Source: an optimization exercise on an open RTL-to-GDS flow (aim: small area, a short achievable clock period and few clock cycles). Production flows keep margins and buffers that such runs may drop.
The RTL was checked by simulation tests, not by an equivalence proof against the original design.
Some runs may be left out. An edit can pass the tests and still lose a function that they never use.
Power figures rest on the tool's default switching activity, not on a simulated workload.

==> flow/design.v <==
module Controller(input zero, EqualFlag, input [5:0]opc, func, output reg FlushFlag, MemtoReg, toReg, MemRead, MemWrite,
				  output PCsrc, output reg RegWrite, Jal, RegDst, toPC_1, toPC_2, ALUsrc, output reg [2:0]ALUop);
	parameter [5:0] R_Type = 6'b000000, j = 6'b000001, jr = 6'b000011, jal = 6'b000111, addi = 6'b001111,
					beq = 6'b011111, slti = 6'b111111, sw = 6'b111110, lw = 6'b111100, nop = 6'b100000;
	parameter [5:0] Add = 6'b100000, Sub = 6'b010000, And = 6'b001000, Or = 6'b000100, Slt = 6'b000010;
	always @(opc, func, EqualFlag) begin
		MemtoReg = 1'b0; toReg = 1'b0; MemRead = 1'b0; MemWrite = 1'b0; RegWrite = 1'b0;
		Jal = 1'b0; RegDst = 1'b0; toPC_1 = 1'b1; toPC_2 = 1'b0; ALUsrc = 1'b0; ALUop = 3'b0; FlushFlag = 1'b0;
		case(opc)
			R_Type: begin
				RegWrite = 1'b1; toReg = 1'b1; RegDst = 1'b1; toPC_1 = 1'b1;
				case(func)
					Add: begin ALUop = 3'b010; end
					Sub: begin ALUop = 3'b110; end
					And: begin ALUop = 3'b000; end
					Or: begin ALUop = 3'b001; end
					Slt: begin ALUop = 3'b111; end
				endcase
			end
			j: begin toPC_2 = 1'b1; FlushFlag = 1'b1; end
			jr: begin toPC_2 = 1'b0; FlushFlag = 1'b1; end
			jal: begin RegWrite = 1'b1; Jal = 1'b1; toPC_2 = 1'b1; FlushFlag = 1'b1; end
			beq: begin ALUop = 3'b110; toPC_1 = 1'b1; FlushFlag = EqualFlag; end
			sw: begin MemWrite = 1'b1; ALUop = 3'b010; ALUsrc = 1'b1; toPC_1 = 1'b1; end
			lw: begin MemtoReg = 1'b1; MemRead = 1'b1; ALUop = 3'b010; ALUsrc = 1'b1; RegWrite = 1'b1; toReg = 1'b1; toPC_1 = 1'b1; end
			addi: begin ALUop = 3'b010; ALUsrc = 1'b1; RegWrite = 1'b1; toReg = 1'b1; toPC_1 = 1'b1; end
			slti: begin ALUop = 3'b111; ALUsrc = 1'b1; RegWrite = 1'b1; toReg = 1'b1; toPC_1 = 1'b1; end
			nop: begin MemtoReg = 1'b0; toReg = 1'b0; MemRead = 1'b0; MemWrite = 1'b0; RegWrite = 1'b0;
					   Jal = 1'b0; RegDst = 1'b0; toPC_1 = 1'b1; toPC_2 = 1'b0; ALUsrc = 1'b0; ALUop = 3'b0; FlushFlag = 1'b0; end
		endcase
	end
	assign PCsrc = EqualFlag ? ((opc == beq) ? 1'b1 : 1'b0) : 1'b0;
endmodule
module HazardUnit(input IDEX_MemRead, input [4:0]IDEX_Rt, IFID_Rs, IFID_Rt, output reg PCwrite, IFIDwrite, HazardSel);
	always @(IDEX_MemRead, IDEX_Rt, IFID_Rs, IFID_Rt) begin
		HazardSel = 1'b0; PCwrite = 1'b1; IFIDwrite = 1'b1;
		case(IDEX_Rt)
			IFID_Rs: begin
						if ((IDEX_MemRead == 1'b1) && (IDEX_Rt != 5'd0)) begin HazardSel = 1'b1; PCwrite = 1'b0; IFIDwrite = 1'b0; end
					 end
			IFID_Rt: begin
						if ((IDEX_MemRead == 1'b1) && (IDEX_Rt != 5'd0)) begin HazardSel = 1'b1; PCwrite = 1'b0; IFIDwrite = 1'b0; end
					 end
			default: begin HazardSel = 1'b0; PCwrite = 1'b1; IFIDwrite = 1'b1; end
		endcase
	end
endmodule
module ForwardUnit(input EXMEM_RegWrite, MEMWB_RegWrite, input [4:0]IDEX_Rt, IDEX_Rs, EXMEM_Rd, MEMWB_Rd, output reg [1:0]ForwardA, ForwardB);
	always @(EXMEM_RegWrite, MEMWB_RegWrite, IDEX_Rt, IDEX_Rs, EXMEM_Rd, MEMWB_Rd) begin
		ForwardA = ((EXMEM_RegWrite) && (EXMEM_Rd == IDEX_Rs) && (EXMEM_Rd != 5'd0)) ? 2'b01 :
							((MEMWB_RegWrite) && (MEMWB_Rd == IDEX_Rs) && (MEMWB_Rd != 5'd0)) ? 2'b10 : 2'b0;
		ForwardB = ((EXMEM_RegWrite) && (EXMEM_Rd == IDEX_Rt) && (EXMEM_Rd != 5'd0)) ? 2'b01 :
							((MEMWB_RegWrite) && (MEMWB_Rd == IDEX_Rt) && (MEMWB_Rd != 5'd0)) ? 2'b10 : 2'b0;
	end
endmodule
module DataPath (input clk, rst, HazardSel, IF_Flush, IFID_Write, PCwrite, MemtoReg, toReg, MemRead, MemWrite, PCsrc, RegWrite, Jal, RegDst, toPC_1, toPC_2, ALUsrc,
				 input [1:0]ForwardA, ForwardB, input [2:0]ALUop, output [2:0] HalaOP, output zero, equal, MemReadIDEX, RegWriteEXMEM, RegWriteMEMWB, output [31:0] imem_addr, input [31:0] imem_data, output [31:0] dmem_addr, dmem_wdata, output dmem_we, dmem_re, input [31:0] dmem_rdata, output [4:0]RsIFID, RtIFID, RsIDEX, RtIDEX, RdEXMEM, RdMEMWB, output [5:0]opc, func,
				 output [31:0] CompA, CompB, A,B,ALUout, PCinit, PC4IFID, Inst_IF, IF_Inst, PCOUTTTT, IFID_PC4, MuxPCsrcOut, Muxto_pc1out);
	wire [31:0] Inst;
	wire [31:0] PC2_PCin;
	wire [31:0] PCout;
	wire [31:0] toReg_WriteData;
	wire [31:0] RegOut1_IDEX, IDEX_RegOut1;
	wire [31:0] RegOut2_IDEX, IDEX_RegOut2;
	wire [31:0] MEMout_MEMWB, MEMWB_MEMout;
	wire [31:0] ALUresult, EXMEM_ALUresult_MEMWB, MEMWB_ALUresult;
	wire [31:0] SignEX_IDEX, IDEX_SignEX;
	wire [31:0] SHL26_PC2;
	wire [31:0] SHL32_Adder;
	wire [31:0] AdderOut1;
	wire [31:0] AdderOut2;
	wire [31:0] Mux1_4;
	wire [31:0] Mux2_8;
	wire [31:0] Mux8_7;
	wire [31:0] Mux3_ALU;
	wire [31:0] PC4_IFID, IFID_PC4_IDEX, IDEX_PC4_EXMEM, EXMEM_PC4_MEMWB, MEMWB_PC4;
	wire [31:0] Inst_IFID, IFID_Inst, InstOut, HazardInstOut;
	wire [31:0] ForwardB_Out, ForwardA_Out, EXMEM_ForwardB;
	wire [4:0] Mux6_5, Jal_EXMEM, IDEX_Rt, IDEX_Rs, IDEX_Rd, EXMEM_R_MEMWB, MEMWB_R;
	wire [2:0] IDEX_ALUop;
	wire alu_zero, CompOut;
	wire IDEX_MemtoReg_EXMEM, IDEX_toReg_EXMEM, IDEX_MemRead_EXMEM, IDEX_MemWrite_EXMEM, IDEX_RegWrite_EXMEM, IDEX_Jal, IDEX_RegDst, IDEX_ALUsrc;
	wire EXMEM_Zero_MEMWB, EXMEM_MemtoReg_MEMWB, EXMEM_toReg_MEMWB, EXMEM_MemRead, EXMEM_MemWrite, EXMEM_RegWrite_MEMWB;
	wire MEMWB_MemtoReg, MEMWB_toReg, MEMWB_RegWrite;
	assign PC4IFID = PC4_IFID;
	assign IFID_PC4 = IFID_PC4_IDEX;
	assign Inst_IF = Inst_IFID;
	assign PCinit = PC2_PCin;
	assign PCOUTTTT = PCout;
	assign opc = HazardInstOut[31:26];
	assign func = HazardInstOut[5:0];
	assign RsIFID = IFID_Inst[25:21];
	assign RtIFID = IFID_Inst[20:16];
	assign RsIDEX = IDEX_Rs;
	assign RtIDEX = IDEX_Rt;
	assign zero = alu_zero;
	assign equal = CompOut;
	assign MemReadIDEX = IDEX_MemRead_EXMEM;
	assign RegWriteEXMEM = EXMEM_RegWrite_MEMWB;
	assign RegWriteMEMWB = MEMWB_RegWrite;
	assign RdEXMEM = EXMEM_R_MEMWB;
	assign RdMEMWB = MEMWB_R;
	assign IF_Inst = IFID_Inst;
	assign MuxPCsrcOut = Mux2_8;
	assign Muxto_pc1out = Mux8_7;
	assign A = ForwardA_Out;
	assign B = Mux3_ALU;
	assign ALUout = ALUresult;
	assign HalaOP = IDEX_ALUop;
	assign CompA = RegOut1_IDEX;
	assign CompB = RegOut2_IDEX;
	HazardMux My_HazardMux(.HazardSel(HazardSel), .inst(IFID_Inst), .instOut(HazardInstOut));
	IF_ID_Reg My_IF_ID(.clk(clk), .rst(rst), .IF_Flush(IF_Flush), .IF_ID_Write(IFID_Write), .InstIn(Inst_IFID), .PC4In(PC4_IFID), .InstOut(IFID_Inst), .PC4Out(IFID_PC4_IDEX));
	ID_EX_Reg My_ID_EX(.clk(clk), .rst(rst), .MemtoRegIn(MemtoReg), .toRegIn(toReg), .MemReadIn(MemRead), .MemWriteIn(MemWrite), .RegWriteIn(RegWrite), .JalIn(Jal), .RegDstIn(RegDst), .ALUsrcIn(ALUsrc),
					   .ALUopIn(ALUop), .RtIn(HazardInstOut[20:16]), .RsIn(HazardInstOut[25:21]), .RdIn(HazardInstOut[15:11]), .ExtendedIn(SignEX_IDEX), .Data1In(RegOut1_IDEX), .Data2In(RegOut2_IDEX),
					   .PC4In(IFID_PC4_IDEX), .MemtoRegOut(IDEX_MemtoReg_EXMEM), .toRegOut(IDEX_toReg_EXMEM), .MemReadOut(IDEX_MemRead_EXMEM), .MemWriteOut(IDEX_MemWrite_EXMEM),
					   .RegWriteOut(IDEX_RegWrite_EXMEM), .JalOut(IDEX_Jal), .RegDstOut(IDEX_RegDst), .ALUsrcOut(IDEX_ALUsrc), .ALUopOut(IDEX_ALUop), .RtOut(IDEX_Rt),
					   .RsOut(IDEX_Rs), .RdOut(IDEX_Rd), .PC4Out(IDEX_PC4_EXMEM), .ExtendedOut(IDEX_SignEX), .Data1Out(IDEX_RegOut1), .Data2Out(IDEX_RegOut2));
	EX_MEM_Reg My_EX_MEM(.clk(clk), .rst(rst), .MemtoRegIn(IDEX_MemtoReg_EXMEM), .toRegIn(IDEX_toReg_EXMEM), .MemReadIn(IDEX_MemRead_EXMEM), .MemWriteIn(IDEX_MemWrite_EXMEM), .RegWriteIn(IDEX_RegWrite_EXMEM),
						 .ZeroIn(alu_zero), .RIn(Jal_EXMEM), .ALUresultIn(ALUresult), .BIn(ForwardB_Out), .PC4In(IDEX_PC4_EXMEM), .ZeroOut(EXMEM_Zero_MEMWB), .MemtoRegOut(EXMEM_MemtoReg_MEMWB),
						 .toRegOut(EXMEM_toReg_MEMWB), .MemReadOut(EXMEM_MemRead), .MemWriteOut(EXMEM_MemWrite), .RegWriteOut(EXMEM_RegWrite_MEMWB), .ROut(EXMEM_R_MEMWB), .PC4Out(EXMEM_PC4_MEMWB),
						 .ALUresultOut(EXMEM_ALUresult_MEMWB), .BOut(EXMEM_ForwardB));
	MEM_WB_Reg My_MEM_WB(.clk(clk), .rst(rst), .MemtoRegIn(EXMEM_MemtoReg_MEMWB), .toRegIn(EXMEM_toReg_MEMWB), .RegWriteIn(EXMEM_RegWrite_MEMWB), .ZeroIn(EXMEM_Zero_MEMWB), .RIn(EXMEM_R_MEMWB),
						 .ALUresultIn(EXMEM_ALUresult_MEMWB), .PC4In(EXMEM_PC4_MEMWB), .DataMemIn(MEMout_MEMWB), .MemtoRegOut(MEMWB_MemtoReg), .toRegOut(MEMWB_toReg), .RegWriteOut(MEMWB_RegWrite), .ROut(MEMWB_R),
						 .PC4Out(MEMWB_PC4), .ALUresultOut(MEMWB_ALUresult), .DataMemOut(MEMWB_MEMout));
	PC My_PC(.clk(clk), .PCwrite(PCwrite), .rst(rst), .PCin(PC2_PCin), .PCout(PCout));
	assign imem_addr = PCout;
	assign Inst_IFID = imem_data;
	RegFile My_RegFile(.clk(clk), .RegWrite(MEMWB_RegWrite), .ReadReg1(HazardInstOut[25:21]), .ReadReg2(HazardInstOut[20:16]), .WriteReg(MEMWB_R), .WriteData(toReg_WriteData), .ReadData1(RegOut1_IDEX), .ReadData2(RegOut2_IDEX));
	assign dmem_addr = EXMEM_ALUresult_MEMWB;
	assign dmem_wdata = EXMEM_ForwardB;
	assign dmem_we = EXMEM_MemWrite;
	assign dmem_re = EXMEM_MemRead;
	assign MEMout_MEMWB = EXMEM_MemRead ? dmem_rdata : 32'b0;
	ALU My_ALU(.op(IDEX_ALUop), .a(ForwardA_Out), .b(Mux3_ALU), .out(ALUresult), .zero(alu_zero));
	SignExtend My_SignExtend(.a(HazardInstOut[15:0]), .out(SignEX_IDEX));
	ShiftLeft32bit My_ShiftLeft32bit(.a(SignEX_IDEX), .out(SHL32_Adder));
	ShiftLeft26bit My_ShiftLeft26bit(.a(HazardInstOut[25:0]), .out(SHL26_PC2));
	Adder My_Adder1(.a(32'd1), .b(PCout), .out(PC4_IFID));
	Adder My_Adder2(.a(IFID_PC4_IDEX), .b(SignEX_IDEX), .out(AdderOut2));
	Comparator My_Comparator(.a(RegOut1_IDEX), .b(RegOut2_IDEX), .Equal(CompOut));
	Mux3 #(32) My_ForwardA(.s(ForwardA), .a(IDEX_RegOut1), .b(EXMEM_ALUresult_MEMWB), .c(Mux1_4), .out(ForwardA_Out));
	Mux3 #(32) My_ForwardB(.s(ForwardB), .a(IDEX_RegOut2), .b(EXMEM_ALUresult_MEMWB), .c(Mux1_4), .out(ForwardB_Out));
	Mux2 #(32) My_Mux1(.s(MEMWB_MemtoReg), .a(MEMWB_ALUresult), .b(MEMWB_MEMout), .out(Mux1_4));
	Mux2 #(32) My_Mux2(.s(PCsrc), .a(PC4_IFID), .b(AdderOut2), .out(Mux2_8));
	Mux2 #(32) My_Mux3(.s(IDEX_ALUsrc), .a(ForwardB_Out), .b(IDEX_SignEX), .out(Mux3_ALU));
	Mux2 #(32) My_Mux4(.s(MEMWB_toReg), .a(MEMWB_PC4), .b(Mux1_4), .out(toReg_WriteData));
	Mux2 #(5) My_Mux5(.s(IDEX_Jal), .a(Mux6_5), .b(5'd31), .out(Jal_EXMEM));
	Mux2 #(5) My_Mux6(.s(IDEX_RegDst), .a(IDEX_Rt), .b(IDEX_Rd), .out(Mux6_5));
	Mux2 #(32) My_Mux7(.s(toPC_2), .a(Mux8_7), .b({PCout[31:26], IFID_Inst[25:0]}), .out(PC2_PCin));
	Mux2 #(32) My_Mux8(.s(toPC_1), .a(RegOut1_IDEX), .b(Mux2_8), .out(Mux8_7));
endmodule
module Mux2 #(parameter N) (input s, input [N-1:0]a, b, output [N-1:0]out);
	assign out = s ? b : a;
endmodule
module Mux3 #(parameter N) (input [1:0]s, input [N-1:0]a, b, c, output [N-1:0]out);
	assign out = (s == 2'b10) ? c : ((s == 2'b01) ? b : a);
endmodule
module Adder (input [31:0]a, b, output [31:0]out);
	wire Cout;
	assign {Cout, out} = a + b;
endmodule
module PC (input clk, rst, PCwrite, input [31:0]PCin, output [31:0]PCout);
	reg [31:0] PCreg;
	always @(posedge clk, posedge rst) begin
		if (rst)
			PCreg <= 32'b0;
		else if (PCwrite)
			PCreg <= PCin;
	end
	assign PCout = PCreg;
endmodule
module ALU (input [2:0]op, input [31:0]a, b, output reg [31:0]out, output zero);
	always @(op, a, b) begin
		case (op)
			3'b000 : out = a & b;
			3'b001 : out = a | b;
			3'b010 : out = a + b;
			3'b110 : out = a - b;
			3'b111 : out = (b>a) ? 32'd1 : 32'd0;
			default : out = 32'b0;
		endcase
	end
	assign zero = (out == 32'b0) ? 1'b1 : 1'b0;
endmodule
module SignExtend (input [15:0]a, output [31:0]out);
	assign out = (a[15]) ? {16'b1, a} : {16'b0, a};
endmodule
module ShiftLeft32bit (input [31:0]a, output [31:0]out);
	assign out = a << 2;
endmodule
module ShiftLeft26bit (input [25:0]a, output [27:0]out);
	assign out = a << 2;
endmodule
module RegFile (input clk, RegWrite, input [4:0]ReadReg1, ReadReg2, WriteReg, input [31:0]WriteData, output [31:0]ReadData1, ReadData2);
	reg [31:0] R [0:31];
	always @(negedge clk) begin
		if ((RegWrite) & (WriteReg != 1'b0))
			R[WriteReg] <= WriteData;
	end
	assign ReadData1 = (ReadReg1 == 5'd0) ? 32'b0 : R[ReadReg1];
	assign ReadData2 = (ReadReg2 == 5'd0) ? 32'b0 : R[ReadReg2];
endmodule
module IF_ID_Reg (input clk, rst, IF_Flush, IF_ID_Write, input [31:0]InstIn, PC4In, output reg [31:0]InstOut, PC4Out);
	always @(posedge clk, posedge rst) begin
		if (rst) begin
			InstOut <= {1'b1, 31'b0};
			PC4Out <= 32'b0;
		end
		else if (IF_Flush == 1'b1) begin
			InstOut <= {1'b1, 31'b0};
			PC4Out <= PC4In;
		end
		else begin
			if (IF_ID_Write == 1'b1) begin
				InstOut <= InstIn;
				PC4Out <= PC4In;
			end
		end
	end
endmodule
module ID_EX_Reg (input clk, rst, MemtoRegIn, toRegIn, MemReadIn, MemWriteIn, RegWriteIn, JalIn, RegDstIn, ALUsrcIn, input [2:0]ALUopIn,
				  input [4:0]RtIn, RsIn, RdIn, input [31:0]ExtendedIn, Data1In, Data2In, PC4In, output reg MemtoRegOut, toRegOut, MemReadOut, MemWriteOut,
				  RegWriteOut, JalOut, RegDstOut, ALUsrcOut, output reg [2:0]ALUopOut, output reg [4:0]RtOut, RsOut, RdOut, output reg [31:0]PC4Out, ExtendedOut, Data1Out, Data2Out);
	always @(posedge clk, posedge rst) begin
		if (rst) begin
			MemReadOut <= 1'b0;
			MemWriteOut <= 1'b0;
			RegWriteOut <= 1'b0;
		end
		else begin
			MemReadOut <= MemReadIn;
			MemWriteOut <= MemWriteIn;
			RegWriteOut <= RegWriteIn;
		end
	end
	always @(posedge clk) begin
		MemtoRegOut <= MemtoRegIn;
		toRegOut <= toRegIn;
		JalOut <= JalIn;
		RegDstOut <= RegDstIn;
		ALUsrcOut <= ALUsrcIn;
		ALUopOut <= ALUopIn;
		RtOut <= RtIn;
		RsOut <= RsIn;
		RdOut <= RdIn;
		ExtendedOut <= ExtendedIn;
		Data1Out <= Data1In;
		Data2Out <= Data2In;
		PC4Out <= PC4In;
	end
endmodule
module EX_MEM_Reg (input clk, rst, MemtoRegIn, toRegIn, MemReadIn, MemWriteIn, RegWriteIn, ZeroIn, input [4:0]RIn, 
				   input [31:0] ALUresultIn, BIn, PC4In, output reg ZeroOut, MemtoRegOut, toRegOut, MemReadOut,
				   MemWriteOut, RegWriteOut, output reg [4:0]ROut, output reg [31:0]PC4Out, ALUresultOut, BOut);
	always @(posedge clk, posedge rst) begin
		if (rst) begin
			MemReadOut <= 1'b0;
			MemWriteOut <= 1'b0;
			RegWriteOut <= 1'b0;
		end
		else begin
			MemReadOut <= MemReadIn;
			MemWriteOut <= MemWriteIn;
			RegWriteOut <= RegWriteIn;
		end
	end
	always @(posedge clk) begin
		MemtoRegOut <= MemtoRegIn;
		toRegOut <= toRegIn;
		ROut <= RIn;
		BOut <= BIn;
		ALUresultOut <= ALUresultIn;
		ZeroOut <= ZeroIn;
		PC4Out <= PC4In;
	end
endmodule
module MEM_WB_Reg (input clk, rst, MemtoRegIn, toRegIn, RegWriteIn, ZeroIn, input [4:0]RIn, 
				   input [31:0] ALUresultIn, PC4In, DataMemIn, output reg MemtoRegOut, toRegOut,
				   RegWriteOut, output reg [4:0]ROut, output reg [31:0]PC4Out, ALUresultOut, DataMemOut);
	always @(posedge clk, posedge rst) begin
		if (rst)
			RegWriteOut <= 1'b0;
		else
			RegWriteOut <= RegWriteIn;
	end
	always @(posedge clk) begin
		DataMemOut <= DataMemIn;
		MemtoRegOut <= MemtoRegIn;
		toRegOut <= toRegIn;
		ROut <= RIn;
		ALUresultOut <= ALUresultIn;
		PC4Out <= PC4In;
	end
endmodule
module Comparator(input [31:0]a, b, output reg Equal);
	always @(a,b) begin
		Equal = 1'b0;
		case(a)
			b: begin Equal = 1'b1; end
			default: Equal = 1'b0;
		endcase
	end
endmodule
module HazardMux (input HazardSel, input [31:0]inst, output reg [31:0]instOut);
	always @(HazardSel, inst) begin
		instOut = (HazardSel) ? {1'b1, 31'b0} : inst;
	end
endmodule
module MipsProcessor(input clk, rst, output [31:0] imem_addr, input [31:0] imem_data, output [31:0] dmem_addr, dmem_wdata, output dmem_we, dmem_re, input [31:0] dmem_rdata);
	wire myMemtoReg, mytoReg, myMemRead, myMemWrite, myPCsrc, myRegWrite, myJal, myRegDst, mytoPC_1, mytoPC_2, myALUsrc, myzero;
	wire Hazard, Equal, Flush, IFID_write, PC_write;
	wire IDEXmemread, EXMEMregwrite, MEMWBregwrite;
	wire [1:0] myForwardA, myForwardB;
	wire [2:0] myALUop, HalaOP;
	wire [5:0] myopc, myfunc;
	wire [4:0] IFIDrs, IFIDrt, IDEXrs, IDEXrt, EXMEMrd, MEMWBrd;
	wire [31:0] CompA,CompB, PCinit, PC4IFID,IF_Inst,Inst_IF, PPCCCC, IFID_PC4, MuxPCsrcOut, Muxto_pc1out, ALUout, A,B;
	DataPath My_DataPath(.CompB(CompB), .CompA(CompA), .HalaOP(HalaOP), .A(A), .B(B), .ALUout(ALUout), .Muxto_pc1out(Muxto_pc1out), .MuxPCsrcOut(MuxPCsrcOut), .IFID_PC4(IFID_PC4), .IF_Inst(IF_Inst), .Inst_IF(Inst_IF), .PC4IFID(PC4IFID), .PCinit(PCinit),.clk(clk), .rst(rst), .PCOUTTTT(PPCCCC), .HazardSel(Hazard), .IF_Flush(Flush), .IFID_Write(IFID_write), .PCwrite(PC_write), .MemtoReg(myMemtoReg),
						 .toReg(mytoReg), .MemRead(myMemRead), .MemWrite(myMemWrite), .PCsrc(myPCsrc), .RegWrite(myRegWrite), .Jal(myJal), .RegDst(myRegDst),
						 .toPC_1(mytoPC_1), .toPC_2(mytoPC_2), .ALUsrc(myALUsrc), .ForwardA(myForwardA), .ForwardB(myForwardB), .ALUop(myALUop),
						 .zero(myzero), .equal(Equal), .MemReadIDEX(IDEXmemread), .RegWriteEXMEM(EXMEMregwrite), .RegWriteMEMWB(MEMWBregwrite), .imem_addr(imem_addr), .imem_data(imem_data), .dmem_addr(dmem_addr), .dmem_wdata(dmem_wdata), .dmem_we(dmem_we), .dmem_re(dmem_re), .dmem_rdata(dmem_rdata),
						 .RsIFID(IFIDrs), .RtIFID(IFIDrt), .RsIDEX(IDEXrs), .RtIDEX(IDEXrt), .RdEXMEM(EXMEMrd), .RdMEMWB(MEMWBrd), .opc(myopc), .func(myfunc));
	Controller My_Controller(.zero(myzero), .EqualFlag(Equal), .opc(myopc), .func(myfunc), .FlushFlag(Flush), .MemtoReg(myMemtoReg),
							 .toReg(mytoReg), .MemRead(myMemRead), .MemWrite(myMemWrite), .PCsrc(myPCsrc), .RegWrite(myRegWrite),
							 .Jal(myJal), .RegDst(myRegDst), .toPC_1(mytoPC_1), .toPC_2(mytoPC_2), .ALUsrc(myALUsrc), .ALUop(myALUop));
	HazardUnit My_HazardUnit(.IDEX_MemRead(IDEXmemread), .IDEX_Rt(IDEXrt), .IFID_Rs(IFIDrs), .IFID_Rt(IFIDrt), .PCwrite(PC_write), .IFIDwrite(IFID_write), .HazardSel(Hazard));
	ForwardUnit My_ForwardUnit(.EXMEM_RegWrite(EXMEMregwrite), .MEMWB_RegWrite(MEMWBregwrite), .IDEX_Rt(IDEXrt), .IDEX_Rs(IDEXrs),
							   .EXMEM_Rd(EXMEMrd), .MEMWB_Rd(MEMWBrd), .ForwardA(myForwardA), .ForwardB(myForwardB));
endmodule
==> flow/run.sh <==
#!/bin/bash
# synth_recipe.tcl (not shown) runs the flow's synth.tcl, then flattens the netlist and writes it again
# the make line also repeats each setting of config.mk as NAME=value (left out here)
make -C /OpenROAD-flow-scripts/flow DESIGN_CONFIG=/design/flow/config.mk WORK_HOME=/design/flow/orfs CLKGATE_MAP_FILE= SYNTH_SCRIPT=/design/flow/synth_recipe.tcl finish
==> flow/config.mk <==
export PLATFORM = sky130hd
export DESIGN_NAME = MipsProcessor
export DESIGN_NICKNAME = MipsProcessor
export VERILOG_FILES = /design/flow/design.v
export SDC_FILE = /design/flow/constraint.sdc
export NUM_CORES = 8
export LEC_CHECK = 0
export CAP_MARGIN = 20
export CORE_MARGIN = 2
export CORE_UTILIZATION = 45
export PLACE_DENSITY = 0.6
export SLEW_MARGIN = 20
==> flow/constraint.sdc <==
create_clock -name core_clock -period 12.0 [get_ports {clk}]
set_input_delay 2.4000 -clock core_clock [delete_from_list [all_inputs] [get_ports {clk}]]
set_output_delay 2.4000 -clock core_clock [all_outputs]
set_load 0.01 [all_outputs]
### Cell density map, run 1

Scale: 1 px per um. The die is cut into 40 by 40 equal tiles; dark blue is low, red is high, 0 to 100% covered.
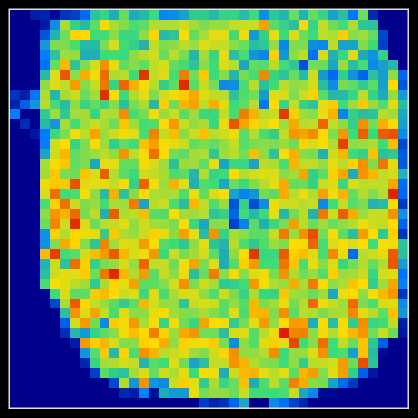
emptiest ninth of the die = lower left
mean over tiles = 52%
tiles over 75% full = 16%
nearly empty tiles = 14%
fullest tile = 97%

### Sequential cells colored by netlist name, run 1

Scale: 1 px per um. Other sequential cells in the stronger gray, the rest of the logic in the fainter gray.
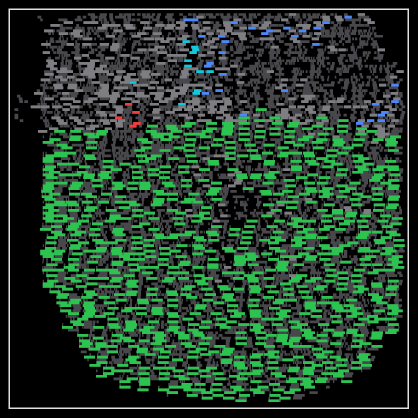
My_DataPath.My_MEM_WB.ROut -> red  # placed flops 5
My_DataPath.My_RegFile.R -> green  # placed flops 1006
My_DataPath.My_ID_EX.ExtendedOut -> cyan  # placed flops 12, where top center
My_DataPath.My_MEM_WB.ALUresultOut -> blue  # placed flops 32
not colored = 390

==> metrics.md, run 1 <==
| Metric | Value |
|---|---|
| Status | finished clean |
| Multi-input gate share of total cell area | 0.338 |
| Clock-cell share | 0.113 |
| Avg Vias per Cell | 6.59 |
| Biggest register | My_DataPath.My_RegFile.R |
| Core Area | 0.154 mm^2 |
| CP peak stage delay | between 900 and 1000 ps |
| CTS H-Tree Depth | 4 |
| EDFF count, synth | 1006 |
| WL/cell | 34.1 um |
| Top post-synthesis cells by count | 1006 x edfxtp_1, 376 x mux2i_1, 366 x nor2_1 |
| YS warnings | 13 |
| CTS tree | built |
| Share of cells above drive strength 1 | 0.141 |
| Min-delay worst type | register to register |
| CP Cell Sequence | mux2_2, o21ai_0, o22ai_1, a311oi_1, o22ai_1, xnor2_1, nand4_1, nor3_1, and4_1, buf_4, nor3_2, a311oi_2 |
| Setup WS post-layout | 1120 ps |
| Setup skew after layout | approximately 65 ps |
| Cts repair resizes | 0 |
| WP data required | between 10000 and 15000 ps |
| Seq/total area | 0.470 |
| Worst skew pair latency | 850 ps |
| Signal inverters | between 150 and 200 |
| Worst setup path start | My_DataPath.My_RegFile.R[17][11] |
| Slew headroom | 0.135 |
| Cts hold-fix bufs | 0 |
| Vias in the first global route | approximately 57000 |
| Largest register FFs | 1006 |
| Detailed Route Iter0 Violations | approximately 11000 |
| Flip-flop and latch count | 1445 |
| CP endpoint kind | register |
| RSZ-0062 raised after global routing | false |
| Remaining antenna violation count | 0 |
| Clock Tree Root | clkbuf_16 |
| Most numerous cell in the Yosys netlist | edfxtp_1 |
| Average size of a mapped cell | approximately 12 um^2 |
| I/O Buffers | ~160 |
| Via count | between 50000 and 60000 |
| #MultiIn Comb | 3651 |
| Fraction of registers with async set/reset | 0.0713 |
| Critical path's most frequent cell | o22ai_1 |
| Tap Cells | 2044 |
| Fillers | 13400 |
| Placed insts | a little under 8000 |
| Slowest-stage cell, CP | and4_1 |
| Max_cap viols | 0 |
| Sequential element share of the synthesized area | 0.567 |
| Power per cell area | roughly 190 mW/mm^2 |
| FF-to-FF path depth | 12 |
| GPL Wtd Cong | roughly 1.0 |
| Synth cell types | about 100 |
| Final net count | between 7000 and 8000 |
| Antenna diodes | 25 |
| Buf+Inv Stages, Crit Path | 1 |
| P&R area growth vs syn | 20.7% |
| Peak VDD IR | 0.151 mV |
| CLK BUF | 197 |
| Final Routed Wirelength | 307 mm |
| Critical path class | register to register |
| Slew Viols, Final | 0 |
| Min Hold Slack | approximately 310 ps |
| Remaining DRCs | 0 |
| First-pass GRT wire length | about 420 mm |
| Top FF cell, synth | edfxtp_1 |
| Sink Count | between 1000 and 1500 |
| GRT Util Overall | 0.380 |
| Post-CTS setup buffers | 0 |
| Crit start category | register |
| Dominant cell type by area after synthesis | edfxtp_1 |
| Final non-clock buffer share | 0.0406 |
| Cell Area, Synth | 0.0697 mm^2 |
| Synth area leaders | edfxtp_1 43%, dfxtp_1 9.7%, mux2i_1 5.4% |
| Hold path startpoint | My_DataPath.My_ID_EX.PC4Out[6] |
| Register area | just under 0.04 mm^2 |
| Setup violators final | 0 |
| Post-route insts no fill | roughly 9000 |
Testbench counts for the RTL of run 1, summed over its fixed seeds: cycles 53,520.
### The whole layout, all layers, run 1

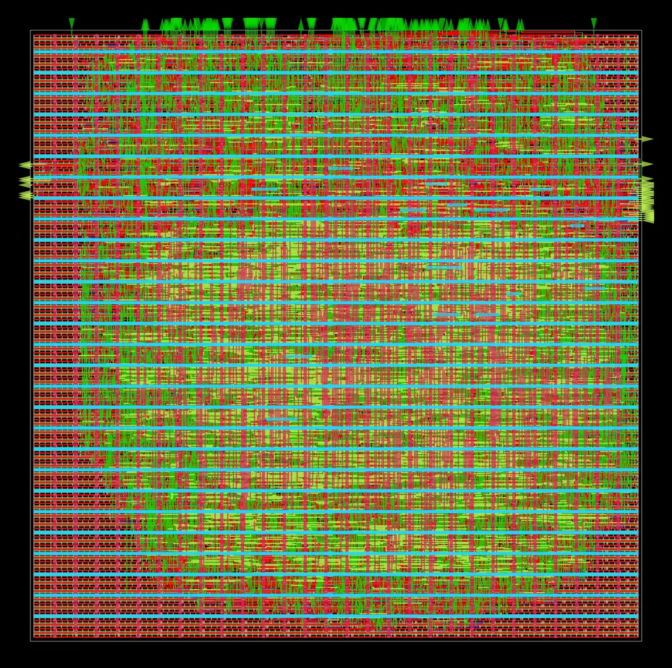
# IOs: 164
final core utilization: 0.547
post-route cell area: 0.0841 mm^2
die width: 398 um
die footprint: 0.158 mm^2

### M3 wires, run 1

Scale: 1 px per um.
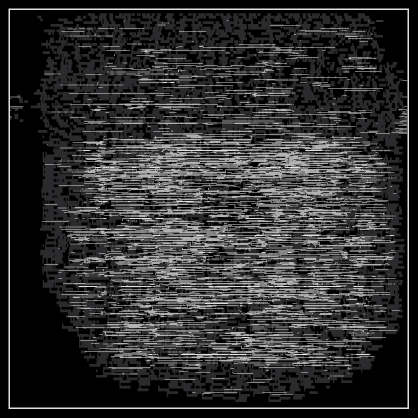
share of all routed wire = 14%
main direction = horizontal
wire length on this layer = 43.7 mm
nets with wire on the layer = 902

-- run 1: metal layers --
metal,share of wire,global-route usage,up-vias
met2,0.42,0.534,5079
met5,0.00068,0.000605,-
met4,0.079,0.276,30
met1,0.36,0.480,28900
li1,-,-,24000
met3,0.14,0.138,1271
-- run 1: where the power goes --
part	total [mW]	switching (mW)	internal (mW)
combinational	3.00	2.02	0.987
sequential	6.38	0.334	6.04
clock	6.74	3.09	3.65
total	16.1	5.44	10.7
-- run 1: kinds of logic after synthesis --
family	share of synthesized area
adders and majority gates	0.0238
other	0.0000538
muxes	0.131
xor gates and xnor gates	0.0176
buffers and inverters	0.0358
and+or+nand+nor	0.0787
AOI/OAI and AO/OA	0.146
DFF	0.567
-- run 1: per-stage QoR --
step           total power, mW  instance area (um^2)
2_1_floorplan             8.41                 69700
3_3_place_gp              9.75                 74400
3_5_place_dp              9.78                 74500
4_1_cts                   16.0                 84000
5_1_grt                   16.7                 84000
6_report                  16.1                 84100
-- run 1: path summary, 6_finish.rpt --
check,endpoint,slack [ps]
min in group asynchronous,My_DataPath.My_PC.PCreg[14],2100
min,My_DataPath.My_EX_MEM.PC4Out[6],310
max,My_DataPath.My_PC.PCreg[6],1120
min reg2reg,My_DataPath.My_EX_MEM.PC4Out[6],310
max in group asynchronous,My_DataPath.My_IF_ID.InstOut[23],8750
max reg2reg,My_DataPath.My_PC.PCreg[6],1120
-- run 1: placed cells by master, fill, tap and decap left out, types with 25 or more instances in the layout --
cell / count
buf_4: 213
ha_1: 128
a21oi_1: 290
and2_1: 58
a221o_1: 27
o211ai_1: 65
inv_1: 1165
clkbuf_16: 172
diode_2: 25
nand2_1: 357
a22oi_1: 80
edfxtp_1: 1006
nor2_4: 33
dfxtp_1: 333
o221ai_1: 58
a221oi_1: 54
o21ai_0: 237
nor2b_1: 60
mux4_2: 154
mux2i_1: 376
nand2b_1: 40
xnor2_1: 90
clkdlybuf4s50_1: 163
xor2_1: 50
mux2_2: 167
nor3_1: 81
nand3_1: 80
nor2_1: 332
dfrtp_1: 96
a21o_1: 36
a31oi_1: 42
o22ai_1: 100
a21oi_2: 32
a211oi_1: 122
## Run 2: files that changed since run 1, shown whole
==> flow/design.v <==
module IfDecode(input [5:0] op, output jt, jal, jr);
	assign jt  = !op[5] && op[0] && !op[3] && (!op[1] || op[2]);    
	assign jal = !op[5] && op[2] && !op[3];
	assign jr  = !op[5] && op[1] && !op[2];
endmodule
module Controller(input [5:0] op, func, input jal, output rtype, useimm, regwrite, memread, memwrite, beq,
                  rdrs, rdrt, sub, andop, orop, slt);
	wire addi = !jal && !op[5] && op[3] && !op[4];
	wire slti = !jal && op[5] && op[0];
	wire lw   = !jal && op[5] && op[2] && !op[1];
	wire sw   = !jal && op[5] && op[1] && !op[0];
	assign beq    = !jal && !op[5] && op[4];
	assign rtype  = !jal && !op[5] && !op[0];
	assign useimm = addi || slti || lw || sw || jal;
	assign regwrite = rtype || addi || slti || lw || jal;
	assign memread  = lw;
	assign memwrite = sw;
	assign rdrs = rtype || addi || slti || lw || sw || beq;
	assign rdrt = rtype || sw || beq;
	assign sub   = rtype && func[4];
	assign andop = rtype && func[3];
	assign orop  = rtype && func[2];
	assign slt   = (rtype && func[1]) || slti;
endmodule
module HazardUnit(input d_valid, rdrs, rdrt, input [4:0] rs, rt, input e_memread, input [4:0] e_rd, output stall);
	assign stall = d_valid && e_memread && ((rdrs && rs == e_rd) || (rdrt && rt == e_rd));
endmodule
module ForwardUnit(input e_regwrite, input [4:0] e_rd, rs, rt, input jal, output fa, ft);
	assign fa = e_regwrite && (e_rd == rs) && !jal;
	assign ft = e_regwrite && (e_rd == rt);
endmodule
module RegFile(input clk, we, input [4:0] wa, input [31:0] wd, input [4:0] ra1, ra2, output reg [31:0] rd1, rd2);
	wire [32*32-1:0] q;
	assign q[31:0] = 32'd0;
	genvar k;
	generate
		for (k = 1; k < 32; k = k + 1) begin : r
			reg [31:0] v;
			always @(posedge clk)
				if (we && wa == k)
					v <= wd;
			assign q[k*32 +: 32] = v;
		end
	endgenerate
	integer i;
	always @(*) begin
		rd1 = 32'd0;
		rd2 = 32'd0;
		for (i = 1; i < 32; i = i + 1) begin
			rd1 = rd1 | ({32{ra1 == i}} & q[i*32 +: 32]);
			rd2 = rd2 | ({32{ra2 == i}} & q[i*32 +: 32]);
		end
	end
endmodule
module ALU(input [31:0] a, b, input sub, andop, orop, slt, output [31:0] out);
	wire [32:0] s = {1'b0, a} + {1'b0, b ^ {32{sub}}} + {32'd0, sub};
	wire lt = !s[32];
	assign out = andop ? (a & b) : orop ? (a | b) : slt ? {31'd0, lt} : s[31:0];
endmodule
module MipsProcessor(input clk, rst, output [31:0] imem_addr, input [31:0] imem_data,
                     output [31:0] dmem_addr, dmem_wdata, output dmem_we, dmem_re, input [31:0] dmem_rdata);
	reg  [31:0] pc;
	wire [31:0] pc1 = pc + 32'd1;
	wire [31:0] pc2 = {pc[31:1] + 31'd1, pc[0]};
	wire [5:0]  iop = imem_data[31:26];
	wire if_jt, if_jal, if_jr;
	IfDecode My_IfDecode(.op(iop), .jt(if_jt), .jal(if_jal), .jr(if_jr));
	wire stall, br_taken;
	wire [31:0] br_target;
	always @(posedge clk, posedge rst) begin
		if (rst)
			pc <= 32'd0;
		else if (!stall) begin
			if (br_taken)    pc <= br_target;
			else if (if_jt)  pc <= {pc1[31:26], imem_data[25:0]};
			else if (if_jr)  pc <= pc2;
			else             pc <= pc1;
		end
	end
	assign imem_addr = pc;
	reg        d_valid;
	reg        d_jal;
	reg [31:0] d_w;
	always @(posedge clk, posedge rst) begin
		if (rst)
			d_valid <= 1'b0;
		else if (!stall)
			d_valid <= !br_taken;
	end
	always @(posedge clk) begin
		if (!stall) begin
			d_jal <= if_jal;
			d_w   <= if_jal ? pc1 : imem_data;
		end
	end
	wire [4:0] d_rs = d_w[25:21];
	wire [4:0] d_rt = d_w[20:16];
	wire [4:0] d_rd = d_w[15:11];
	wire c_rtype, c_useimm, c_regwrite, c_memread, c_memwrite, c_beq, c_rdrs, c_rdrt, c_sub, c_and, c_or, c_slt;
	Controller My_Controller(.op(d_w[31:26]), .func(d_w[5:0]), .jal(d_jal), .rtype(c_rtype), .useimm(c_useimm),
	                         .regwrite(c_regwrite), .memread(c_memread), .memwrite(c_memwrite), .beq(c_beq),
	                         .rdrs(c_rdrs), .rdrt(c_rdrt), .sub(c_sub), .andop(c_and), .orop(c_or), .slt(c_slt));
	wire [4:0] d_dst = d_jal ? 5'd31 : (c_rtype ? d_rd : d_rt);
	wire        m_regwrite;
	wire [4:0]  m_rd;
	wire [31:0] m_wd;
	wire [31:0] rf1, rf2;
	RegFile My_RegFile(.clk(clk), .we(m_regwrite), .wa(m_rd), .wd(m_wd), .ra1(d_rs), .ra2(d_rt), .rd1(rf1), .rd2(rf2));
	wire byp1 = m_regwrite && (m_rd == d_rs);
	wire byp2 = m_regwrite && (m_rd == d_rt);
	wire [31:0] opa = d_jal ? d_w : (byp1 ? m_wd : rf1);
	wire [31:0] opb = byp2 ? m_wd : rf2;
	assign br_taken  = d_valid && c_beq && (rf1 == rf2) && !stall;
	assign br_target = pc + {15'd0, d_w[15], d_w[15:0]};
	reg        e_regwrite, e_memread, e_memwrite;
	reg [4:0]  e_rd;
	HazardUnit My_HazardUnit(.d_valid(d_valid), .rdrs(c_rdrs), .rdrt(c_rdrt), .rs(d_rs), .rt(d_rt),
	                         .e_memread(e_memread), .e_rd(e_rd), .stall(stall));
	wire fa, ft;
	ForwardUnit My_ForwardUnit(.e_regwrite(e_regwrite), .e_rd(e_rd), .rs(d_rs), .rt(d_rt), .jal(d_jal), .fa(fa), .ft(ft));
	reg [31:0] e_a, e_b;
	reg [16:0] e_imm;
	reg        e_fa, e_ra, e_fb, e_rb, e_ib, e_ft;
	reg        e_sub, e_and, e_or, e_slt;
	wire d_go = d_valid && !stall;
	always @(posedge clk, posedge rst) begin
		if (rst) begin
			e_regwrite <= 1'b0; e_memread <= 1'b0; e_memwrite <= 1'b0;
		end else begin
			e_regwrite <= d_go && c_regwrite && (d_dst != 5'd0);
			e_memread  <= d_go && c_memread;
			e_memwrite <= d_go && c_memwrite;
		end
	end
	always @(posedge clk) begin
		e_rd  <= d_dst;
		e_a   <= opa;
		e_b   <= opb;
		e_imm <= {d_w[15], d_w[15:0]};
		e_fa  <= fa;
		e_ra  <= !fa;
		e_ft  <= ft;
		e_fb  <= ft && !c_useimm;
		e_rb  <= !ft && !c_useimm;
		e_ib  <= c_useimm && !d_jal;
		e_sub <= c_sub | c_slt;
		e_and <= c_and;
		e_or  <= c_or;
		e_slt <= c_slt;
	end
	reg [31:0] m_res, m_sd;
	wire [31:0] a = ({32{e_fa}} & m_res) | ({32{e_ra}} & e_a);
	wire [31:0] b = ({32{e_fb}} & m_res) | ({32{e_rb}} & e_b) | ({32{e_ib}} & {15'd0, e_imm});
	wire [31:0] sd = e_ft ? m_res : e_b;
	wire [31:0] res;
	ALU My_ALU(.a(a), .b(b), .sub(e_sub), .andop(e_and), .orop(e_or), .slt(e_slt), .out(res));
	reg m_regwrite_r, m_memread, m_memwrite;
	reg [4:0] m_rd_r;
	always @(posedge clk, posedge rst) begin
		if (rst) begin
			m_regwrite_r <= 1'b0; m_memread <= 1'b0; m_memwrite <= 1'b0;
		end else begin
			m_regwrite_r <= e_regwrite; m_memread <= e_memread; m_memwrite <= e_memwrite;
		end
	end
	always @(posedge clk) begin
		m_rd_r <= e_rd;
		m_res  <= res;
		m_sd   <= sd;
	end
	assign m_regwrite = m_regwrite_r;
	assign m_rd = m_rd_r;
	assign m_wd = m_memread ? dmem_rdata : m_res;
	assign dmem_addr  = m_res;
	assign dmem_wdata = m_sd;
	assign dmem_we    = m_memwrite;
	assign dmem_re    = m_memread;
endmodule
### The whole layout, all layers, run 2

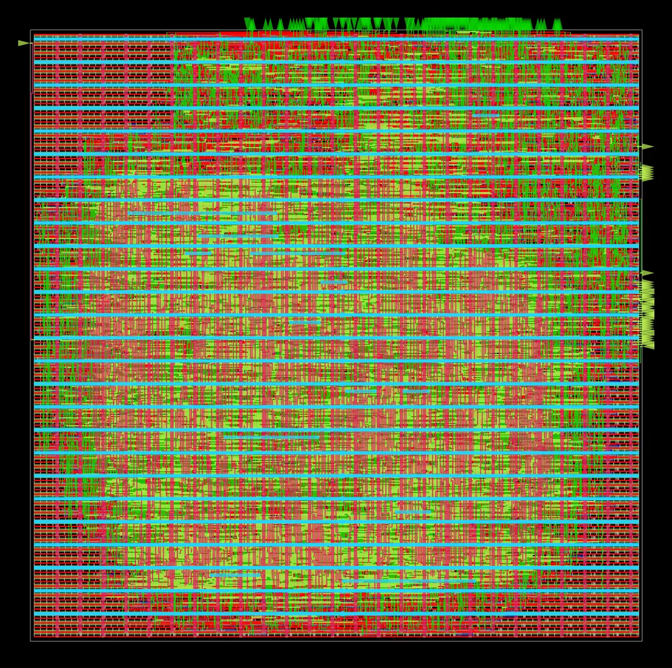
Final Routed Wirelength: 310 mm
post-route insts no fill: 6674

### Routed metal, one color a layer, run 2

Scale: 1 px per um. Two of the layers only.
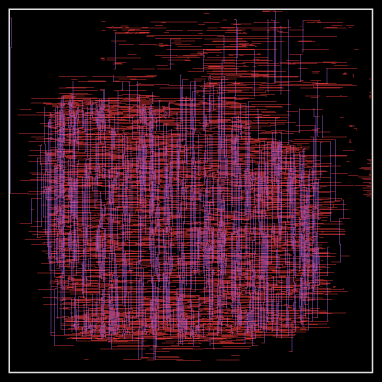
M3 -> red  # wire length 56.5 mm
M4 -> purple  # wire length 29.4 mm

==> metrics.md, run 2 <==
| Metric | Value |
|---|---|
| Status | finished clean |
| Critical path class | register to register |
| Via count | roughly 53000 |
| Setup WS post-layout | about 5400 ps |
| Final Critical Period | approximately 6600 ps |
| Synth area leaders | edfxtp_1 53%, a22oi_1 8.9%, dfxtp_1 5.7% |
| P&R area growth vs syn | 15.6% |
| 1st-pass router iterations | 12 |
| Final core utilization | 0.523 |
| Crit start category | register |
| Post-CTS setup buffers | 0 |
| Slew headroom | 0.0632 |
| Setup_tns | 0 ps |
| CP endpoint kind | register |
| Clock Tree Root | clkbuf_16 |
| Slowest-stage cell, CP | nor2_4 |
| Placed insts | about 6400 |
| Most numerous cell in the Yosys netlist | edfxtp_1 |
| Top-area cell type share of the netlist area | 0.534 |
| Slew Viols, Final | 0 |
| Die footprint | 0.131 mm^2 |
| GRT Util Overall | 0.460 |
| DP HPWL | around 190 mm |
| Commonest non-fill, non-tap cell in the layout | edfxtp_1 |
| Arr. time, crit path | around 7300 ps |
| Cts repair resizes | 0 |
| DP Worst Slack | around 5900 ps |
| Die width | about 360 um |
| Sequential element share of the synthesized area | 0.608 |
| Fraction of registers with async set/reset | 0.0318 |
| WP data required | between 10000 and 15000 ps |
| CP Cell Sequence | buf_4, buf_4, nand2_1, nor2_4, buf_4, a22oi_1, nand4_1, nor4_1, xnor2_1, nor4_1, nand4_1, nor4_4, buf_4, mux2_2, o21ai_0 |
| RSZ-0062 raised after global routing | false |
| GPL Wtd Cong | between 1 and 1.5 |
| Dominant cell type by area after synthesis | edfxtp_1 |
| Period utilization | 0.552 |
| Vias in the first global route | around 48000 |
| Setup violators final | 0 |
| Synth Instances | roughly 4700 |
| First-pass GRT wire length | around 410 mm |
| Power per cell area | about 200 mW/mm^2 |
| Largest register FFs | a little under 1000 |
| Peak VDD IR | approximately 0.15 mV |
| Avg Vias per Cell | between 7 and 8 |
| CTS Buffer Depth | 3 |
| Seq cells post-synth | 1228 |
| Min-delay worst type | register to register |
| Slew @ Worst Pin | between 1000 and 1500 ps |
| Placed cell area | 0.0619 mm^2 |
| Cell Area, Synth | between 0.05 and 0.06 mm^2 |
| Initial antenna violation count | 40 |
| Synth cell types | 84 |
| Cts hold-fix bufs | 0 |
| Min Hold Slack | 355 ps |
| Sink Count | 1228 |
| Final Total Pwr | about 14 mW |
| Maximum fanout along the worst path | 37 |
| Fillers | ~11000 |
| Remaining antenna violation count | 0 |
| Biggest register | My_RegFile.r.v |
| Core Area | about 0.13 mm^2 |
| Std-Cell Rows | around 130 |
| Pleak | ~23 nW |
| # IOs | between 150 and 200 |
| WL/cell | between 40 and 50 um |
| Hold Vio Cnt, Final | 0 |
| Commonest non-fill, non-tap cells in the layout | 1025 x edfxtp_1, 683 x a22oi_1, 354 x and3_1 |
| Final net count | 4961 |
| Share of cells above drive strength 1 | 0.129 |
| Max Clock Freq | roughly 0.15 GHz |
| CP peak stage delay | ~1000 ps |
| EDFF count, synth | 1025 |
| Remaining DRCs | 0 |
| Max_cap viols | 0 |
| Starting density of the core | 0.452 |
| Die span in y | around 360 um |
| Setup skew after layout | about 54 ps |
| Post-route cell area | around 0.067 mm^2 |
| CTS buffer count | approximately 140 |
| Clock transition at path regs | approximately 70 ps |
| CTS tree | built |
| Top post-synthesis cells by count | 1025 x edfxtp_1, 683 x a22oi_1, 356 x and3_1 |
| Critical path's most frequent cell | buf_4 |
| Largest net degree at the start of global routing | 75 |
| CTS H-Tree Depth | 4 |
| I/O Buffers | ~160 |
| Average size of a mapped cell | between 10 and 15 um^2 |
| Top FF cell, synth | edfxtp_1 |
| Detailed Route Iter0 Violations | 14200 |
| YS warnings | 2 |
| Grt total ovfl | 0 |
| Worst skew pair latency | about 840 ps |
Testbench counts for the RTL of run 2, summed over its fixed seeds: cycles 49,457.
### Cell density map, run 2

Scale: 1 px per um. The die is cut into 36 by 36 equal tiles; dark blue is low, red is high, 0 to 100% covered.
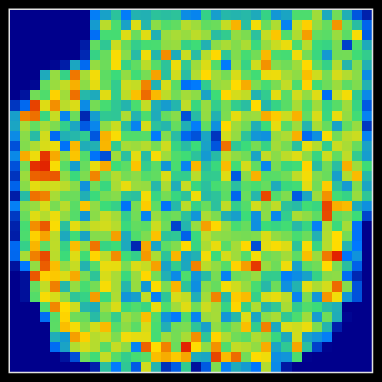
fullest tile = 96%
mean over tiles = 49%
tiles over 75% full = 11%
nearly empty tiles = 9.6%

run 2: changes by cell type after synthesis, sizes merged, moves of 118 or more:
cell	delta
a22oi	+602
and3	+333
mux2i	-323
a21oi	-218
dfxtp	-172
mux4	-154
nand2	-144
nor2	-137
o21ai	-133
nand3	+122
a211oi	-120
nand4	+118
run 2: worst max-delay path, delay by kind of cell, from the launching register on:
family          cells  cell delay [ps]
simple gates        7             3190
buf+inv             4             1840
mux                 1              390
compound gates      2              330
flops               1              320
xor+xnor            1              320
run 2: layout make-up:
class	instances	area, um^2	area share
sequential	1228	35000	0.526
multi-input combinational	3067	21600	0.325
clock buffer	158	3560	0.0534
timing repair buffer	336	2940	0.0442
tap	1662	2080	0.0312
clock inverter	89	935	0.0140
inverter	75	282	0.00423
antenna	59	148	0.00222
run 2: layer usage:
| layer | global-route usage | up-vias | share of wire |
|---|---|---|---|
| met2 | 0.605 | 6405 | 0.38 |
| met5 | 0.0104 | - | 0.0015 |
| met1 | 0.579 | 25500 | 0.34 |
| li1 | - | 19200 | - |
| met4 | 0.314 | 26 | 0.095 |
| met3 | 0.240 | 2068 | 0.18 |
run 2: where the power goes:
part | internal [mW] | switching [mW]
Clock | 2.45 | 1.88
Combinational | 1.06 | 2.42
Sequential | 5.43 | 0.377
Total | 8.94 | 4.67
run 2: kinds of logic after synthesis:
kind of cell             Yosys count  synth area share
buffers and inverters            424            0.0305
adder cells (fa/ha/maj)           52            0.0116
multiplexers                     151            0.0284
AO/OA/AOI/OAI                   1272             0.162
AND/OR/NAND/NOR                 1421             0.134
flip-flops                      1228             0.608
XOR/XNOR                         171            0.0260
run 2: path summary, 6_finish.rpt:
path,from,slack (ps),cells past startpoint,end
max in group asynchronous,rst,9140,2,m_memread
min reg2reg,e_memwrite,360,0,m_memwrite
min,e_memwrite,360,0,m_memwrite
max,d_w[16],5380,15,pc[1]
max reg2reg,d_w[16],5380,15,pc[1]
min in group asynchronous,rst,2140,2,pc[16]
## Run 3: files that changed since run 2, shown whole
removed: flow/run.sh
==> flow/design.v <==
module IfDecode(input [5:0] op, output jt, jal, jr);
	assign jt  = !op[5] && op[0] && !op[3] && (!op[1] || op[2]);    
	assign jal = !op[5] && op[2] && !op[3];
	assign jr  = !op[5] && op[1] && !op[2];
endmodule
module Controller(input [5:0] op, func, input jal, output rtype, useimm, regwrite, memread, memwrite, beq,
                  rdrs, rdrt, sub, andop, orop, slt);
	wire addi = !jal && !op[5] && op[3] && !op[4];
	wire slti = !jal && op[5] && op[0];
	wire lw   = !jal && op[5] && op[2] && !op[1];
	wire sw   = !jal && op[5] && op[1] && !op[0];
	assign beq    = !jal && !op[5] && op[4];
	assign rtype  = !jal && !op[5] && !op[0];
	assign useimm = addi || slti || lw || sw || jal;
	assign regwrite = rtype || addi || slti || lw || jal;
	assign memread  = lw;
	assign memwrite = sw;
	assign rdrs = rtype || addi || slti || lw || sw || beq;
	assign rdrt = rtype || sw || beq;
	assign sub   = rtype && func[4];
	assign andop = rtype && func[3];
	assign orop  = rtype && func[2];
	assign slt   = (rtype && func[1]) || slti;
endmodule
module HazardUnit(input d_valid, rdrs, rdrt, input [4:0] rs, rt, input e_memread, input [4:0] e_rd, output stall);
	assign stall = d_valid && e_memread && ((rdrs && rs == e_rd) || (rdrt && rt == e_rd));
endmodule
module ForwardUnit(input e_regwrite, input [4:0] e_rd, rs, rt, input jal, output fa, ft);
	assign fa = e_regwrite && (e_rd == rs) && !jal;
	assign ft = e_regwrite && (e_rd == rt);
endmodule
module RegFile(input clk, we, input [4:0] wa, input [31:0] wd, input [31:1] s1, s2,
               output [31:0] rd1_n, rd2_n);
	wire [32*31-1:0] q;
	wire [31:1] wsel;
	Dec5 My_WDec(.a(wa), .en(we), .y(wsel));
	genvar k;
	generate
		for (k = 1; k < 32; k = k + 1) begin : r
			reg [31:0] v;
			always @(posedge clk)
				if (wsel[k])
					v <= wd;
			assign q[(k-1)*32 +: 32] = v;
		end
	endgenerate
	ReadPort My_RP1(.s(s1), .q(q), .y_n(rd1_n));
	ReadPort My_RP2(.s(s2), .q(q), .y_n(rd2_n));
endmodule
module Dec5(input [4:0] a, input en, output [31:1] y);
	genvar k;
	generate
		for (k = 1; k < 32; k = k + 1) begin : d
			assign y[k] = en && (a == k);
		end
	endgenerate
endmodule
module ReadPort(input [31:1] s, input [32*31-1:0] q, output [31:0] y_n);
	genvar b, g;
	generate
		for (b = 0; b < 32; b = b + 1) begin : bt
			wire [10:0] n;
			wire [2:0] t;
			for (g = 0; g < 10; g = g + 1) begin : grp
				C_AOI222 My_G(.a1(s[3*g+1]), .a2(q[(3*g)*32 + b]), .b1(s[3*g+2]), .b2(q[(3*g+1)*32 + b]),
				              .c1(s[3*g+3]), .c2(q[(3*g+2)*32 + b]), .y(n[g]));
			end
			C_NAND2 My_G10(.a(s[31]), .b(q[30*32 + b]), .y(n[10]));
			C_NAND4 My_T0(.a(n[0]), .b(n[1]), .c(n[2]), .d(n[3]), .y(t[0]));
			C_NAND4 My_T1(.a(n[4]), .b(n[5]), .c(n[6]), .d(n[7]), .y(t[1]));
			C_NAND3 My_T2(.a(n[8]), .b(n[9]), .c(n[10]), .y(t[2]));
			C_NOR3 My_Y(.a(t[0]), .b(t[1]), .c(t[2]), .y(y_n[b]));
		end
	endgenerate
endmodule
module BrCmp(input [31:0] a_n, b_n, input go, output taken);
	assign taken = go && (a_n == b_n);
endmodule
module ALU(input [31:0] m, ea, eb, input [16:0] imm, input fa, ra, fb, rb, ib, sub, ssum, andop, orop, slt,
           output [31:0] out);
	wire [31:0] a_n, b_n, bx_n, g0, p0, o0, s;
	genvar i;
	generate
		for (i = 0; i < 32; i = i + 1) begin : op
			C_AOI22 My_A(.a1(fa), .a2(m[i]), .b1(ra), .b2(ea[i]), .y(a_n[i]));
			if (i < 17) begin : lo
				C_AOI222 My_B(.a1(fb), .a2(m[i]), .b1(rb), .b2(eb[i]), .c1(ib), .c2(imm[i]), .y(b_n[i]));
			end else begin : hi
				C_AOI22 My_B(.a1(fb), .a2(m[i]), .b1(rb), .b2(eb[i]), .y(b_n[i]));
			end
			C_XOR2 My_X(.a(b_n[i]), .b(sub), .y(bx_n[i]));
			C_NOR2 My_G(.a(a_n[i]), .b(bx_n[i]), .y(g0[i]));
			C_XOR2 My_P(.a(a_n[i]), .b(bx_n[i]), .y(p0[i]));
			C_NAND2 My_O(.a(a_n[i]), .b(bx_n[i]), .y(o0[i]));
		end
	endgenerate
	wire pg_1;
	C_AOI21 My_AOI21_2(.a1(p0[0]), .a2(sub), .b1(g0[0]), .y(pg_1));
	wire pi_3;
	C_INV My_INV_4(.a(pg_1), .y(pi_3));
	wire pg_5;
	C_AOI21 My_AOI21_6(.a1(p0[1]), .a2(pi_3), .b1(g0[1]), .y(pg_5));
	wire pg_7;
	C_AOI21 My_AOI21_8(.a1(p0[3]), .a2(g0[2]), .b1(g0[3]), .y(pg_7));
	wire pp_9;
	C_NAND2 My_NAND2_10(.a(p0[3]), .b(p0[2]), .y(pp_9));
	wire pg_11;
	C_AOI21 My_AOI21_12(.a1(p0[5]), .a2(g0[4]), .b1(g0[5]), .y(pg_11));
	wire pp_13;
	C_NAND2 My_NAND2_14(.a(p0[5]), .b(p0[4]), .y(pp_13));
	wire pg_15;
	C_AOI21 My_AOI21_16(.a1(p0[7]), .a2(g0[6]), .b1(g0[7]), .y(pg_15));
	wire pp_17;
	C_NAND2 My_NAND2_18(.a(p0[7]), .b(p0[6]), .y(pp_17));
	wire pg_19;
	C_AOI21 My_AOI21_20(.a1(p0[9]), .a2(g0[8]), .b1(g0[9]), .y(pg_19));
	wire pp_21;
	C_NAND2 My_NAND2_22(.a(p0[9]), .b(p0[8]), .y(pp_21));
	wire pg_23;
	C_AOI21 My_AOI21_24(.a1(p0[11]), .a2(g0[10]), .b1(g0[11]), .y(pg_23));
	wire pp_25;
	C_NAND2 My_NAND2_26(.a(p0[11]), .b(p0[10]), .y(pp_25));
	wire pg_27;
	C_AOI21 My_AOI21_28(.a1(p0[13]), .a2(g0[12]), .b1(g0[13]), .y(pg_27));
	wire pp_29;
	C_NAND2 My_NAND2_30(.a(p0[13]), .b(p0[12]), .y(pp_29));
	wire pg_31;
	C_AOI21 My_AOI21_32(.a1(p0[15]), .a2(g0[14]), .b1(g0[15]), .y(pg_31));
	wire pp_33;
	C_NAND2 My_NAND2_34(.a(p0[15]), .b(p0[14]), .y(pp_33));
	wire pg_35;
	C_AOI21 My_AOI21_36(.a1(p0[17]), .a2(g0[16]), .b1(g0[17]), .y(pg_35));
	wire pp_37;
	C_NAND2 My_NAND2_38(.a(p0[17]), .b(p0[16]), .y(pp_37));
	wire pg_39;
	C_AOI21 My_AOI21_40(.a1(p0[19]), .a2(g0[18]), .b1(g0[19]), .y(pg_39));
	wire pp_41;
	C_NAND2 My_NAND2_42(.a(p0[19]), .b(p0[18]), .y(pp_41));
	wire pg_43;
	C_AOI21 My_AOI21_44(.a1(p0[21]), .a2(g0[20]), .b1(g0[21]), .y(pg_43));
	wire pp_45;
	C_NAND2 My_NAND2_46(.a(p0[21]), .b(p0[20]), .y(pp_45));
	wire pg_47;
	C_AOI21 My_AOI21_48(.a1(p0[23]), .a2(g0[22]), .b1(g0[23]), .y(pg_47));
	wire pp_49;
	C_NAND2 My_NAND2_50(.a(p0[23]), .b(p0[22]), .y(pp_49));
	wire pg_51;
	C_AOI21 My_AOI21_52(.a1(p0[25]), .a2(g0[24]), .b1(g0[25]), .y(pg_51));
	wire pp_53;
	C_NAND2 My_NAND2_54(.a(p0[25]), .b(p0[24]), .y(pp_53));
	wire pg_55;
	C_AOI21 My_AOI21_56(.a1(p0[27]), .a2(g0[26]), .b1(g0[27]), .y(pg_55));
	wire pp_57;
	C_NAND2 My_NAND2_58(.a(p0[27]), .b(p0[26]), .y(pp_57));
	wire pg_59;
	C_AOI21 My_AOI21_60(.a1(p0[29]), .a2(g0[28]), .b1(g0[29]), .y(pg_59));
	wire pp_61;
	C_NAND2 My_NAND2_62(.a(p0[29]), .b(p0[28]), .y(pp_61));
	wire pg_63;
	C_AOI21 My_AOI21_64(.a1(p0[31]), .a2(g0[30]), .b1(g0[31]), .y(pg_63));
	wire pp_65;
	C_NAND2 My_NAND2_66(.a(p0[31]), .b(p0[30]), .y(pp_65));
	wire pg_67;
	C_OAI21 My_OAI21_68(.a1(pp_9), .a2(pg_5), .b1(pg_7), .y(pg_67));
	wire pg_69;
	C_OAI21 My_OAI21_70(.a1(pp_17), .a2(pg_11), .b1(pg_15), .y(pg_69));
	wire pp_71;
	C_NOR2 My_NOR2_72(.a(pp_17), .b(pp_13), .y(pp_71));
	wire pg_73;
	C_OAI21 My_OAI21_74(.a1(pp_25), .a2(pg_19), .b1(pg_23), .y(pg_73));
	wire pp_75;
	C_NOR2 My_NOR2_76(.a(pp_25), .b(pp_21), .y(pp_75));
	wire pg_77;
	C_OAI21 My_OAI21_78(.a1(pp_33), .a2(pg_27), .b1(pg_31), .y(pg_77));
	wire pp_79;
	C_NOR2 My_NOR2_80(.a(pp_33), .b(pp_29), .y(pp_79));
	wire pg_81;
	C_OAI21 My_OAI21_82(.a1(pp_41), .a2(pg_35), .b1(pg_39), .y(pg_81));
	wire pp_83;
	C_NOR2 My_NOR2_84(.a(pp_41), .b(pp_37), .y(pp_83));
	wire pg_85;
	C_OAI21 My_OAI21_86(.a1(pp_49), .a2(pg_43), .b1(pg_47), .y(pg_85));
	wire pp_87;
	C_NOR2 My_NOR2_88(.a(pp_49), .b(pp_45), .y(pp_87));
	wire pg_89;
	C_OAI21 My_OAI21_90(.a1(pp_57), .a2(pg_51), .b1(pg_55), .y(pg_89));
	wire pp_91;
	C_NOR2 My_NOR2_92(.a(pp_57), .b(pp_53), .y(pp_91));
	wire pg_93;
	C_OAI21 My_OAI21_94(.a1(pp_65), .a2(pg_59), .b1(pg_63), .y(pg_93));
	wire pp_95;
	C_NOR2 My_NOR2_96(.a(pp_65), .b(pp_61), .y(pp_95));
	wire pg_97;
	C_AOI21 My_AOI21_98(.a1(pp_71), .a2(pg_67), .b1(pg_69), .y(pg_97));
	wire pg_99;
	C_AOI21 My_AOI21_100(.a1(pp_79), .a2(pg_73), .b1(pg_77), .y(pg_99));
	wire pp_101;
	C_NAND2 My_NAND2_102(.a(pp_79), .b(pp_75), .y(pp_101));
	wire pg_103;
	C_AOI21 My_AOI21_104(.a1(pp_87), .a2(pg_81), .b1(pg_85), .y(pg_103));
	wire pp_105;
	C_NAND2 My_NAND2_106(.a(pp_87), .b(pp_83), .y(pp_105));
	wire pg_107;
	C_AOI21 My_AOI21_108(.a1(pp_95), .a2(pg_89), .b1(pg_93), .y(pg_107));
	wire pp_109;
	C_NAND2 My_NAND2_110(.a(pp_95), .b(pp_91), .y(pp_109));
	wire pg_111;
	C_OAI21 My_OAI21_112(.a1(pp_101), .a2(pg_97), .b1(pg_99), .y(pg_111));
	wire pg_113;
	C_OAI21 My_OAI21_114(.a1(pp_109), .a2(pg_103), .b1(pg_107), .y(pg_113));
	wire pp_115;
	C_NOR2 My_NOR2_116(.a(pp_109), .b(pp_105), .y(pp_115));
	wire pg_117;
	C_AOI21 My_AOI21_118(.a1(pp_115), .a2(pg_111), .b1(pg_113), .y(pg_117));
	wire pi_119;
	C_INV My_INV_120(.a(pg_111), .y(pi_119));
	wire pg_121;
	C_OAI21 My_OAI21_122(.a1(pp_105), .a2(pi_119), .b1(pg_103), .y(pg_121));
	wire pi_123;
	C_INV My_INV_124(.a(pg_97), .y(pi_123));
	wire pg_125;
	C_AOI21 My_AOI21_126(.a1(pp_75), .a2(pi_123), .b1(pg_73), .y(pg_125));
	wire pg_127;
	C_AOI21 My_AOI21_128(.a1(pp_83), .a2(pg_111), .b1(pg_81), .y(pg_127));
	wire pg_129;
	C_AOI21 My_AOI21_130(.a1(pp_91), .a2(pg_121), .b1(pg_89), .y(pg_129));
	wire pi_131;
	C_INV My_INV_132(.a(pg_67), .y(pi_131));
	wire pg_133;
	C_OAI21 My_OAI21_134(.a1(pp_13), .a2(pi_131), .b1(pg_11), .y(pg_133));
	wire pg_135;
	C_OAI21 My_OAI21_136(.a1(pp_21), .a2(pg_97), .b1(pg_19), .y(pg_135));
	wire pg_137;
	C_OAI21 My_OAI21_138(.a1(pp_29), .a2(pg_125), .b1(pg_27), .y(pg_137));
	wire pg_139;
	C_OAI21 My_OAI21_140(.a1(pp_37), .a2(pi_119), .b1(pg_35), .y(pg_139));
	wire pg_141;
	C_OAI21 My_OAI21_142(.a1(pp_45), .a2(pg_127), .b1(pg_43), .y(pg_141));
	wire pi_143;
	C_INV My_INV_144(.a(pg_121), .y(pi_143));
	wire pg_145;
	C_OAI21 My_OAI21_146(.a1(pp_53), .a2(pi_143), .b1(pg_51), .y(pg_145));
	wire pg_147;
	C_OAI21 My_OAI21_148(.a1(pp_61), .a2(pg_129), .b1(pg_59), .y(pg_147));
	wire pi_149;
	C_INV My_INV_150(.a(pg_5), .y(pi_149));
	wire pg_151;
	C_AOI21 My_AOI21_152(.a1(p0[2]), .a2(pi_149), .b1(g0[2]), .y(pg_151));
	wire pg_153;
	C_AOI21 My_AOI21_154(.a1(p0[4]), .a2(pg_67), .b1(g0[4]), .y(pg_153));
	wire pg_155;
	C_AOI21 My_AOI21_156(.a1(p0[6]), .a2(pg_133), .b1(g0[6]), .y(pg_155));
	wire pg_157;
	C_AOI21 My_AOI21_158(.a1(p0[8]), .a2(pi_123), .b1(g0[8]), .y(pg_157));
	wire pg_159;
	C_AOI21 My_AOI21_160(.a1(p0[10]), .a2(pg_135), .b1(g0[10]), .y(pg_159));
	wire pi_161;
	C_INV My_INV_162(.a(pg_125), .y(pi_161));
	wire pg_163;
	C_AOI21 My_AOI21_164(.a1(p0[12]), .a2(pi_161), .b1(g0[12]), .y(pg_163));
	wire pg_165;
	C_AOI21 My_AOI21_166(.a1(p0[14]), .a2(pg_137), .b1(g0[14]), .y(pg_165));
	wire pg_167;
	C_AOI21 My_AOI21_168(.a1(p0[16]), .a2(pg_111), .b1(g0[16]), .y(pg_167));
	wire pg_169;
	C_AOI21 My_AOI21_170(.a1(p0[18]), .a2(pg_139), .b1(g0[18]), .y(pg_169));
	wire pi_171;
	C_INV My_INV_172(.a(pg_127), .y(pi_171));
	wire pg_173;
	C_AOI21 My_AOI21_174(.a1(p0[20]), .a2(pi_171), .b1(g0[20]), .y(pg_173));
	wire pg_175;
	C_AOI21 My_AOI21_176(.a1(p0[22]), .a2(pg_141), .b1(g0[22]), .y(pg_175));
	wire pg_177;
	C_AOI21 My_AOI21_178(.a1(p0[24]), .a2(pg_121), .b1(g0[24]), .y(pg_177));
	wire pg_179;
	C_AOI21 My_AOI21_180(.a1(p0[26]), .a2(pg_145), .b1(g0[26]), .y(pg_179));
	wire pi_181;
	C_INV My_INV_182(.a(pg_129), .y(pi_181));
	wire pg_183;
	C_AOI21 My_AOI21_184(.a1(p0[28]), .a2(pi_181), .b1(g0[28]), .y(pg_183));
	wire pg_185;
	C_AOI21 My_AOI21_186(.a1(p0[30]), .a2(pg_147), .b1(g0[30]), .y(pg_185));
	C_XNOR2 My_XNOR2_187(.a(p0[1]), .b(pg_1), .y(s[1]));
	C_XNOR2 My_XNOR2_188(.a(p0[2]), .b(pg_5), .y(s[2]));
	C_XNOR2 My_XNOR2_189(.a(p0[3]), .b(pg_151), .y(s[3]));
	C_XOR2 My_XOR2_190(.a(p0[4]), .b(pg_67), .y(s[4]));
	C_XNOR2 My_XNOR2_191(.a(p0[5]), .b(pg_153), .y(s[5]));
	C_XOR2 My_XOR2_192(.a(p0[6]), .b(pg_133), .y(s[6]));
	C_XNOR2 My_XNOR2_193(.a(p0[7]), .b(pg_155), .y(s[7]));
	C_XNOR2 My_XNOR2_194(.a(p0[8]), .b(pg_97), .y(s[8]));
	C_XNOR2 My_XNOR2_195(.a(p0[9]), .b(pg_157), .y(s[9]));
	C_XOR2 My_XOR2_196(.a(p0[10]), .b(pg_135), .y(s[10]));
	C_XNOR2 My_XNOR2_197(.a(p0[11]), .b(pg_159), .y(s[11]));
	C_XNOR2 My_XNOR2_198(.a(p0[12]), .b(pg_125), .y(s[12]));
	C_XNOR2 My_XNOR2_199(.a(p0[13]), .b(pg_163), .y(s[13]));
	C_XOR2 My_XOR2_200(.a(p0[14]), .b(pg_137), .y(s[14]));
	C_XNOR2 My_XNOR2_201(.a(p0[15]), .b(pg_165), .y(s[15]));
	C_XOR2 My_XOR2_202(.a(p0[16]), .b(pg_111), .y(s[16]));
	C_XNOR2 My_XNOR2_203(.a(p0[17]), .b(pg_167), .y(s[17]));
	C_XOR2 My_XOR2_204(.a(p0[18]), .b(pg_139), .y(s[18]));
	C_XNOR2 My_XNOR2_205(.a(p0[19]), .b(pg_169), .y(s[19]));
	C_XNOR2 My_XNOR2_206(.a(p0[20]), .b(pg_127), .y(s[20]));
	C_XNOR2 My_XNOR2_207(.a(p0[21]), .b(pg_173), .y(s[21]));
	C_XOR2 My_XOR2_208(.a(p0[22]), .b(pg_141), .y(s[22]));
	C_XNOR2 My_XNOR2_209(.a(p0[23]), .b(pg_175), .y(s[23]));
	C_XOR2 My_XOR2_210(.a(p0[24]), .b(pg_121), .y(s[24]));
	C_XNOR2 My_XNOR2_211(.a(p0[25]), .b(pg_177), .y(s[25]));
	C_XOR2 My_XOR2_212(.a(p0[26]), .b(pg_145), .y(s[26]));
	C_XNOR2 My_XNOR2_213(.a(p0[27]), .b(pg_179), .y(s[27]));
	C_XNOR2 My_XNOR2_214(.a(p0[28]), .b(pg_129), .y(s[28]));
	C_XNOR2 My_XNOR2_215(.a(p0[29]), .b(pg_183), .y(s[29]));
	C_XOR2 My_XOR2_216(.a(p0[30]), .b(pg_147), .y(s[30]));
	C_XNOR2 My_XNOR2_217(.a(p0[31]), .b(pg_185), .y(s[31]));
	wire lt_218;
	assign lt_218 = pg_117;
	wire lt = lt_218;
	C_XOR2 My_XOR2_219(.a(p0[0]), .b(sub), .y(s[0]));
	wire [31:0] lg;
	assign lg = ({32{andop}} & g0) | ({32{orop}} & o0);
	generate
		for (i = 1; i < 32; i = i + 1) begin : rs
			C_A21O My_R(.a1(ssum), .a2(s[i]), .b1(lg[i]), .y(out[i]));
		end
	endgenerate
	wire r0;
	C_A21O My_R0(.a1(ssum), .a2(s[0]), .b1(lg[0]), .y(r0));
	C_A21O My_R0s(.a1(slt), .a2(lt), .b1(r0), .y(out[0]));
endmodule
module C_INV(input a, output y);
	assign y = !a;
endmodule
module C_NAND2(input a, b, output y);
	assign y = !(a && b);
endmodule
module C_NOR2(input a, b, output y);
	assign y = !(a || b);
endmodule
module C_XOR2(input a, b, output y);
	assign y = a ^ b;
endmodule
module C_XNOR2(input a, b, output y);
	assign y = !(a ^ b);
endmodule
module C_NAND3(input a, b, c, output y);
	assign y = !(a && b && c);
endmodule
module C_NAND4(input a, b, c, d, output y);
	assign y = !(a && b && c && d);
endmodule
module C_NOR3(input a, b, c, output y);
	assign y = !(a || b || c);
endmodule
module C_AOI21(input a1, a2, b1, output y);
	assign y = !((a1 && a2) || b1);
endmodule
module C_OAI21(input a1, a2, b1, output y);
	assign y = !((a1 || a2) && b1);
endmodule
module C_A21O(input a1, a2, b1, output y);
	assign y = (a1 && a2) || b1;
endmodule
module C_AOI22(input a1, a2, b1, b2, output y);
	assign y = !((a1 && a2) || (b1 && b2));
endmodule
module C_AOI222(input a1, a2, b1, b2, c1, c2, output y);
	assign y = !((a1 && a2) || (b1 && b2) || (c1 && c2));
endmodule
module C_MUX2(input a0, a1, s, output y);
	assign y = s ? a1 : a0;
endmodule
module MipsProcessor(input clk, rst, output [31:0] imem_addr, input [31:0] imem_data,
                     output [31:0] dmem_addr, dmem_wdata, output dmem_we, dmem_re, input [31:0] dmem_rdata);
	reg  [31:0] pc;
	wire [31:0] pc1 = pc + 32'd1;
	wire [31:0] pc2 = {pc[31:1] + 31'd1, pc[0]};
	wire [5:0]  iop = imem_data[31:26];
	wire if_jt, if_jal, if_jr;
	IfDecode My_IfDecode(.op(iop), .jt(if_jt), .jal(if_jal), .jr(if_jr));
	wire stall, br_taken;
	wire [31:0] br_target;
	wire [31:0] pc_seq = if_jt ? {pc1[31:26], imem_data[25:0]} : (if_jr ? pc2 : pc1);
	wire [31:0] pc_hold = stall ? pc : pc_seq;
	wire [31:0] pc_next;
	genvar i;
	generate
		for (i = 0; i < 32; i = i + 1) begin : pcm
			C_MUX2 My_M(.a0(pc_hold[i]), .a1(br_target[i]), .s(br_taken), .y(pc_next[i]));
		end
	endgenerate
	always @(posedge clk, posedge rst) begin
		if (rst)
			pc <= 32'd0;
		else
			pc <= pc_next;
	end
	assign imem_addr = pc;
	reg        d_valid;
	reg        d_jal;
	reg [31:0] d_w;
	always @(posedge clk, posedge rst) begin
		if (rst)
			d_valid <= 1'b0;
		else
			d_valid <= !br_taken && (stall ? d_valid : 1'b1);
	end
	reg [31:1] d_s1, d_s2;
	wire [31:1] n_s1, n_s2;
	Dec5 My_SDec1(.a(stall ? d_w[25:21] : imem_data[25:21]), .en(1'b1), .y(n_s1));
	Dec5 My_SDec2(.a(stall ? d_w[20:16] : imem_data[20:16]), .en(1'b1), .y(n_s2));
	always @(posedge clk) begin
		d_s1 <= n_s1;
		d_s2 <= n_s2;
	end
	always @(posedge clk) begin
		if (!stall) begin
			d_jal <= if_jal;
			d_w   <= if_jal ? pc1 : imem_data;
		end
	end
	wire [4:0] d_rs = d_w[25:21];
	wire [4:0] d_rt = d_w[20:16];
	wire [4:0] d_rd = d_w[15:11];
	wire c_rtype, c_useimm, c_regwrite, c_memread, c_memwrite, c_beq, c_rdrs, c_rdrt, c_sub, c_and, c_or, c_slt;
	Controller My_Controller(.op(d_w[31:26]), .func(d_w[5:0]), .jal(d_jal), .rtype(c_rtype), .useimm(c_useimm),
	                         .regwrite(c_regwrite), .memread(c_memread), .memwrite(c_memwrite), .beq(c_beq),
	                         .rdrs(c_rdrs), .rdrt(c_rdrt), .sub(c_sub), .andop(c_and), .orop(c_or), .slt(c_slt));
	wire [4:0] d_dst = d_jal ? 5'd31 : (c_rtype ? d_rd : d_rt);
	wire        m_regwrite;
	wire [4:0]  m_rd;
	wire [31:0] m_wd;
	wire [31:0] rf1_n, rf2_n;
	RegFile My_RegFile(.clk(clk), .we(m_regwrite), .wa(m_rd), .wd(m_wd), .s1(d_s1), .s2(d_s2), .rd1_n(rf1_n), .rd2_n(rf2_n));
	wire byp1 = m_regwrite && (m_rd == d_rs);
	wire byp2 = m_regwrite && (m_rd == d_rt);
	wire [31:0] opa = d_jal ? d_w : (byp1 ? m_wd : ~rf1_n);
	wire [31:0] opb = byp2 ? m_wd : ~rf2_n;
	BrCmp My_BrCmp(.a_n(rf1_n), .b_n(rf2_n), .go(d_valid && c_beq), .taken(br_taken));
	assign br_target = pc + {15'd0, d_w[15], d_w[15:0]};
	reg        e_regwrite, e_memread, e_memwrite;
	reg [4:0]  e_rd;
	HazardUnit My_HazardUnit(.d_valid(d_valid), .rdrs(c_rdrs), .rdrt(c_rdrt), .rs(d_rs), .rt(d_rt),
	                         .e_memread(e_memread), .e_rd(e_rd), .stall(stall));
	wire fa, ft;
	ForwardUnit My_ForwardUnit(.e_regwrite(e_regwrite), .e_rd(e_rd), .rs(d_rs), .rt(d_rt), .jal(d_jal), .fa(fa), .ft(ft));
	reg [31:0] e_a, e_b;
	reg [16:0] e_imm;
	reg        e_fa, e_ra, e_fb, e_rb, e_ib, e_ft;
	reg        e_sub, e_ssum, e_and, e_or, e_slt;
	wire d_go = d_valid && !stall;
	always @(posedge clk, posedge rst) begin
		if (rst) begin
			e_regwrite <= 1'b0; e_memread <= 1'b0; e_memwrite <= 1'b0;
		end else begin
			e_regwrite <= d_go && c_regwrite && (d_dst != 5'd0);
			e_memread  <= d_go && c_memread;
			e_memwrite <= d_go && c_memwrite;
		end
	end
	always @(posedge clk) begin
		e_rd   <= d_dst;
		e_a    <= opa;
		e_b    <= opb;
		e_imm  <= {d_w[15], d_w[15:0]};
		e_fa   <= fa;
		e_ra   <= !fa;
		e_ft   <= ft;
		e_fb   <= ft && !c_useimm;
		e_rb   <= !ft && !c_useimm;
		e_ib   <= c_useimm && !d_jal;
		e_sub  <= c_sub | c_slt;
		e_ssum <= !(c_and | c_or | c_slt);
		e_and  <= c_and;
		e_or   <= c_or;
		e_slt  <= c_slt;
	end
	reg [31:0] m_res, m_sd;
	wire [31:0] sd = e_ft ? m_res : e_b;
	wire [31:0] res;
	ALU My_ALU(.m(m_res), .ea(e_a), .eb(e_b), .imm(e_imm), .fa(e_fa), .ra(e_ra), .fb(e_fb), .rb(e_rb), .ib(e_ib),
	           .sub(e_sub), .ssum(e_ssum), .andop(e_and), .orop(e_or), .slt(e_slt), .out(res));
	reg m_regwrite_r, m_memread, m_memwrite;
	reg [4:0] m_rd_r;
	always @(posedge clk, posedge rst) begin
		if (rst) begin
			m_regwrite_r <= 1'b0; m_memread <= 1'b0; m_memwrite <= 1'b0;
		end else begin
			m_regwrite_r <= e_regwrite; m_memread <= e_memread; m_memwrite <= e_memwrite;
		end
	end
	always @(posedge clk) begin
		m_rd_r <= e_rd;
		m_res  <= res;
		m_sd   <= sd;
	end
	assign m_regwrite = m_regwrite_r;
	assign m_rd = m_rd_r;
	assign m_wd = m_memread ? dmem_rdata : m_res;
	assign dmem_addr  = m_res;
	assign dmem_wdata = m_sd;
	assign dmem_we    = m_memwrite;
	assign dmem_re    = m_memread;
endmodule
==> flow/flow/run.sh <==
#!/bin/bash
# The standard synthesis and layout (standard.sh), with:
#  - ports buffered with buf_4 instead of the library's first buffer;
#  - larger clock-tree sink clusters and no dummy clock loads.
set -o pipefail
bash standard.sh \
  SETUP_SLACK_MARGIN=8.6 \
  MATCH_CELL_FOOTPRINT=0 \
  "BUFFER_PORTS_ARGS=-buffer_cell sky130_fd_sc_hd__buf_4" \
  "CTS_ARGS=-sink_clustering_enable -repair_clock_nets -sink_clustering_size 25 -sink_clustering_max_diameter 80 -dont_use_dummy_load" \
  finish > flow_make.log 2>&1
==> flow/standard.sh <==
#!/bin/bash
# synth_recipe.tcl (not shown) runs the flow's synth.tcl, then flattens the netlist and writes it again
# the make line also repeats each setting of config.mk as NAME=value (left out here)
make -C /OpenROAD-flow-scripts/flow DESIGN_CONFIG=/design/flow/config.mk WORK_HOME=/design/flow/orfs CLKGATE_MAP_FILE= SYNTH_SCRIPT=/design/flow/synth_recipe.tcl "${@:-finish}"
==> flow/config.mk <==
export PLATFORM = sky130hd
export DESIGN_NAME = MipsProcessor
export DESIGN_NICKNAME = MipsProcessor
export VERILOG_FILES = /design/flow/design.v
export SDC_FILE = /design/flow/constraint.sdc
export NUM_CORES = 8
export LEC_CHECK = 0
export CAP_MARGIN = 20
export CORE_MARGIN = 2
export CORE_UTILIZATION = 60
export PLACE_DENSITY = 0.7
export SLEW_MARGIN = 20
export SYNTH_HIERARCHICAL = 1
### Cell density map, run 3

Scale: 1 px per um. The die is cut into 31 by 31 equal tiles; dark blue is low, red is high, 0 to 100% covered.
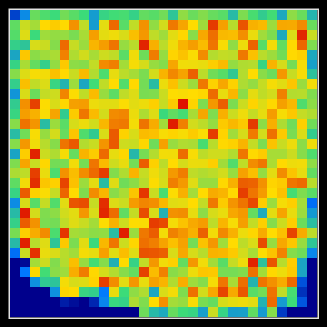
mean over tiles = 66%
tiles over 75% full = 35%
fullest tile = 98%
nearly empty tiles = 3.6%
emptiest ninth of the die = lower left

### Clock routing, run 3

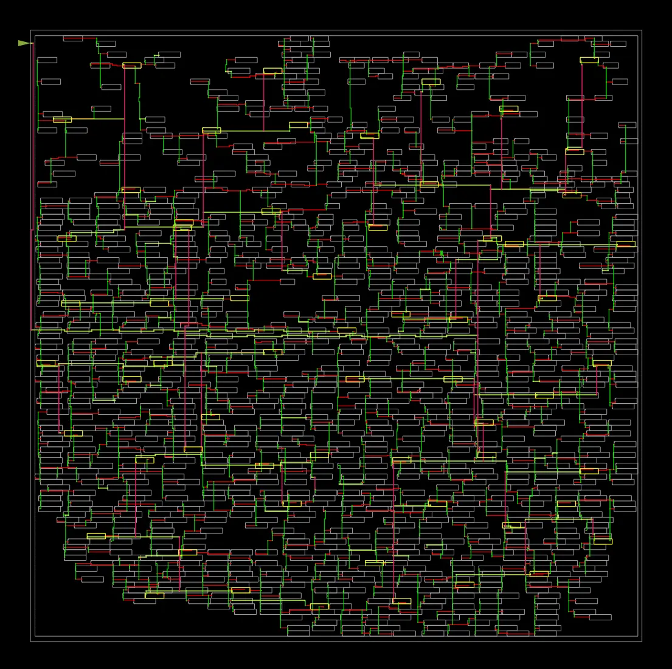
setup skew after layout: 65.9 ps
CLK BUF: 61

==> metrics.md, run 3 <==
| Metric | Value |
|---|---|
| Clock transition at path regs | roughly 100 ps |
| FF-to-FF path depth | 11 |
| Synth Instances | ~3800 |
| CTS buffer count | ~60 |
| Pwr top | registers |
| Fillers | roughly 6200 |
| Reg power frac | 0.515 |
| Critical R2R Capture | pc[17] |
| Min-delay worst type | register to register |
| RSZ-0062 raised after global routing | true |
| Internal | roughly 7.6 mW |
| Critical path class | register to register |
| Min Hold Slack | ~360 ps |
| Synth area leaders | edfxtp_1 56%, a222oi_1 12%, dfxtp_1 8.2% |
| Detailed Route Iter0 Violations | about 11000 |
| Final net count | between 4000 and 5000 |
| Power per cell area | ~180 mW/mm^2 |
| Remaining antenna violation count | 0 |
| Sequential element share of the synthesized area | 0.657 |
| Clock Power | 2.25 mW |
| Slew @ Worst Pin | 1090 ps |
| Setup_tns | 0 ps |
| Dominant cell type by area after synthesis | edfxtp_1 |
| Peak VDD IR | approximately 0.18 mV |
| Clock share of power | 0.199 |
| Max_cap viols | 0 |
| Vias in the first global route | 41300 |
| Max Clock Freq | 0.257 GHz |
| Switching power | ~3.7 mW |
| Initial antenna violation count | 3 |
| Final Critical Period | approximately 3900 ps |
| Die footprint | approximately 0.095 mm^2 |
| 1st-pass router iterations | 14 |
| Period utilization | 0.324 |
| Combinational power share | 0.286 |
| Setup violators final | 0 |
| Most numerous cell in the Yosys netlist | edfxtp_1 |
| YS warnings | 8 |
| Clock Tree Root | clkbuf_16 |
| Worst skew pair latency | between 700 and 800 ps |
| Starting density of the core | 0.604 |
| Cell Area, Synth | approximately 0.055 mm^2 |
| CTS tree | built |
| Top FF cell, synth | edfxtp_1 |
| Comb pwr | 3.24 mW |
| Via count | approximately 43000 |
| Largest net degree at the start of global routing | 81 |
| Slew Viols, Final | 0 |
| Core Area | between 0.09 and 0.1 mm^2 |
| Top-area cell type share of the netlist area | 0.557 |
| Avg Vias per Cell | approximately 8 |
| Status | finished clean |
| GRT Util Overall | 0.440 |
| Remaining DRCs | 0 |
| Commonest non-fill, non-tap cell in the layout | edfxtp_1 |
| Cts hold-fix bufs | 0 |
| Top post-synthesis cells by count | 1025 x edfxtp_1, 657 x a222oi_1, 227 x dfxtp_1 |
| GPL Wtd Cong | 0.947 |
| Arr. time, crit path | approximately 4400 ps |
| Sw Share | 0.329 |
| EDFF count, synth | around 1000 |
| CTS Buffer Depth | 3 |
| Crit path to | pc[17] |
| # IOs | approximately 160 |
| Commonest non-fill, non-tap cells in the layout | 1025 x edfxtp_1, 657 x a222oi_1, 311 x buf_4 |
| WL/cell | a little under 40 um |
| Sink Count | between 1000 and 1500 |
| Crit start category | register |
| Worst setup path start | d_s1[13] |
| Final core utilization | 0.698 |
| Fraction of registers with async set/reset | 0.0302 |
| CTS H-Tree Depth | 2 |
| Pleak | 21.2 nW |
| Placed cell area | around 0.059 mm^2 |
| Sequential power | approximately 5.8 mW |
| Biggest register | My_RegFile.r.v |
| Synth cell types | between 70 and 80 |
| RR Startpoint | d_s1[13] |
| Share of cells above drive strength 1 | 0.254 |
| DP HPWL | ~120 mm |
| I/O Buffers | approximately 160 |
| Slew headroom | 0.256 |
| Largest register FFs | 992 |
| Std-Cell Rows | 111 |
| Final Total Pwr | around 11 mW |
| Seq cells post-synth | about 1300 |
| Maximum fanout along the worst path | 32 |
| P&R area growth vs syn | 15.6% |
| Average size of a mapped cell | 14.6 um^2 |
| Hold Vio Cnt, Final | 0 |
| First-pass GRT wire length | around 290 mm |
| CP endpoint kind | register |
| Grt total ovfl | 0 |
Testbench counts for the RTL of run 3, summed over its fixed seeds: cycles 49,457.
### The whole layout, all layers, run 3

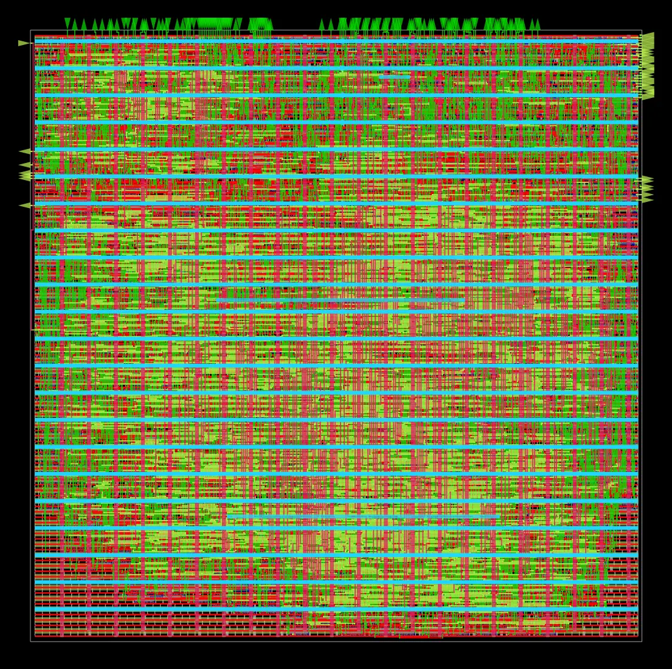
post-route cell area: 0.0639 mm^2
die span in y: 307 um
die width: 307 um
Final Routed Wirelength: 214 mm

[run 3: worst min-delay path by stage]
stage	startpoint	endpoint	slack, ps	depth (start not counted)
2_1_floorplan	e_memwrite	m_memwrite	330	0
3_3_place_gp	e_memwrite	m_memwrite	330	0
3_5_place_dp	e_memwrite	m_memwrite	340	0
4_1_cts	e_memwrite	m_memwrite	360	0
5_1_grt	e_memwrite	m_memwrite	370	0
6_report	e_memwrite	m_memwrite	360	0
[run 3: logic make-up (layout without fill, tap and decap cells)]
kind of cell / Yosys count / after routing / share of synthesized area
fa+ha+maj: 20 / 20 / 0.00466
buf+inv: 154 / 615 / 0.0117
compound gates: 1054 / 1054 / 0.172
xor+xnor: 224 / 224 / 0.0355
mux: 175 / 175 / 0.0363
flops: 1291 / 1291 / 0.657
other cells: 1 / 19 / 0.0000679
simple gates: 855 / 857 / 0.0831
[run 3: routing by layer]
layer,share of wire,vias to the layer above,track usage,routed length [um]
met5,0.0013,-,0.0103,272
met4,0.077,6,0.260,16600
met3,0.18,929,0.176,39400
met2,0.41,4295,0.627,88700
met1,0.32,21000,0.568,69000
li1,-,17200,-,-
[run 3: area by class of cell]
type	count	area, um^2	share of cell area
Clock buffer	61	1530	0.0239
Antenna cell	3	7.51	0.000117
Inverter	65	345	0.00540
Sequential cell	1291	36600	0.572
Timing Repair inverter	23	160	0.00251
Multi-Input combinational cell	2346	19500	0.305
Timing Repair Buffer	466	4330	0.0678
Tap cell	1186	1480	0.0232
[run 3: stage by stage]
stage	setup slack, ps	cells
2_1_floorplan	8100	3789
3_3_place_gp	7480	5160
3_5_place_dp	7470	5161
4_1_cts	8260	5394
5_1_grt	8120	5438
6_report	8110	5441
[run 3: critical path: stages, from the launching register on]
cell and delay [ps]:
dfxtp_1 330, buf_8 210, a222oi_1 470, nand4_1 600
nor3_4 510, xor2_1 160, nor4_2 280, nand3_1 160
nor3_4 260, buf_6 210, clkbuf_16 200, mux2_4 320
[run 3: what timing repair did]
| action | 4_1_cts | 5_1_grt |
|---|---|---|
| pin swaps | 126 | 70 |
| buffers inserted | 146 | 35 |
| endpoints found under the setup margin | 777 | 471 |
| cloned | 26 | 5 |
| resized for setup | 426 | 77 |
==> inputs of run 4 (changes only) <==
--- a/flow/design.v
+++ b/flow/design.v
@@ -31,3 +31,3 @@
 endmodule
-module RegFile(input clk, we, input [4:0] wa, input [31:0] wd, input [31:1] s1, s2,
+module RegFile(input clk, we, input [4:0] wa, input [31:0] wd_a, wd_b, input [31:1] s1, s2,
                output [31:0] rd1_n, rd2_n);
@@ -42,3 +42,3 @@
 				if (wsel[k])
-					v <= wd;
+					v <= (k < 16) ? wd_a : wd_b;
 			assign q[(k-1)*32 +: 32] = v;
@@ -75,4 +75,21 @@
 endmodule
-module BrCmp(input [31:0] a_n, b_n, input go, output taken);
-	assign taken = go && (a_n == b_n);
+module BrCmp(input [31:0] a_n, b_n, input go_n, output [4:0] taken);
+	wire [31:0] ne;
+	wire [7:0] z;
+	wire [1:0] y;
+	genvar i;
+	generate
+		for (i = 0; i < 32; i = i + 1) begin : x
+			C_XOR2 My_X(.a(a_n[i]), .b(b_n[i]), .y(ne[i]));
+		end
+		for (i = 0; i < 8; i = i + 1) begin : l1
+			C_NOR4 My_Z(.a(ne[4*i]), .b(ne[4*i+1]), .c(ne[4*i+2]), .d(ne[4*i+3]), .y(z[i]));
+		end
+		for (i = 0; i < 2; i = i + 1) begin : l2
+			C_NAND4 My_Y(.a(z[4*i]), .b(z[4*i+1]), .c(z[4*i+2]), .d(z[4*i+3]), .y(y[i]));
+		end
+		for (i = 0; i < 5; i = i + 1) begin : l3
+			C_NOR3 My_T(.a(y[0]), .b(y[1]), .c(go_n), .y(taken[i]));
+		end
+	endgenerate
 endmodule
@@ -352,2 +369,5 @@
 endmodule
+module C_NOR4(input a, b, c, d, output y);
+	assign y = !(a || b || c || d);
+endmodule
 module C_AOI21(input a1, a2, b1, output y);
@@ -373,4 +393,5 @@
 	reg  [31:0] pc;
-	wire [31:0] pc1 = pc + 32'd1;
-	wire [31:0] pc2 = {pc[31:1] + 31'd1, pc[0]};
+	wire [31:1] inc = pc[31:1] + 31'd1;
+	wire [31:0] pc1 = pc[0] ? {inc, 1'b0} : {pc[31:1], 1'b1};
+	wire [31:0] pc2 = {inc, pc[0]};
 	wire [5:0]  iop = imem_data[31:26];
@@ -378,3 +399,4 @@
 	IfDecode My_IfDecode(.op(iop), .jt(if_jt), .jal(if_jal), .jr(if_jr));
-	wire stall, br_taken;
+	wire stall;
+	wire [4:0] br_taken;    
 	wire [31:0] br_target;
@@ -386,3 +408,3 @@
 		for (i = 0; i < 32; i = i + 1) begin : pcm
-			C_MUX2 My_M(.a0(pc_hold[i]), .a1(br_target[i]), .s(br_taken), .y(pc_next[i]));
+			C_MUX2 My_M(.a0(pc_hold[i]), .a1(br_target[i]), .s(br_taken[i/8]), .y(pc_next[i]));
 		end
@@ -397,3 +419,2 @@
 	reg        d_valid;
-	reg        d_jal;
 	reg [31:0] d_w;
@@ -403,3 +424,3 @@
 		else
-			d_valid <= !br_taken && (stall ? d_valid : 1'b1);
+			d_valid <= !br_taken[4] && (stall ? d_valid : 1'b1);
 	end
@@ -414,6 +435,4 @@
 	always @(posedge clk) begin
-		if (!stall) begin
-			d_jal <= if_jal;
-			d_w   <= if_jal ? pc1 : imem_data;
-		end
+		if (!stall)
+			d_w <= {imem_data[31:26], if_jal ? pc1[25:0] : imem_data[25:0]};
 	end
@@ -422,2 +441,3 @@
 	wire [4:0] d_rd = d_w[15:11];
+	wire d_jal = !d_w[31] && d_w[28] && !d_w[29];
 	wire c_rtype, c_useimm, c_regwrite, c_memread, c_memwrite, c_beq, c_rdrs, c_rdrt, c_sub, c_and, c_or, c_slt;
@@ -429,10 +449,10 @@
 	wire [4:0]  m_rd;
-	wire [31:0] m_wd;
+	wire [31:0] m_wd, m_wd_b;
 	wire [31:0] rf1_n, rf2_n;
-	RegFile My_RegFile(.clk(clk), .we(m_regwrite), .wa(m_rd), .wd(m_wd), .s1(d_s1), .s2(d_s2), .rd1_n(rf1_n), .rd2_n(rf2_n));
+	RegFile My_RegFile(.clk(clk), .we(m_regwrite), .wa(m_rd), .wd_a(m_wd), .wd_b(m_wd_b), .s1(d_s1), .s2(d_s2), .rd1_n(rf1_n), .rd2_n(rf2_n));
 	wire byp1 = m_regwrite && (m_rd == d_rs);
 	wire byp2 = m_regwrite && (m_rd == d_rt);
-	wire [31:0] opa = d_jal ? d_w : (byp1 ? m_wd : ~rf1_n);
+	wire [31:0] opa = d_jal ? {pc[31:26], d_w[25:0]} : (byp1 ? m_wd : ~rf1_n);
 	wire [31:0] opb = byp2 ? m_wd : ~rf2_n;
-	BrCmp My_BrCmp(.a_n(rf1_n), .b_n(rf2_n), .go(d_valid && c_beq), .taken(br_taken));
+	BrCmp My_BrCmp(.a_n(rf1_n), .b_n(rf2_n), .go_n(!(d_valid && c_beq)), .taken(br_taken));
 	assign br_target = pc + {15'd0, d_w[15], d_w[15:0]};
@@ -445,3 +465,3 @@
 	reg [31:0] e_a, e_b;
-	reg [16:0] e_imm;
+	reg [15:0] e_imm;
 	reg        e_fa, e_ra, e_fb, e_rb, e_ib, e_ft;
@@ -462,3 +482,3 @@
 		e_b    <= opb;
-		e_imm  <= {d_w[15], d_w[15:0]};
+		e_imm  <= d_w[15:0];
 		e_fa   <= fa;
@@ -478,3 +498,3 @@
 	wire [31:0] res;
-	ALU My_ALU(.m(m_res), .ea(e_a), .eb(e_b), .imm(e_imm), .fa(e_fa), .ra(e_ra), .fb(e_fb), .rb(e_rb), .ib(e_ib),
+	ALU My_ALU(.m(m_res), .ea(e_a), .eb(e_b), .imm({e_imm[15], e_imm}), .fa(e_fa), .ra(e_ra), .fb(e_fb), .rb(e_rb), .ib(e_ib),
 	           .sub(e_sub), .ssum(e_ssum), .andop(e_and), .orop(e_or), .slt(e_slt), .out(res));
@@ -489,3 +509,5 @@
 	end
+	reg m_re_o;
 	always @(posedge clk) begin
+		m_re_o <= e_memread;
 		m_rd_r <= e_rd;
@@ -496,3 +518,8 @@
 	assign m_rd = m_rd_r;
-	assign m_wd = m_memread ? dmem_rdata : m_res;
+	generate
+		for (i = 0; i < 32; i = i + 1) begin : wdm
+			C_MUX2 My_WA(.a0(m_res[i]), .a1(dmem_rdata[i]), .s(m_memread), .y(m_wd[i]));
+			C_MUX2 My_WB(.a0(m_res[i]), .a1(dmem_rdata[i]), .s(m_memread), .y(m_wd_b[i]));
+		end
+	endgenerate
 	assign dmem_addr  = m_res;
@@ -500,3 +527,3 @@
 	assign dmem_we    = m_memwrite;
-	assign dmem_re    = m_memread;
+	assign dmem_re    = m_re_o;
 endmodule
--- a/flow/flow/run.sh
+++ b/flow/flow/run.sh
@@ -6,3 +6,3 @@
 bash standard.sh \
-  SETUP_SLACK_MARGIN=8.6 \
+  SETUP_SLACK_MARGIN=8.3 \
   MATCH_CELL_FOOTPRINT=0 \
### Clock routing, run 4

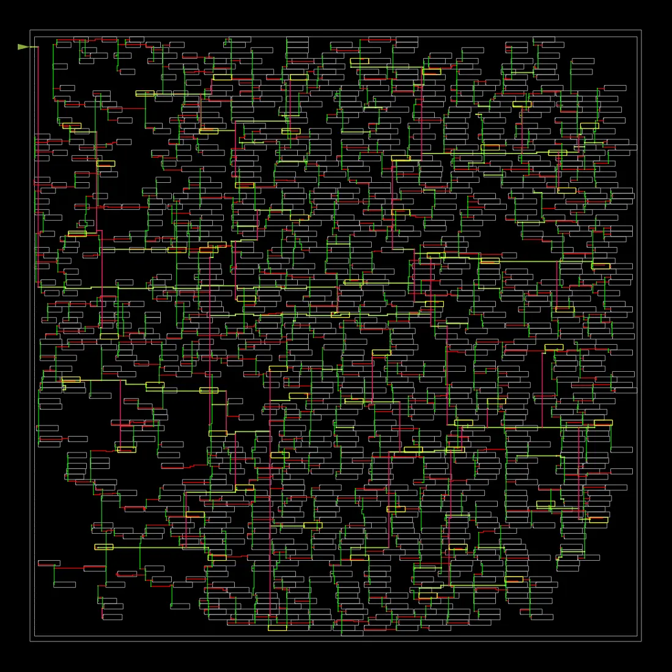
setup skew after layout: 50.2 ps
flip-flop and latch count: 1291
worst skew pair latency: 690 ps
Sink Count: 1291
CTS buffer count: 60

### Sequential cells colored by netlist name, run 4

Scale: 1.5 px per um. Other sequential cells in the stronger gray, the rest of the logic in the fainter gray.
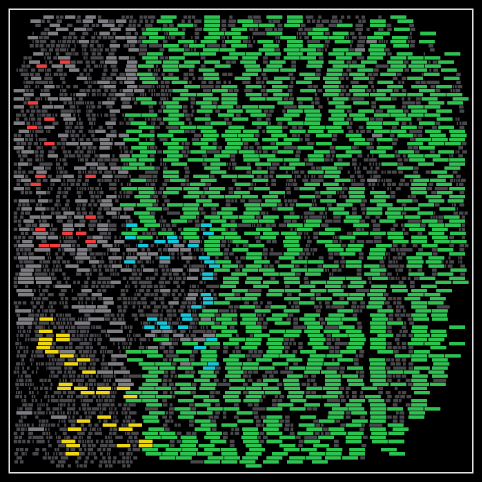
pc -> yellow  # placed flops 32, where lower left
e_imm -> red  # placed flops 16
My_RegFile.r.v -> green  # placed flops 992
d_s2 -> cyan  # placed flops 31, where center
not colored = 220

==> metrics.md, run 4 <==
| Metric | Value |
|---|---|
| CTS tree | built |
| Reg2reg setup slack | between 8000 and 9000 ps |
| Final net count | between 4000 and 5000 |
| Min-delay worst type | register to register |
| CTS Buffer Depth | 3 |
| Die footprint | roughly 0.095 mm^2 |
| Crit path to | pc[21] |
| EDFF count, synth | 1024 |
| Max Clock Freq | 0.264 GHz |
| Vias in the first global route | 39800 |
| Fraction of registers with async set/reset | 0.0302 |
| Crit start category | register |
| Maximum fanout along the worst path | 18 |
| Clock Tree Root | clkbuf_16 |
| Seq cells post-synth | about 1300 |
| Synth cell types | 82 |
| Synth area leaders | edfxtp_1 55%, a222oi_1 12%, dfxtp_1 8.2% |
| Sequential element share of the synthesized area | 0.654 |
| CP endpoint kind | register |
| Top post-synthesis cells by count | 1024 x edfxtp_1, 657 x a222oi_1, 241 x nor2_1 |
| GPL Wtd Cong | between 0.9 and 1 |
| DP Worst Slack | 7180 ps |
| WL/cell | slightly below 40 um |
| Critical path class | register to register |
| Top-area cell type share of the netlist area | 0.554 |
| Largest net degree at the start of global routing | 72 |
| Final Critical Period | 3780 ps |
| Critical R2R Capture | pc[21] |
| Slew Viols, Final | 0 |
| Remaining antenna violation count | 0 |
| Average size of a mapped cell | 14.6 um^2 |
| P&R area growth vs syn | 11.3% |
| DP HPWL | around 120 mm |
| Most numerous cell in the Yosys netlist | edfxtp_1 |
| Starting density of the core | 0.605 |
| Via count | roughly 42000 |
| Share of cells above drive strength 1 | 0.218 |
| Setup violators final | 0 |
| # IOs | 164 |
| Status | finished clean |
| Final Total Pwr | about 11 mW |
| GRT Util Overall | 0.424 |
| Cts hold-fix bufs | 0 |
| WP data required | around 13000 ps |
| CTS H-Tree Depth | 2 |
| YS warnings | 8 |
| Largest register FFs | roughly 990 |
| Slew @ Worst Pin | roughly 1400 ps |
| 1st-pass router iterations | 15 |
| Biggest register | My_RegFile.r.v |
| Detailed Route Iter0 Violations | between 9000 and 10000 |
| Die span in y | approximately 310 um |
| Setup_tns | 0 ps |
| Slew headroom | 0.0412 |
| Remaining DRCs | 0 |
| Cell Area, Synth | 0.0555 mm^2 |
| Std-Cell Rows | ~110 |
| Final Routed Wirelength | 206 mm |
| Die width | a little over 300 um |
| I/O Buffers | around 160 |
| RR Startpoint | d_s2[7] |
| Clock transition at path regs | around 90 ps |
| Pleak | ~21 nW |
| Max_cap viols | 0 |
| Core Area | 0.0917 mm^2 |
| Initial antenna violation count | 8 |
| Hold Vio Cnt, Final | 0 |
| Dominant cell type by area after synthesis | edfxtp_1 |
| Setup WS post-layout | 8220 ps |
| Commonest non-fill, non-tap cell in the layout | edfxtp_1 |
| Worst setup path start | d_s2[7] |
| Synth Instances | ~3800 |
| Power per cell area | around 170 mW/mm^2 |
| Commonest non-fill, non-tap cells in the layout | 1024 x edfxtp_1, 657 x a222oi_1, 326 x buf_4 |
| Peak VDD IR | ~0.14 mV |
| Top FF cell, synth | edfxtp_1 |
| RSZ-0062 raised after global routing | true |
| Arr. time, crit path | 4310 ps |
| FF-to-FF path depth | 11 |
| Grt total ovfl | 0 |
| Avg Vias per Cell | around 7.9 |
| First-pass GRT wire length | about 280 mm |
| Period utilization | 0.315 |
Testbench counts for the RTL of run 4, summed over its fixed seeds: cycles 49,457.
### M3 wires, run 4

Scale: 1 px per um.
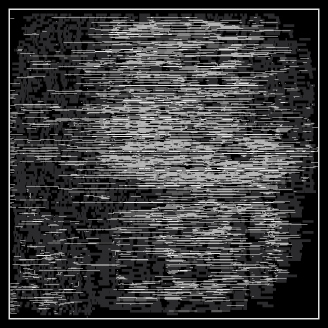
main direction = horizontal
longest straight run = 187 um
wire length on this layer = 34.8 mm
share of all routed wire = 17%

## run 4: area by class of cell
class,count,area [um^2]
repair buffers,360,2950
multi-input cells,2400,19200
well taps,1186,1480
diodes,4,10.0
flip-flops and latches,1291,36500
inverters,32,120
clock buffers,60,1500
fillers,6506,29900
## run 4: power by group
part,leakage (nW),switching [mW],internal (mW),total (mW)
sequential,11.7,0.312,5.56,5.87
clock,0.739,1.32,0.889,2.21
combinational,8.36,1.71,0.893,2.60
total,20.8,3.34,7.34,10.7
## run 4: worst max-delay path, stage by stage, from the launching register on
cell and delay [ps]:
dfxtp_4 440, buf_4 260, a222oi_1 380, nand4_1 470, nor3_4 390, xor2_1 120, nor4_2 420, nand4_1 170
buf_6 200, nor3_4 260, buf_12 180, mux2_4 300
## run 4: worst min path at each step
stage                            end  slack [ps]  depth (start not counted)  startpoint
after CTS                 m_memwrite         370                          0  e_memwrite
after global placement    m_memwrite         350                          0  e_memwrite
after floorplan           m_memwrite         330                          0  e_memwrite
final                     m_memwrite         370                          0  e_memwrite
after detailed placement  m_memwrite         340                          0  e_memwrite
after global routing      m_memwrite         380                          0  e_memwrite
## run 4: Yosys stat by module, one instance, submodules excluded, excerpt
module      times used  flops+latches  cell area, um^2  cells inside
C_AOI21             40              0             8.76             1
C_NAND4            130              0             6.26             1
C_NOR3              69              0             10.0             1
C_NOR4               8              0             12.5             1
C_XNOR2             21              0             8.76             1
C_XOR2             107              0             8.76             1
HazardUnit           1              0              119            15
## run 4: layer usage
layer,wire length (um),track usage
met5,215,0
met4,17300,0.277
met1,66700,0.531
met2,86500,0.619
met3,34800,0.157
## run 4: logic make-up after synthesis
family	Yosys count	share of synthesized area
flip-flops	1291	0.654
AO/OA/AOI/OAI	1097	0.175
AND/OR/NAND/NOR	902	0.0873
XOR/XNOR	223	0.0352
multiplexers	143	0.0353
buffers and inverters	115	0.00898
adder cells (fa/ha/maj)	19	0.00442
other	1	0.0000676
## run 4: stage by stage
step	std cells	hold WS, ps	util	area, um^2
floorplan	3806	331	-	55600
global placement	5189	351	0.644	59100
detailed placement	5189	336	0.644	59100
CTS	5302	371	0.668	61300
global route	5329	378	0.673	61700
finish	5333	370	0.673	61700
## run 4: timing repair
item                       CTS  global route
setup buffers               52            24
pin swaps                   19            44
setup endpoints to repair  171            53
cloned                       1             2
gates resized for setup    109            50
==> inputs of run 5 (changes only) <==
==> flow/flow/run.sh (replaced) <==
#!/bin/bash
# The standard synthesis and layout (standard.sh), with:
#  - ports buffered with buf_4 instead of the library's first buffer;
#  - larger clock-tree sink clusters and no dummy clock loads;
#  - after global routing, cells with ample slack are downsized (flow/downsize.tcl).
set -o pipefail
bash standard.sh \
  SETUP_SLACK_MARGIN=8.45 \
  MATCH_CELL_FOOTPRINT=0 \
  "BUFFER_PORTS_ARGS=-buffer_cell sky130_fd_sc_hd__buf_4" \
  "CTS_ARGS=-sink_clustering_enable -repair_clock_nets -sink_clustering_size 25 -sink_clustering_max_diameter 80 -dont_use_dummy_load" \
  POST_GLOBAL_ROUTE_TCL=$PWD/flow/post_grt.tcl \
  finish > flow_make.log 2>&1
==> flow/flow/downsize.tcl (new file) <==
# Area recovery: replace cells by smaller sizes of the same function where the
# timing through them stays well above the design's worst setup slack.
# Runs inside ORFS (after global route repair); parasitics from global routing.
proc ds_smaller_cells { lc } {
  set name [get_property $lc name]
  if {![regexp {^(sky130_fd_sc_hd__[a-z0-9]+)_([0-9]+)$} $name -> base sz]} { return {} }
  set a [get_property $lc area]
  set out {}
  foreach c [get_lib_cells */${base}_*] {
    set cn [get_property $c name]
    if {[get_property $c dont_use]} continue
    set ca [get_property $c area]
    if {$ca < $a} { lappend out [list $ca $c] }
  }
  return [lsort -real -index 0 $out]
}
proc ds_inst_slack { inst } {
  set sl 1e9
  foreach p [get_pins -of $inst] {
    set s [get_property $p slack_max]
    if {$s ne "INF" && $s < $sl} { set sl $s }
  }
  return $sl
}
proc ds_viol {} {
  return [expr {[sta::max_slew_violation_count] + [sta::max_capacitance_violation_count]}]
}
proc downsize_all { guard } {
  set wns [worst_slack -max]
  set v0 [ds_viol]
  set thr [expr {$wns + $guard}]
  puts "downsize: worst slack $wns, keeping instance slack above $thr"
  set saved 0; set n 0
  set cands {}
  foreach inst [get_cells *] {
    set lc [get_lib_cells -of $inst]
    if {$lc eq "NULL" || $lc eq ""} continue
    set cn [get_property $lc name]
    if {[string match "*clkbuf*" $cn] || [string match "*clkinv*" $cn] || [string match "*tap*" $cn] || [string match "*fill*" $cn] || [string match "*decap*" $cn] || [string match "*dly*" $cn]} continue
    set sm [ds_smaller_cells $lc]
    if {[llength $sm] == 0} continue
    set sl [ds_inst_slack $inst]
    if {$sl < $thr + 0.05} continue
    lappend cands [list $sl $inst]
  }
  # most slack first
  foreach c [lsort -real -decreasing -index 0 $cands] {
    set inst [lindex $c 1]
    set lc [get_lib_cells -of $inst]
    set a0 [get_property $lc area]
    foreach s [ds_smaller_cells $lc] {
      set nc [lindex $s 1]
      replace_cell $inst $nc
      if {[ds_inst_slack $inst] >= $thr && [worst_slack -max] >= $wns - 1e-4 && [ds_viol] <= $v0} {
        set saved [expr {$saved + $a0 - [lindex $s 0]}]
        incr n
        break
      } else {
        replace_cell $inst $lc
      }
    }
  }
  puts "downsize: resized $n instances, saved [format %.1f $saved] um2, worst slack now [worst_slack -max]"
}
==> flow/flow/post_grt.tcl (new file) <==
# After the global-route timing repair: recover area from cells on paths
# with ample slack (see downsize.tcl).
source [file join [file dirname [info script]] downsize.tcl]
downsize_all 0.10
### Cell density map, run 5

Scale: 1 px per um. The die is cut into 31 by 31 equal tiles; dark blue is low, red is high, 0 to 100% covered.
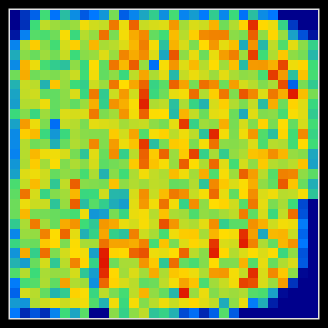
fullest tile = 98%
emptiest ninth of the die = lower right
tiles over 75% full = 25%

### The whole layout, all layers, run 5

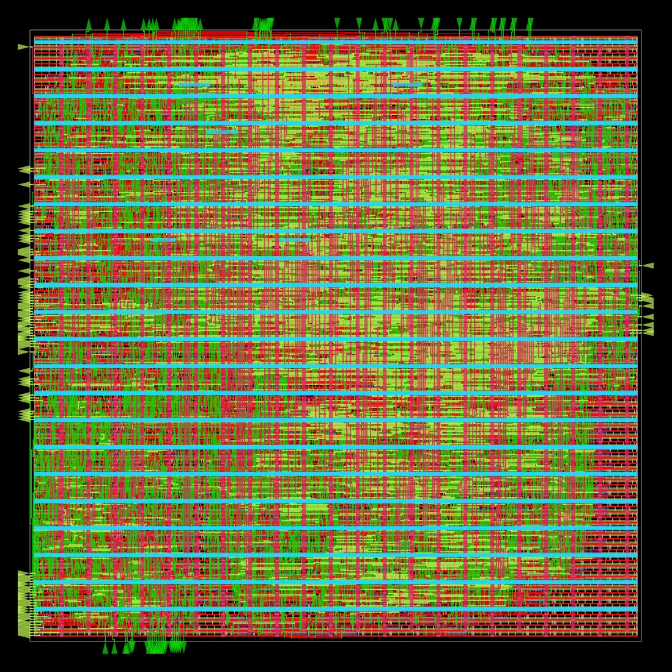
Std-Cell Rows: 111
die footprint: 0.0949 mm^2

==> metrics.md, run 5 <==
| Metric | Value |
|---|---|
| Status | finished with violations |
| Layout Check Failures | max-capacitance violations, max-slew violations |
| DP Worst Slack | 7300 ps |
| DP HPWL | about 120 mm |
| Worst skew pair latency | 750 ps |
| Top post-synthesis cells by count | 1024 x edfxtp_1, 657 x a222oi_1, 241 x nor2_1 |
| CTS Buffer Depth | 3 |
| Top-area cell type share of the netlist area | 0.554 |
| CTS tree | built |
| Delay-heaviest family, CP | compound AO/OA/AOI/OAI gates |
| Remaining DRCs | 0 |
| Biggest register | My_RegFile.r.v |
| Clock Tree Root | clkbuf_16 |
| Post-CTS setup buffers | around 100 |
| Top FF cell, synth | edfxtp_1 |
| Max_cap viols | 3 |
| Via count | 42800 |
| Placed insts | about 5200 |
| Critical path class | register to register |
| Grt total ovfl | 0 |
| CP Cell Sequence | buf_1, a22oi_1, xor2_1, a21oi_1, inv_1, a21oi_4, o21ai_2, a21oi_4, o21ai_0, inv_1, o21ai_0, a21oi_2, o21ai_0, a21oi_1, xnor2_1, a21o_1 |
| Clock transition at path regs | approximately 90 ps |
| Synth Instances | 3791 |
| Remaining antenna violation count | 0 |
| Slew Viols, Final | approximately 110 |
| FF-to-FF path depth | 16 |
| Combinational power share | 0.231 |
| Hold Vio Cnt, Final | 0 |
| Share of cells above drive strength 1 | 0.0805 |
| Synth cell types | between 80 and 90 |
| Slowest-stage cell, CP | buf_1 |
| Switching power | approximately 3.4 mW |
| EDFF count, synth | 1024 |
| Cell Area, Synth | around 0.055 mm^2 |
| Final net count | between 4000 and 5000 |
| 1st-pass router iterations | 17 |
| Sink Count | roughly 1300 |
| Arr. time, crit path | ~5800 ps |
| Setup WS post-layout | approximately 6800 ps |
| Dominant cell type by area after synthesis | edfxtp_1 |
| Average size of a mapped cell | about 15 um^2 |
| CP endpoint kind | register |
| Cts repair resizes | around 300 |
| Commonest non-fill, non-tap cell in the layout | edfxtp_1 |
| WP data required | 12610 ps |
| Reg2reg setup slack | 6840 ps |
| Commonest non-fill, non-tap cells in the layout | 1024 x edfxtp_1, 657 x a222oi_1, 247 x buf_1 |
| Pleak | 19.7 nW |
| I/O Buffers | 163 |
| First-pass GRT wire length | approximately 290 mm |
| YS warnings | 8 |
| WL/cell | just under 40 um |
| Peak VDD IR | around 0.14 mV |
| Crit path to | m_res[31] |
| Buf+Inv Stages, Crit Path | 3 |
| Setup skew after layout | between 100 and 150 ps |
| Starting density of the core | 0.605 |
| Setup_tns | 0 ps |
| Setup violators final | 0 |
| Period utilization | 0.430 |
| Slew headroom | -0.442 |
| Detailed Route Iter0 Violations | ~9900 |
| GPL Wtd Cong | ~0.95 |
| Synth area leaders | edfxtp_1 55%, a222oi_1 12%, dfxtp_1 8.2% |
| RR Startpoint | e_fa |
| Avg Vias per Cell | around 8 |
| Core Area | 0.0917 mm^2 |
| Sequential element share of the synthesized area | 0.654 |
| Initial antenna violation count | 9 |
### Sequential cells colored by netlist name, run 5

Scale: 1.5 px per um. Other sequential cells in the stronger gray, the rest of the logic in the fainter gray.
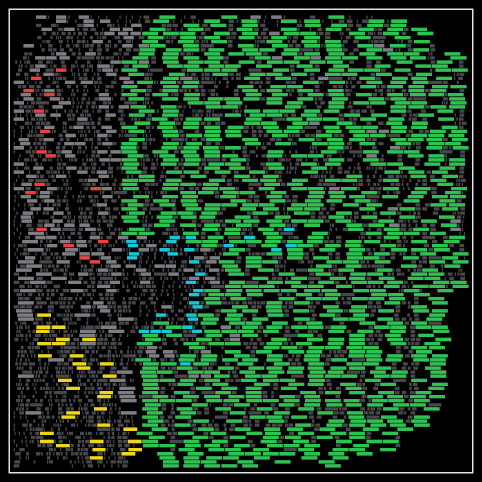
e_imm -> red  # placed flops 16
My_RegFile.r.v -> green  # placed flops 992
d_s2 -> cyan  # placed flops 31, where center
pc -> yellow  # placed flops 32, where lower left
not colored = 220

-- run 5: cell counts after synthesis --
No cell type changed its count.
-- run 5: cell type report --
type / instances / area [um^2]
multi-input cells: 2400 / 17600
clock buffers: 60 / 1500
well taps: 1186 / 1480
inverters: 32 / 120
repair buffers: 403 / 2180
fillers: 7114 / 32400
flip-flops and latches: 1291 / 36400
diodes: 4 / 10.0
-- run 5: modules after synthesis (local to each module, per instance), a selection --
module	flip-flops and latches	area, um^2	copies in the design
C_AOI21	0	8.76	40
C_AOI222	0	10.0	657
C_INV	0	3.75	9
C_MUX2	0	15.0	96
C_NAND3	0	5.00	64
C_NOR3	0	10.0	69
Controller	0	170	1
Dec5	0	230	3
ForwardUnit	0	121	1
-- run 5: kinds of logic after synthesis --
| group | Yosys count | share of synthesized area |
|---|---|---|
| flops | 1291 | 0.654 |
| compound gates | 1097 | 0.175 |
| xor+xnor | 223 | 0.0352 |
| fa+ha+maj | 19 | 0.00442 |
| mux | 143 | 0.0353 |
| other cells | 1 | 0.0000676 |
| buf+inv | 115 | 0.00898 |
| simple gates | 902 | 0.0873 |
-- run 5: metal layers --
layer	GRT usage	share of wire	vias up
li1	-	-	17100
met1	0.552	0.33	20700
met2	0.631	0.42	4128
met3	0.152	0.17	908
met4	0.284	0.086	10
met5	0	0.00030	-
-- run 5: through the flow --
step / hold WS (ps) / power (mW)
after detailed placement: 351 / 8.27
after floorplan: 331 / 7.24
final: 366 / 10.5
after global placement: 336 / 8.23
after CTS: 375 / 10.7
-- run 5: power by group through the flow --
| stage | combinational (mW) | sequential (mW) | clock (mW) |
|---|---|---|---|
| after floorplan | 1.36 | 5.88 | 0 |
| after global placement | 2.21 | 6.02 | 0 |
| after detailed placement | 2.24 | 6.03 | 0 |
| after CTS | 2.68 | 5.83 | 2.23 |
| final | 2.42 | 5.81 | 2.24 |
-- run 5: worst min path at each step --
stage	end	slack, ps	start	cells past startpoint
global placement	m_memwrite	340	e_memwrite	0
floorplan	m_memwrite	330	e_memwrite	0
detailed placement	m_memwrite	350	e_memwrite	0
CTS	m_memwrite	380	e_memwrite	0
finish	m_memwrite	370	e_memwrite	0
## Run 6: large edit since run 5, in outline
flow/design.v: 529 -> 560 lines; modules unchanged: 23
  BrCmp: edited, 20 -> 29 lines
  C_OR3: new, 3 lines
  MipsProcessor: edited, 139 -> 158 lines
==> module BrCmp as of run 6 <==
module BrCmp(input [31:0] a_n, b_n, input go_n, output [3:0] taken, ntaken);
	wire [31:0] ne;
	wire [15:0] e2;
	wire [7:0] d4;
	wire [3:0] e8;
	wire [1:0] d16;
	genvar i;
	generate
		for (i = 0; i < 32; i = i + 1) begin : x
			C_XOR2 My_X(.a(a_n[i]), .b(b_n[i]), .y(ne[i]));
		end
		for (i = 0; i < 16; i = i + 1) begin : l1
			C_NOR2 My_E(.a(ne[2*i]), .b(ne[2*i+1]), .y(e2[i]));
		end
		for (i = 0; i < 8; i = i + 1) begin : l2
			C_NAND2 My_D(.a(e2[2*i]), .b(e2[2*i+1]), .y(d4[i]));
		end
		for (i = 0; i < 4; i = i + 1) begin : l3
			C_NOR2 My_E(.a(d4[2*i]), .b(d4[2*i+1]), .y(e8[i]));
		end
		for (i = 0; i < 2; i = i + 1) begin : l4
			C_NAND2 My_D(.a(e8[2*i]), .b(e8[2*i+1]), .y(d16[i]));
		end
		for (i = 0; i < 4; i = i + 1) begin : l5
			C_NOR3 My_T(.a(d16[0]), .b(d16[1]), .c(go_n), .y(taken[i]));
			C_OR3 My_N(.a(d16[0]), .b(d16[1]), .c(go_n), .y(ntaken[i]));
		end
	endgenerate
endmodule
==> module C_OR3 as of run 6 <==
module C_OR3(input a, b, c, output y);
	assign y = a || b || c;
endmodule
--- a/flow/flow/downsize.tcl
+++ b/flow/flow/downsize.tcl
@@ -23,10 +23,13 @@
   return $sl
 }
-proc ds_viol {} {
-  return [expr {[sta::max_slew_violation_count] + [sta::max_capacitance_violation_count]}]
+proc ds_drv_ok { rs rc } {
+  # worst max-slew and max-capacitance slack, relative to the limit
+  return [expr {[sta::max_slew_check_slack_limit] >= $rs && [sta::max_capacitance_check_slack_limit] >= $rc}]
 }
 proc downsize_all { guard } {
   set wns [worst_slack -max]
-  set v0 [ds_viol]
+  set rs [expr {min(0.2, [sta::max_slew_check_slack_limit])}]
+  set rc [expr {min(0.2, [sta::max_capacitance_check_slack_limit])}]
+  puts "downsize: slew and capacitance margins kept at $rs $rc"
   set thr [expr {$wns + $guard}]
   puts "downsize: worst slack $wns, keeping instance slack above $thr"
@@ -52,5 +55,5 @@
       set nc [lindex $s 1]
       replace_cell $inst $nc
-      if {[ds_inst_slack $inst] >= $thr && [worst_slack -max] >= $wns - 1e-4 && [ds_viol] <= $v0} {
+      if {[ds_inst_slack $inst] >= $thr && [worst_slack -max] >= $wns - 1e-4 && [ds_drv_ok $rs $rc]} {
         set saved [expr {$saved + $a0 - [lindex $s 0]}]
         incr n
==> flow/flow/post_grt.tcl (replaced) <==
# After the global-route timing repair: recover area from cells on paths
# with ample slack (see downsize.tcl). The estimated parasitics are written
# to SPEF and read back so that they stay attached to the nets while cells
# are swapped.
source [file join [file dirname [info script]] downsize.tcl]
set ds_spef [file join $::env(RESULTS_DIR) 5_1_grt_est.spef]
estimate_parasitics -global_routing -spef_file $ds_spef
read_spef $ds_spef
downsize_all 0.30
### M3 wires, run 6

Scale: 1 px per um.
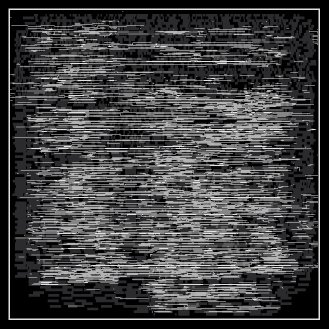
wire length on this layer = 40.4 mm
nets with wire on the layer = 813
main direction = horizontal
longest straight run = 217 um

### Clock routing, run 6

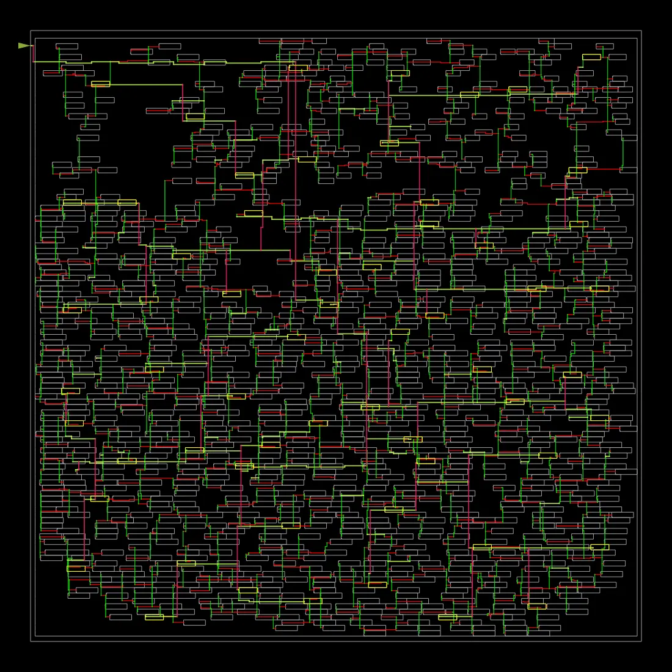
worst skew pair latency: 740 ps
Clock Power: 2.25 mW
setup skew after layout: 85.5 ps
CLK BUF: 60

==> metrics.md, run 6 <==
| Metric | Value |
|---|---|
| Status | finished clean |
| Min-delay worst type | register to register |
| Cts repair resizes | 230 |
| Period utilization | 0.312 |
| YS warnings | 8 |
| Power per cell area | approximately 170 mW/mm^2 |
| Fraction of registers with async set/reset | 0.0302 |
| Maximum fanout along the worst path | 2 |
| # IOs | roughly 160 |
| WL/cell | between 30 and 40 um |
| CTS buffer count | 60 |
| Final core utilization | 0.670 |
| CP endpoint kind | output pin |
| Die footprint | 0.0952 mm^2 |
| Setup violators final | 0 |
| Clock Tree Root | clkbuf_16 |
| Crit path to | imem_addr[0] |
| WP data required | roughly 9600 ps |
| CTS tree | built |
| 1st-pass router iterations | 13 |
| Xor-xnor portion of the synthesized cell area | 0.0348 |
| Largest register FFs | 992 |
| Average size of a mapped cell | approximately 15 um^2 |
| Peak VDD IR | between 0.1 and 0.15 mV |
| Pleak | 20.6 nW |
| Final net count | ~4400 |
| Biggest register | My_RegFile.r.v |
| Detailed Route Iter0 Violations | 11300 |
| Reg2reg setup slack | roughly 8300 ps |
| Commonest non-fill, non-tap cell in the layout | edfxtp_1 |
| Final Routed Wirelength | ~220 mm |
| Synth Instances | roughly 3800 |
| Die width | 309 um |
| Setup_tns | 0 ps |
| Placed insts | approximately 5300 |
| EDFF count, synth | 1024 |
| RR Startpoint | m_memread |
| DP HPWL | between 100 and 150 mm |
| Top FF cell, synth | edfxtp_1 |
| Multi-input logic area | roughly 0.019 mm^2 |
| Remaining DRCs | 0 |
| GRT Util Overall | 0.449 |
| Final Critical Period | 3740 ps |
| Synth area leaders | edfxtp_1 55%, a222oi_1 12%, dfxtp_1 8.2% |
| Die span in y | ~300 um |
| Dominant cell type by area after synthesis | edfxtp_1 |
| Initial antenna violation count | 7 |
| Remaining antenna violation count | 0 |
| Register area | roughly 0.036 mm^2 |
| GPL Wtd Cong | 0.983 |
| Most numerous cell in the Yosys netlist | edfxtp_1 |
| Cts hold-fix bufs | 0 |
| Sequential element share of the synthesized area | 0.652 |
| Starting density of the core | 0.606 |
| Avg Vias per Cell | between 7 and 8 |
| Adder-cell share of the synthesized area | 0.00441 |
| Commonest non-fill, non-tap cells in the layout | 1024 x edfxtp_1, 689 x a222oi_1, 263 x nand2_1 |
| CTS H-Tree Depth | 2 |
| Seq cells post-synth | 1291 |
| Share of cells above drive strength 1 | 0.143 |
| Via count | around 44000 |
| Fillers | ~7000 |
Testbench counts for the RTL of run 6, summed over its fixed seeds: cycles 49,457.
### Cell density map, run 6

Scale: 1 px per um. The die is cut into 31 by 31 equal tiles; dark blue is low, red is high, 0 to 100% covered.
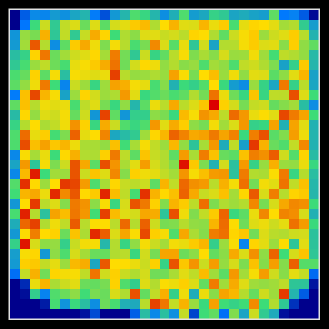
mean over tiles = 63%
fullest tile = 100%
nearly empty tiles = 2.4%
tiles over 75% full = 27%

[run 6: power breakdown]
part           total [mW]  switching [mW]  internal, mW
combinational        2.60            1.81         0.794
clock                2.25            1.36         0.888
sequential           5.80           0.225          5.57
[run 6: cell families after synthesis]
| kind of cell | after synthesis |
|---|---|
| mux | 111 |
| xor+xnor | 221 |
| other cells | 1 |
| compound gates | 1128 |
| buf+inv | 97 |
| fa+ha+maj | 19 |
| simple gates | 947 |
| flops | 1291 |
[run 6: routing by layer]
layer  up-vias  routed length, um  track usage
met3       964              40400        0.199
met5         -                167      0.00455
met4         6              18100        0.284
met1     21400              70600        0.570
li1      17500                  -            -
met2      4432              89800        0.627
[run 6: worst min-delay path by stage]
stage          startpoint  depth (start not counted)  slack, ps          to
2_1_floorplan  e_memwrite                          0        330  m_memwrite
3_3_place_gp   e_memwrite                          0        340  m_memwrite
3_5_place_dp   e_memwrite                          0        340  m_memwrite
4_1_cts        e_memwrite                          0        370  m_memwrite
6_report       e_memwrite                          0        370  m_memwrite
[run 6: area by class of cell]
cell class / count / area share
tap: 1243 / 0.0253
clock buffer: 60 / 0.0244
antenna: 14 / 0.000569
inverter: 36 / 0.00226
timing repair buffer: 465 / 0.0535
sequential: 1291 / 0.593
timing repair inverter: 1 / 0.0000813
multi-input combinational: 2447 / 0.301
[run 6: through the flow]
step / hold slack (ps) / power, mW / area, um^2
2_1_floorplan: 331 / 7.19 / 55800
3_3_place_gp: 341 / 8.16 / 59300
3_5_place_dp: 343 / 8.19 / 59300
4_1_cts: 373 / 10.7 / 62400
6_report: 373 / 10.6 / 61500
[run 6: per-module statistics from Yosys, one instance, submodules excluded, a selection]
module       cells inside  times used
IfDecode                5           1
C_NAND2                 1         220
C_XOR2                  1         107
C_NAND3                 1          64
C_AOI21                 1          40
C_MUX2                  1          64
C_NAND4                 1         128
Controller             27           1
C_A21O                  1          33
ForwardUnit            14           1
C_XNOR2                 1          21
C_OAI21                 1          82
C_INV                   1           9
RegFile               992           1
C_AOI22                 1          79
C_OR3                   1           4
[run 6: worst max-delay path, stage by stage, from the launching register on]
cell	delay, ps
dfrtp_2	440
buf_12	130
buf_6	110

## Gallery

Clock routing.
Plate I
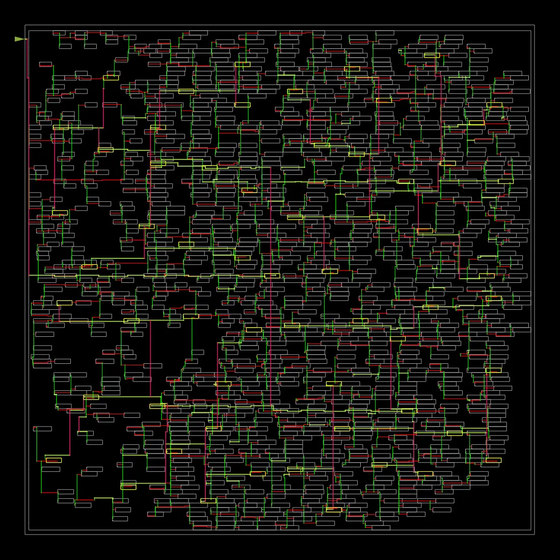
Plate II
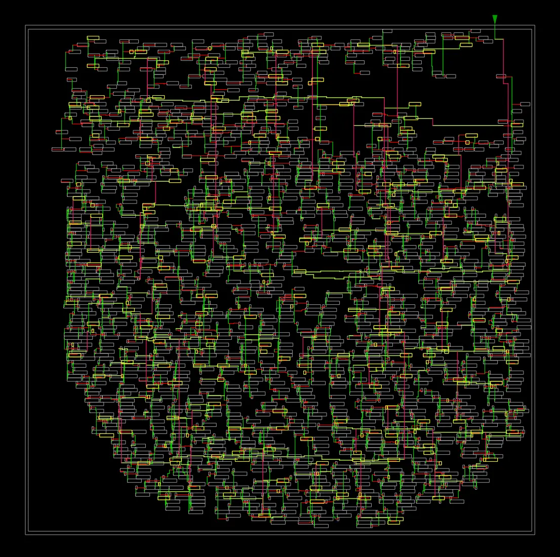
Plate III
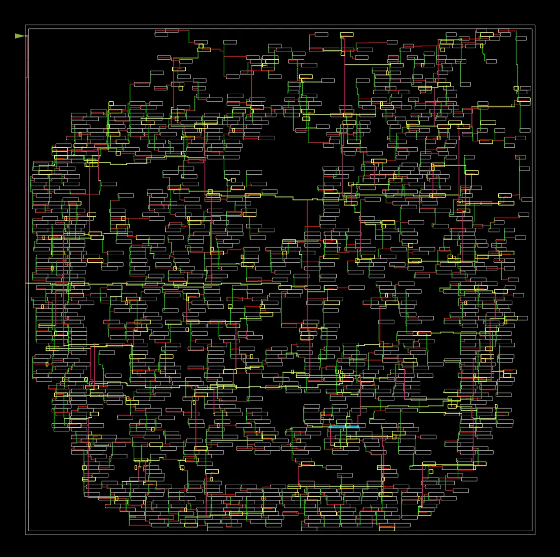
Plate II comes from run 1.
Plate I comes from run 5.
Plate III comes from run 2.
The one with the most clock buffers is Plate II.
The one with the fewest clock buffers is Plate I.


==> screenshots <==
Sequential cells colored by netlist name.
panel A
Scale: 1.5 px per um. Other sequential cells in the stronger gray, the rest of the logic in the fainter gray.
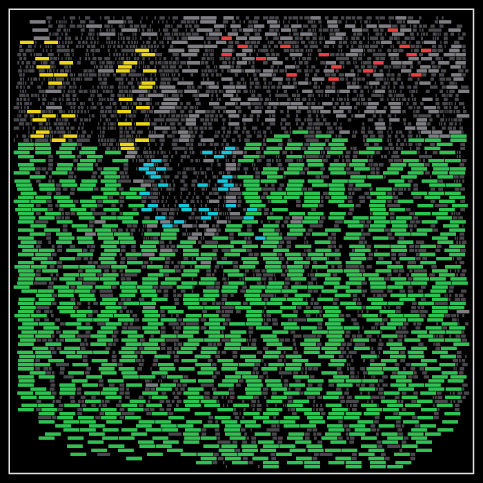
panel B
Scale: 1 px per um. Other sequential cells in the stronger gray, the rest of the logic in the fainter gray.
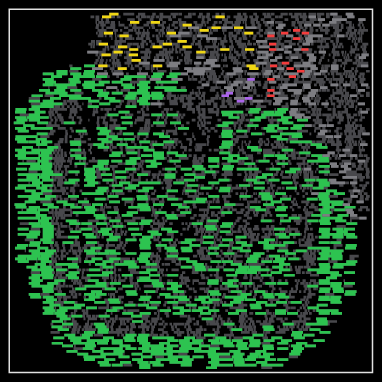
| from | picture |
|---|---|
| run 6 | panel A |
| run 2 | panel B |
Of these, largest die: panel B

## re-timing with driven ports
In the flow no input, the clock included, has a driving cell. The finished layouts below were timed again as built, in two steps. Step 1 (the two cells are an assumption about what drives the block):
set clk [get_ports {clk}]
set_driving_cell -lib_cell sky130_fd_sc_hd__clkbuf_16 $clk
set_driving_cell -lib_cell sky130_fd_sc_hd__buf_2 [delete_from_list [all_inputs] $clk]
Step 2 also shifts input and output timing later by t, the mid clock arrival at the registers, as if the neighbouring blocks saw the same clock. Three values: ideal, step 1, step 2; two values: the first two.
run	t, ns	slack for setup (ns)	worst hold slack (ns)	worst register clock-pin slew, ns
run 2	0.889	5.379 / 5.379 / 5.379	0.355 / 0.355 / 0.355	0.07 / 0.07
run 3	0.765	8.111 / 8.111 / 7.519	0.357 / 0.357 / 0.357	0.10 / 0.10
run 4	0.739	8.219 / 8.203 / 7.564	0.370 / 0.370 / 0.370	0.10 / 0.10
run 5	0.773	6.839 / 6.839 / 6.839	0.366 / 0.366 / 0.366	0.11 / 0.11
run 6	0.770	8.257 / 8.181 / 7.556	0.373 / 0.373 / 0.373	0.10 / 0.10
For run 6, which loses most, drivers alone change the setup slack by -0.076 ns; drivers and shift together by -0.701 ns.
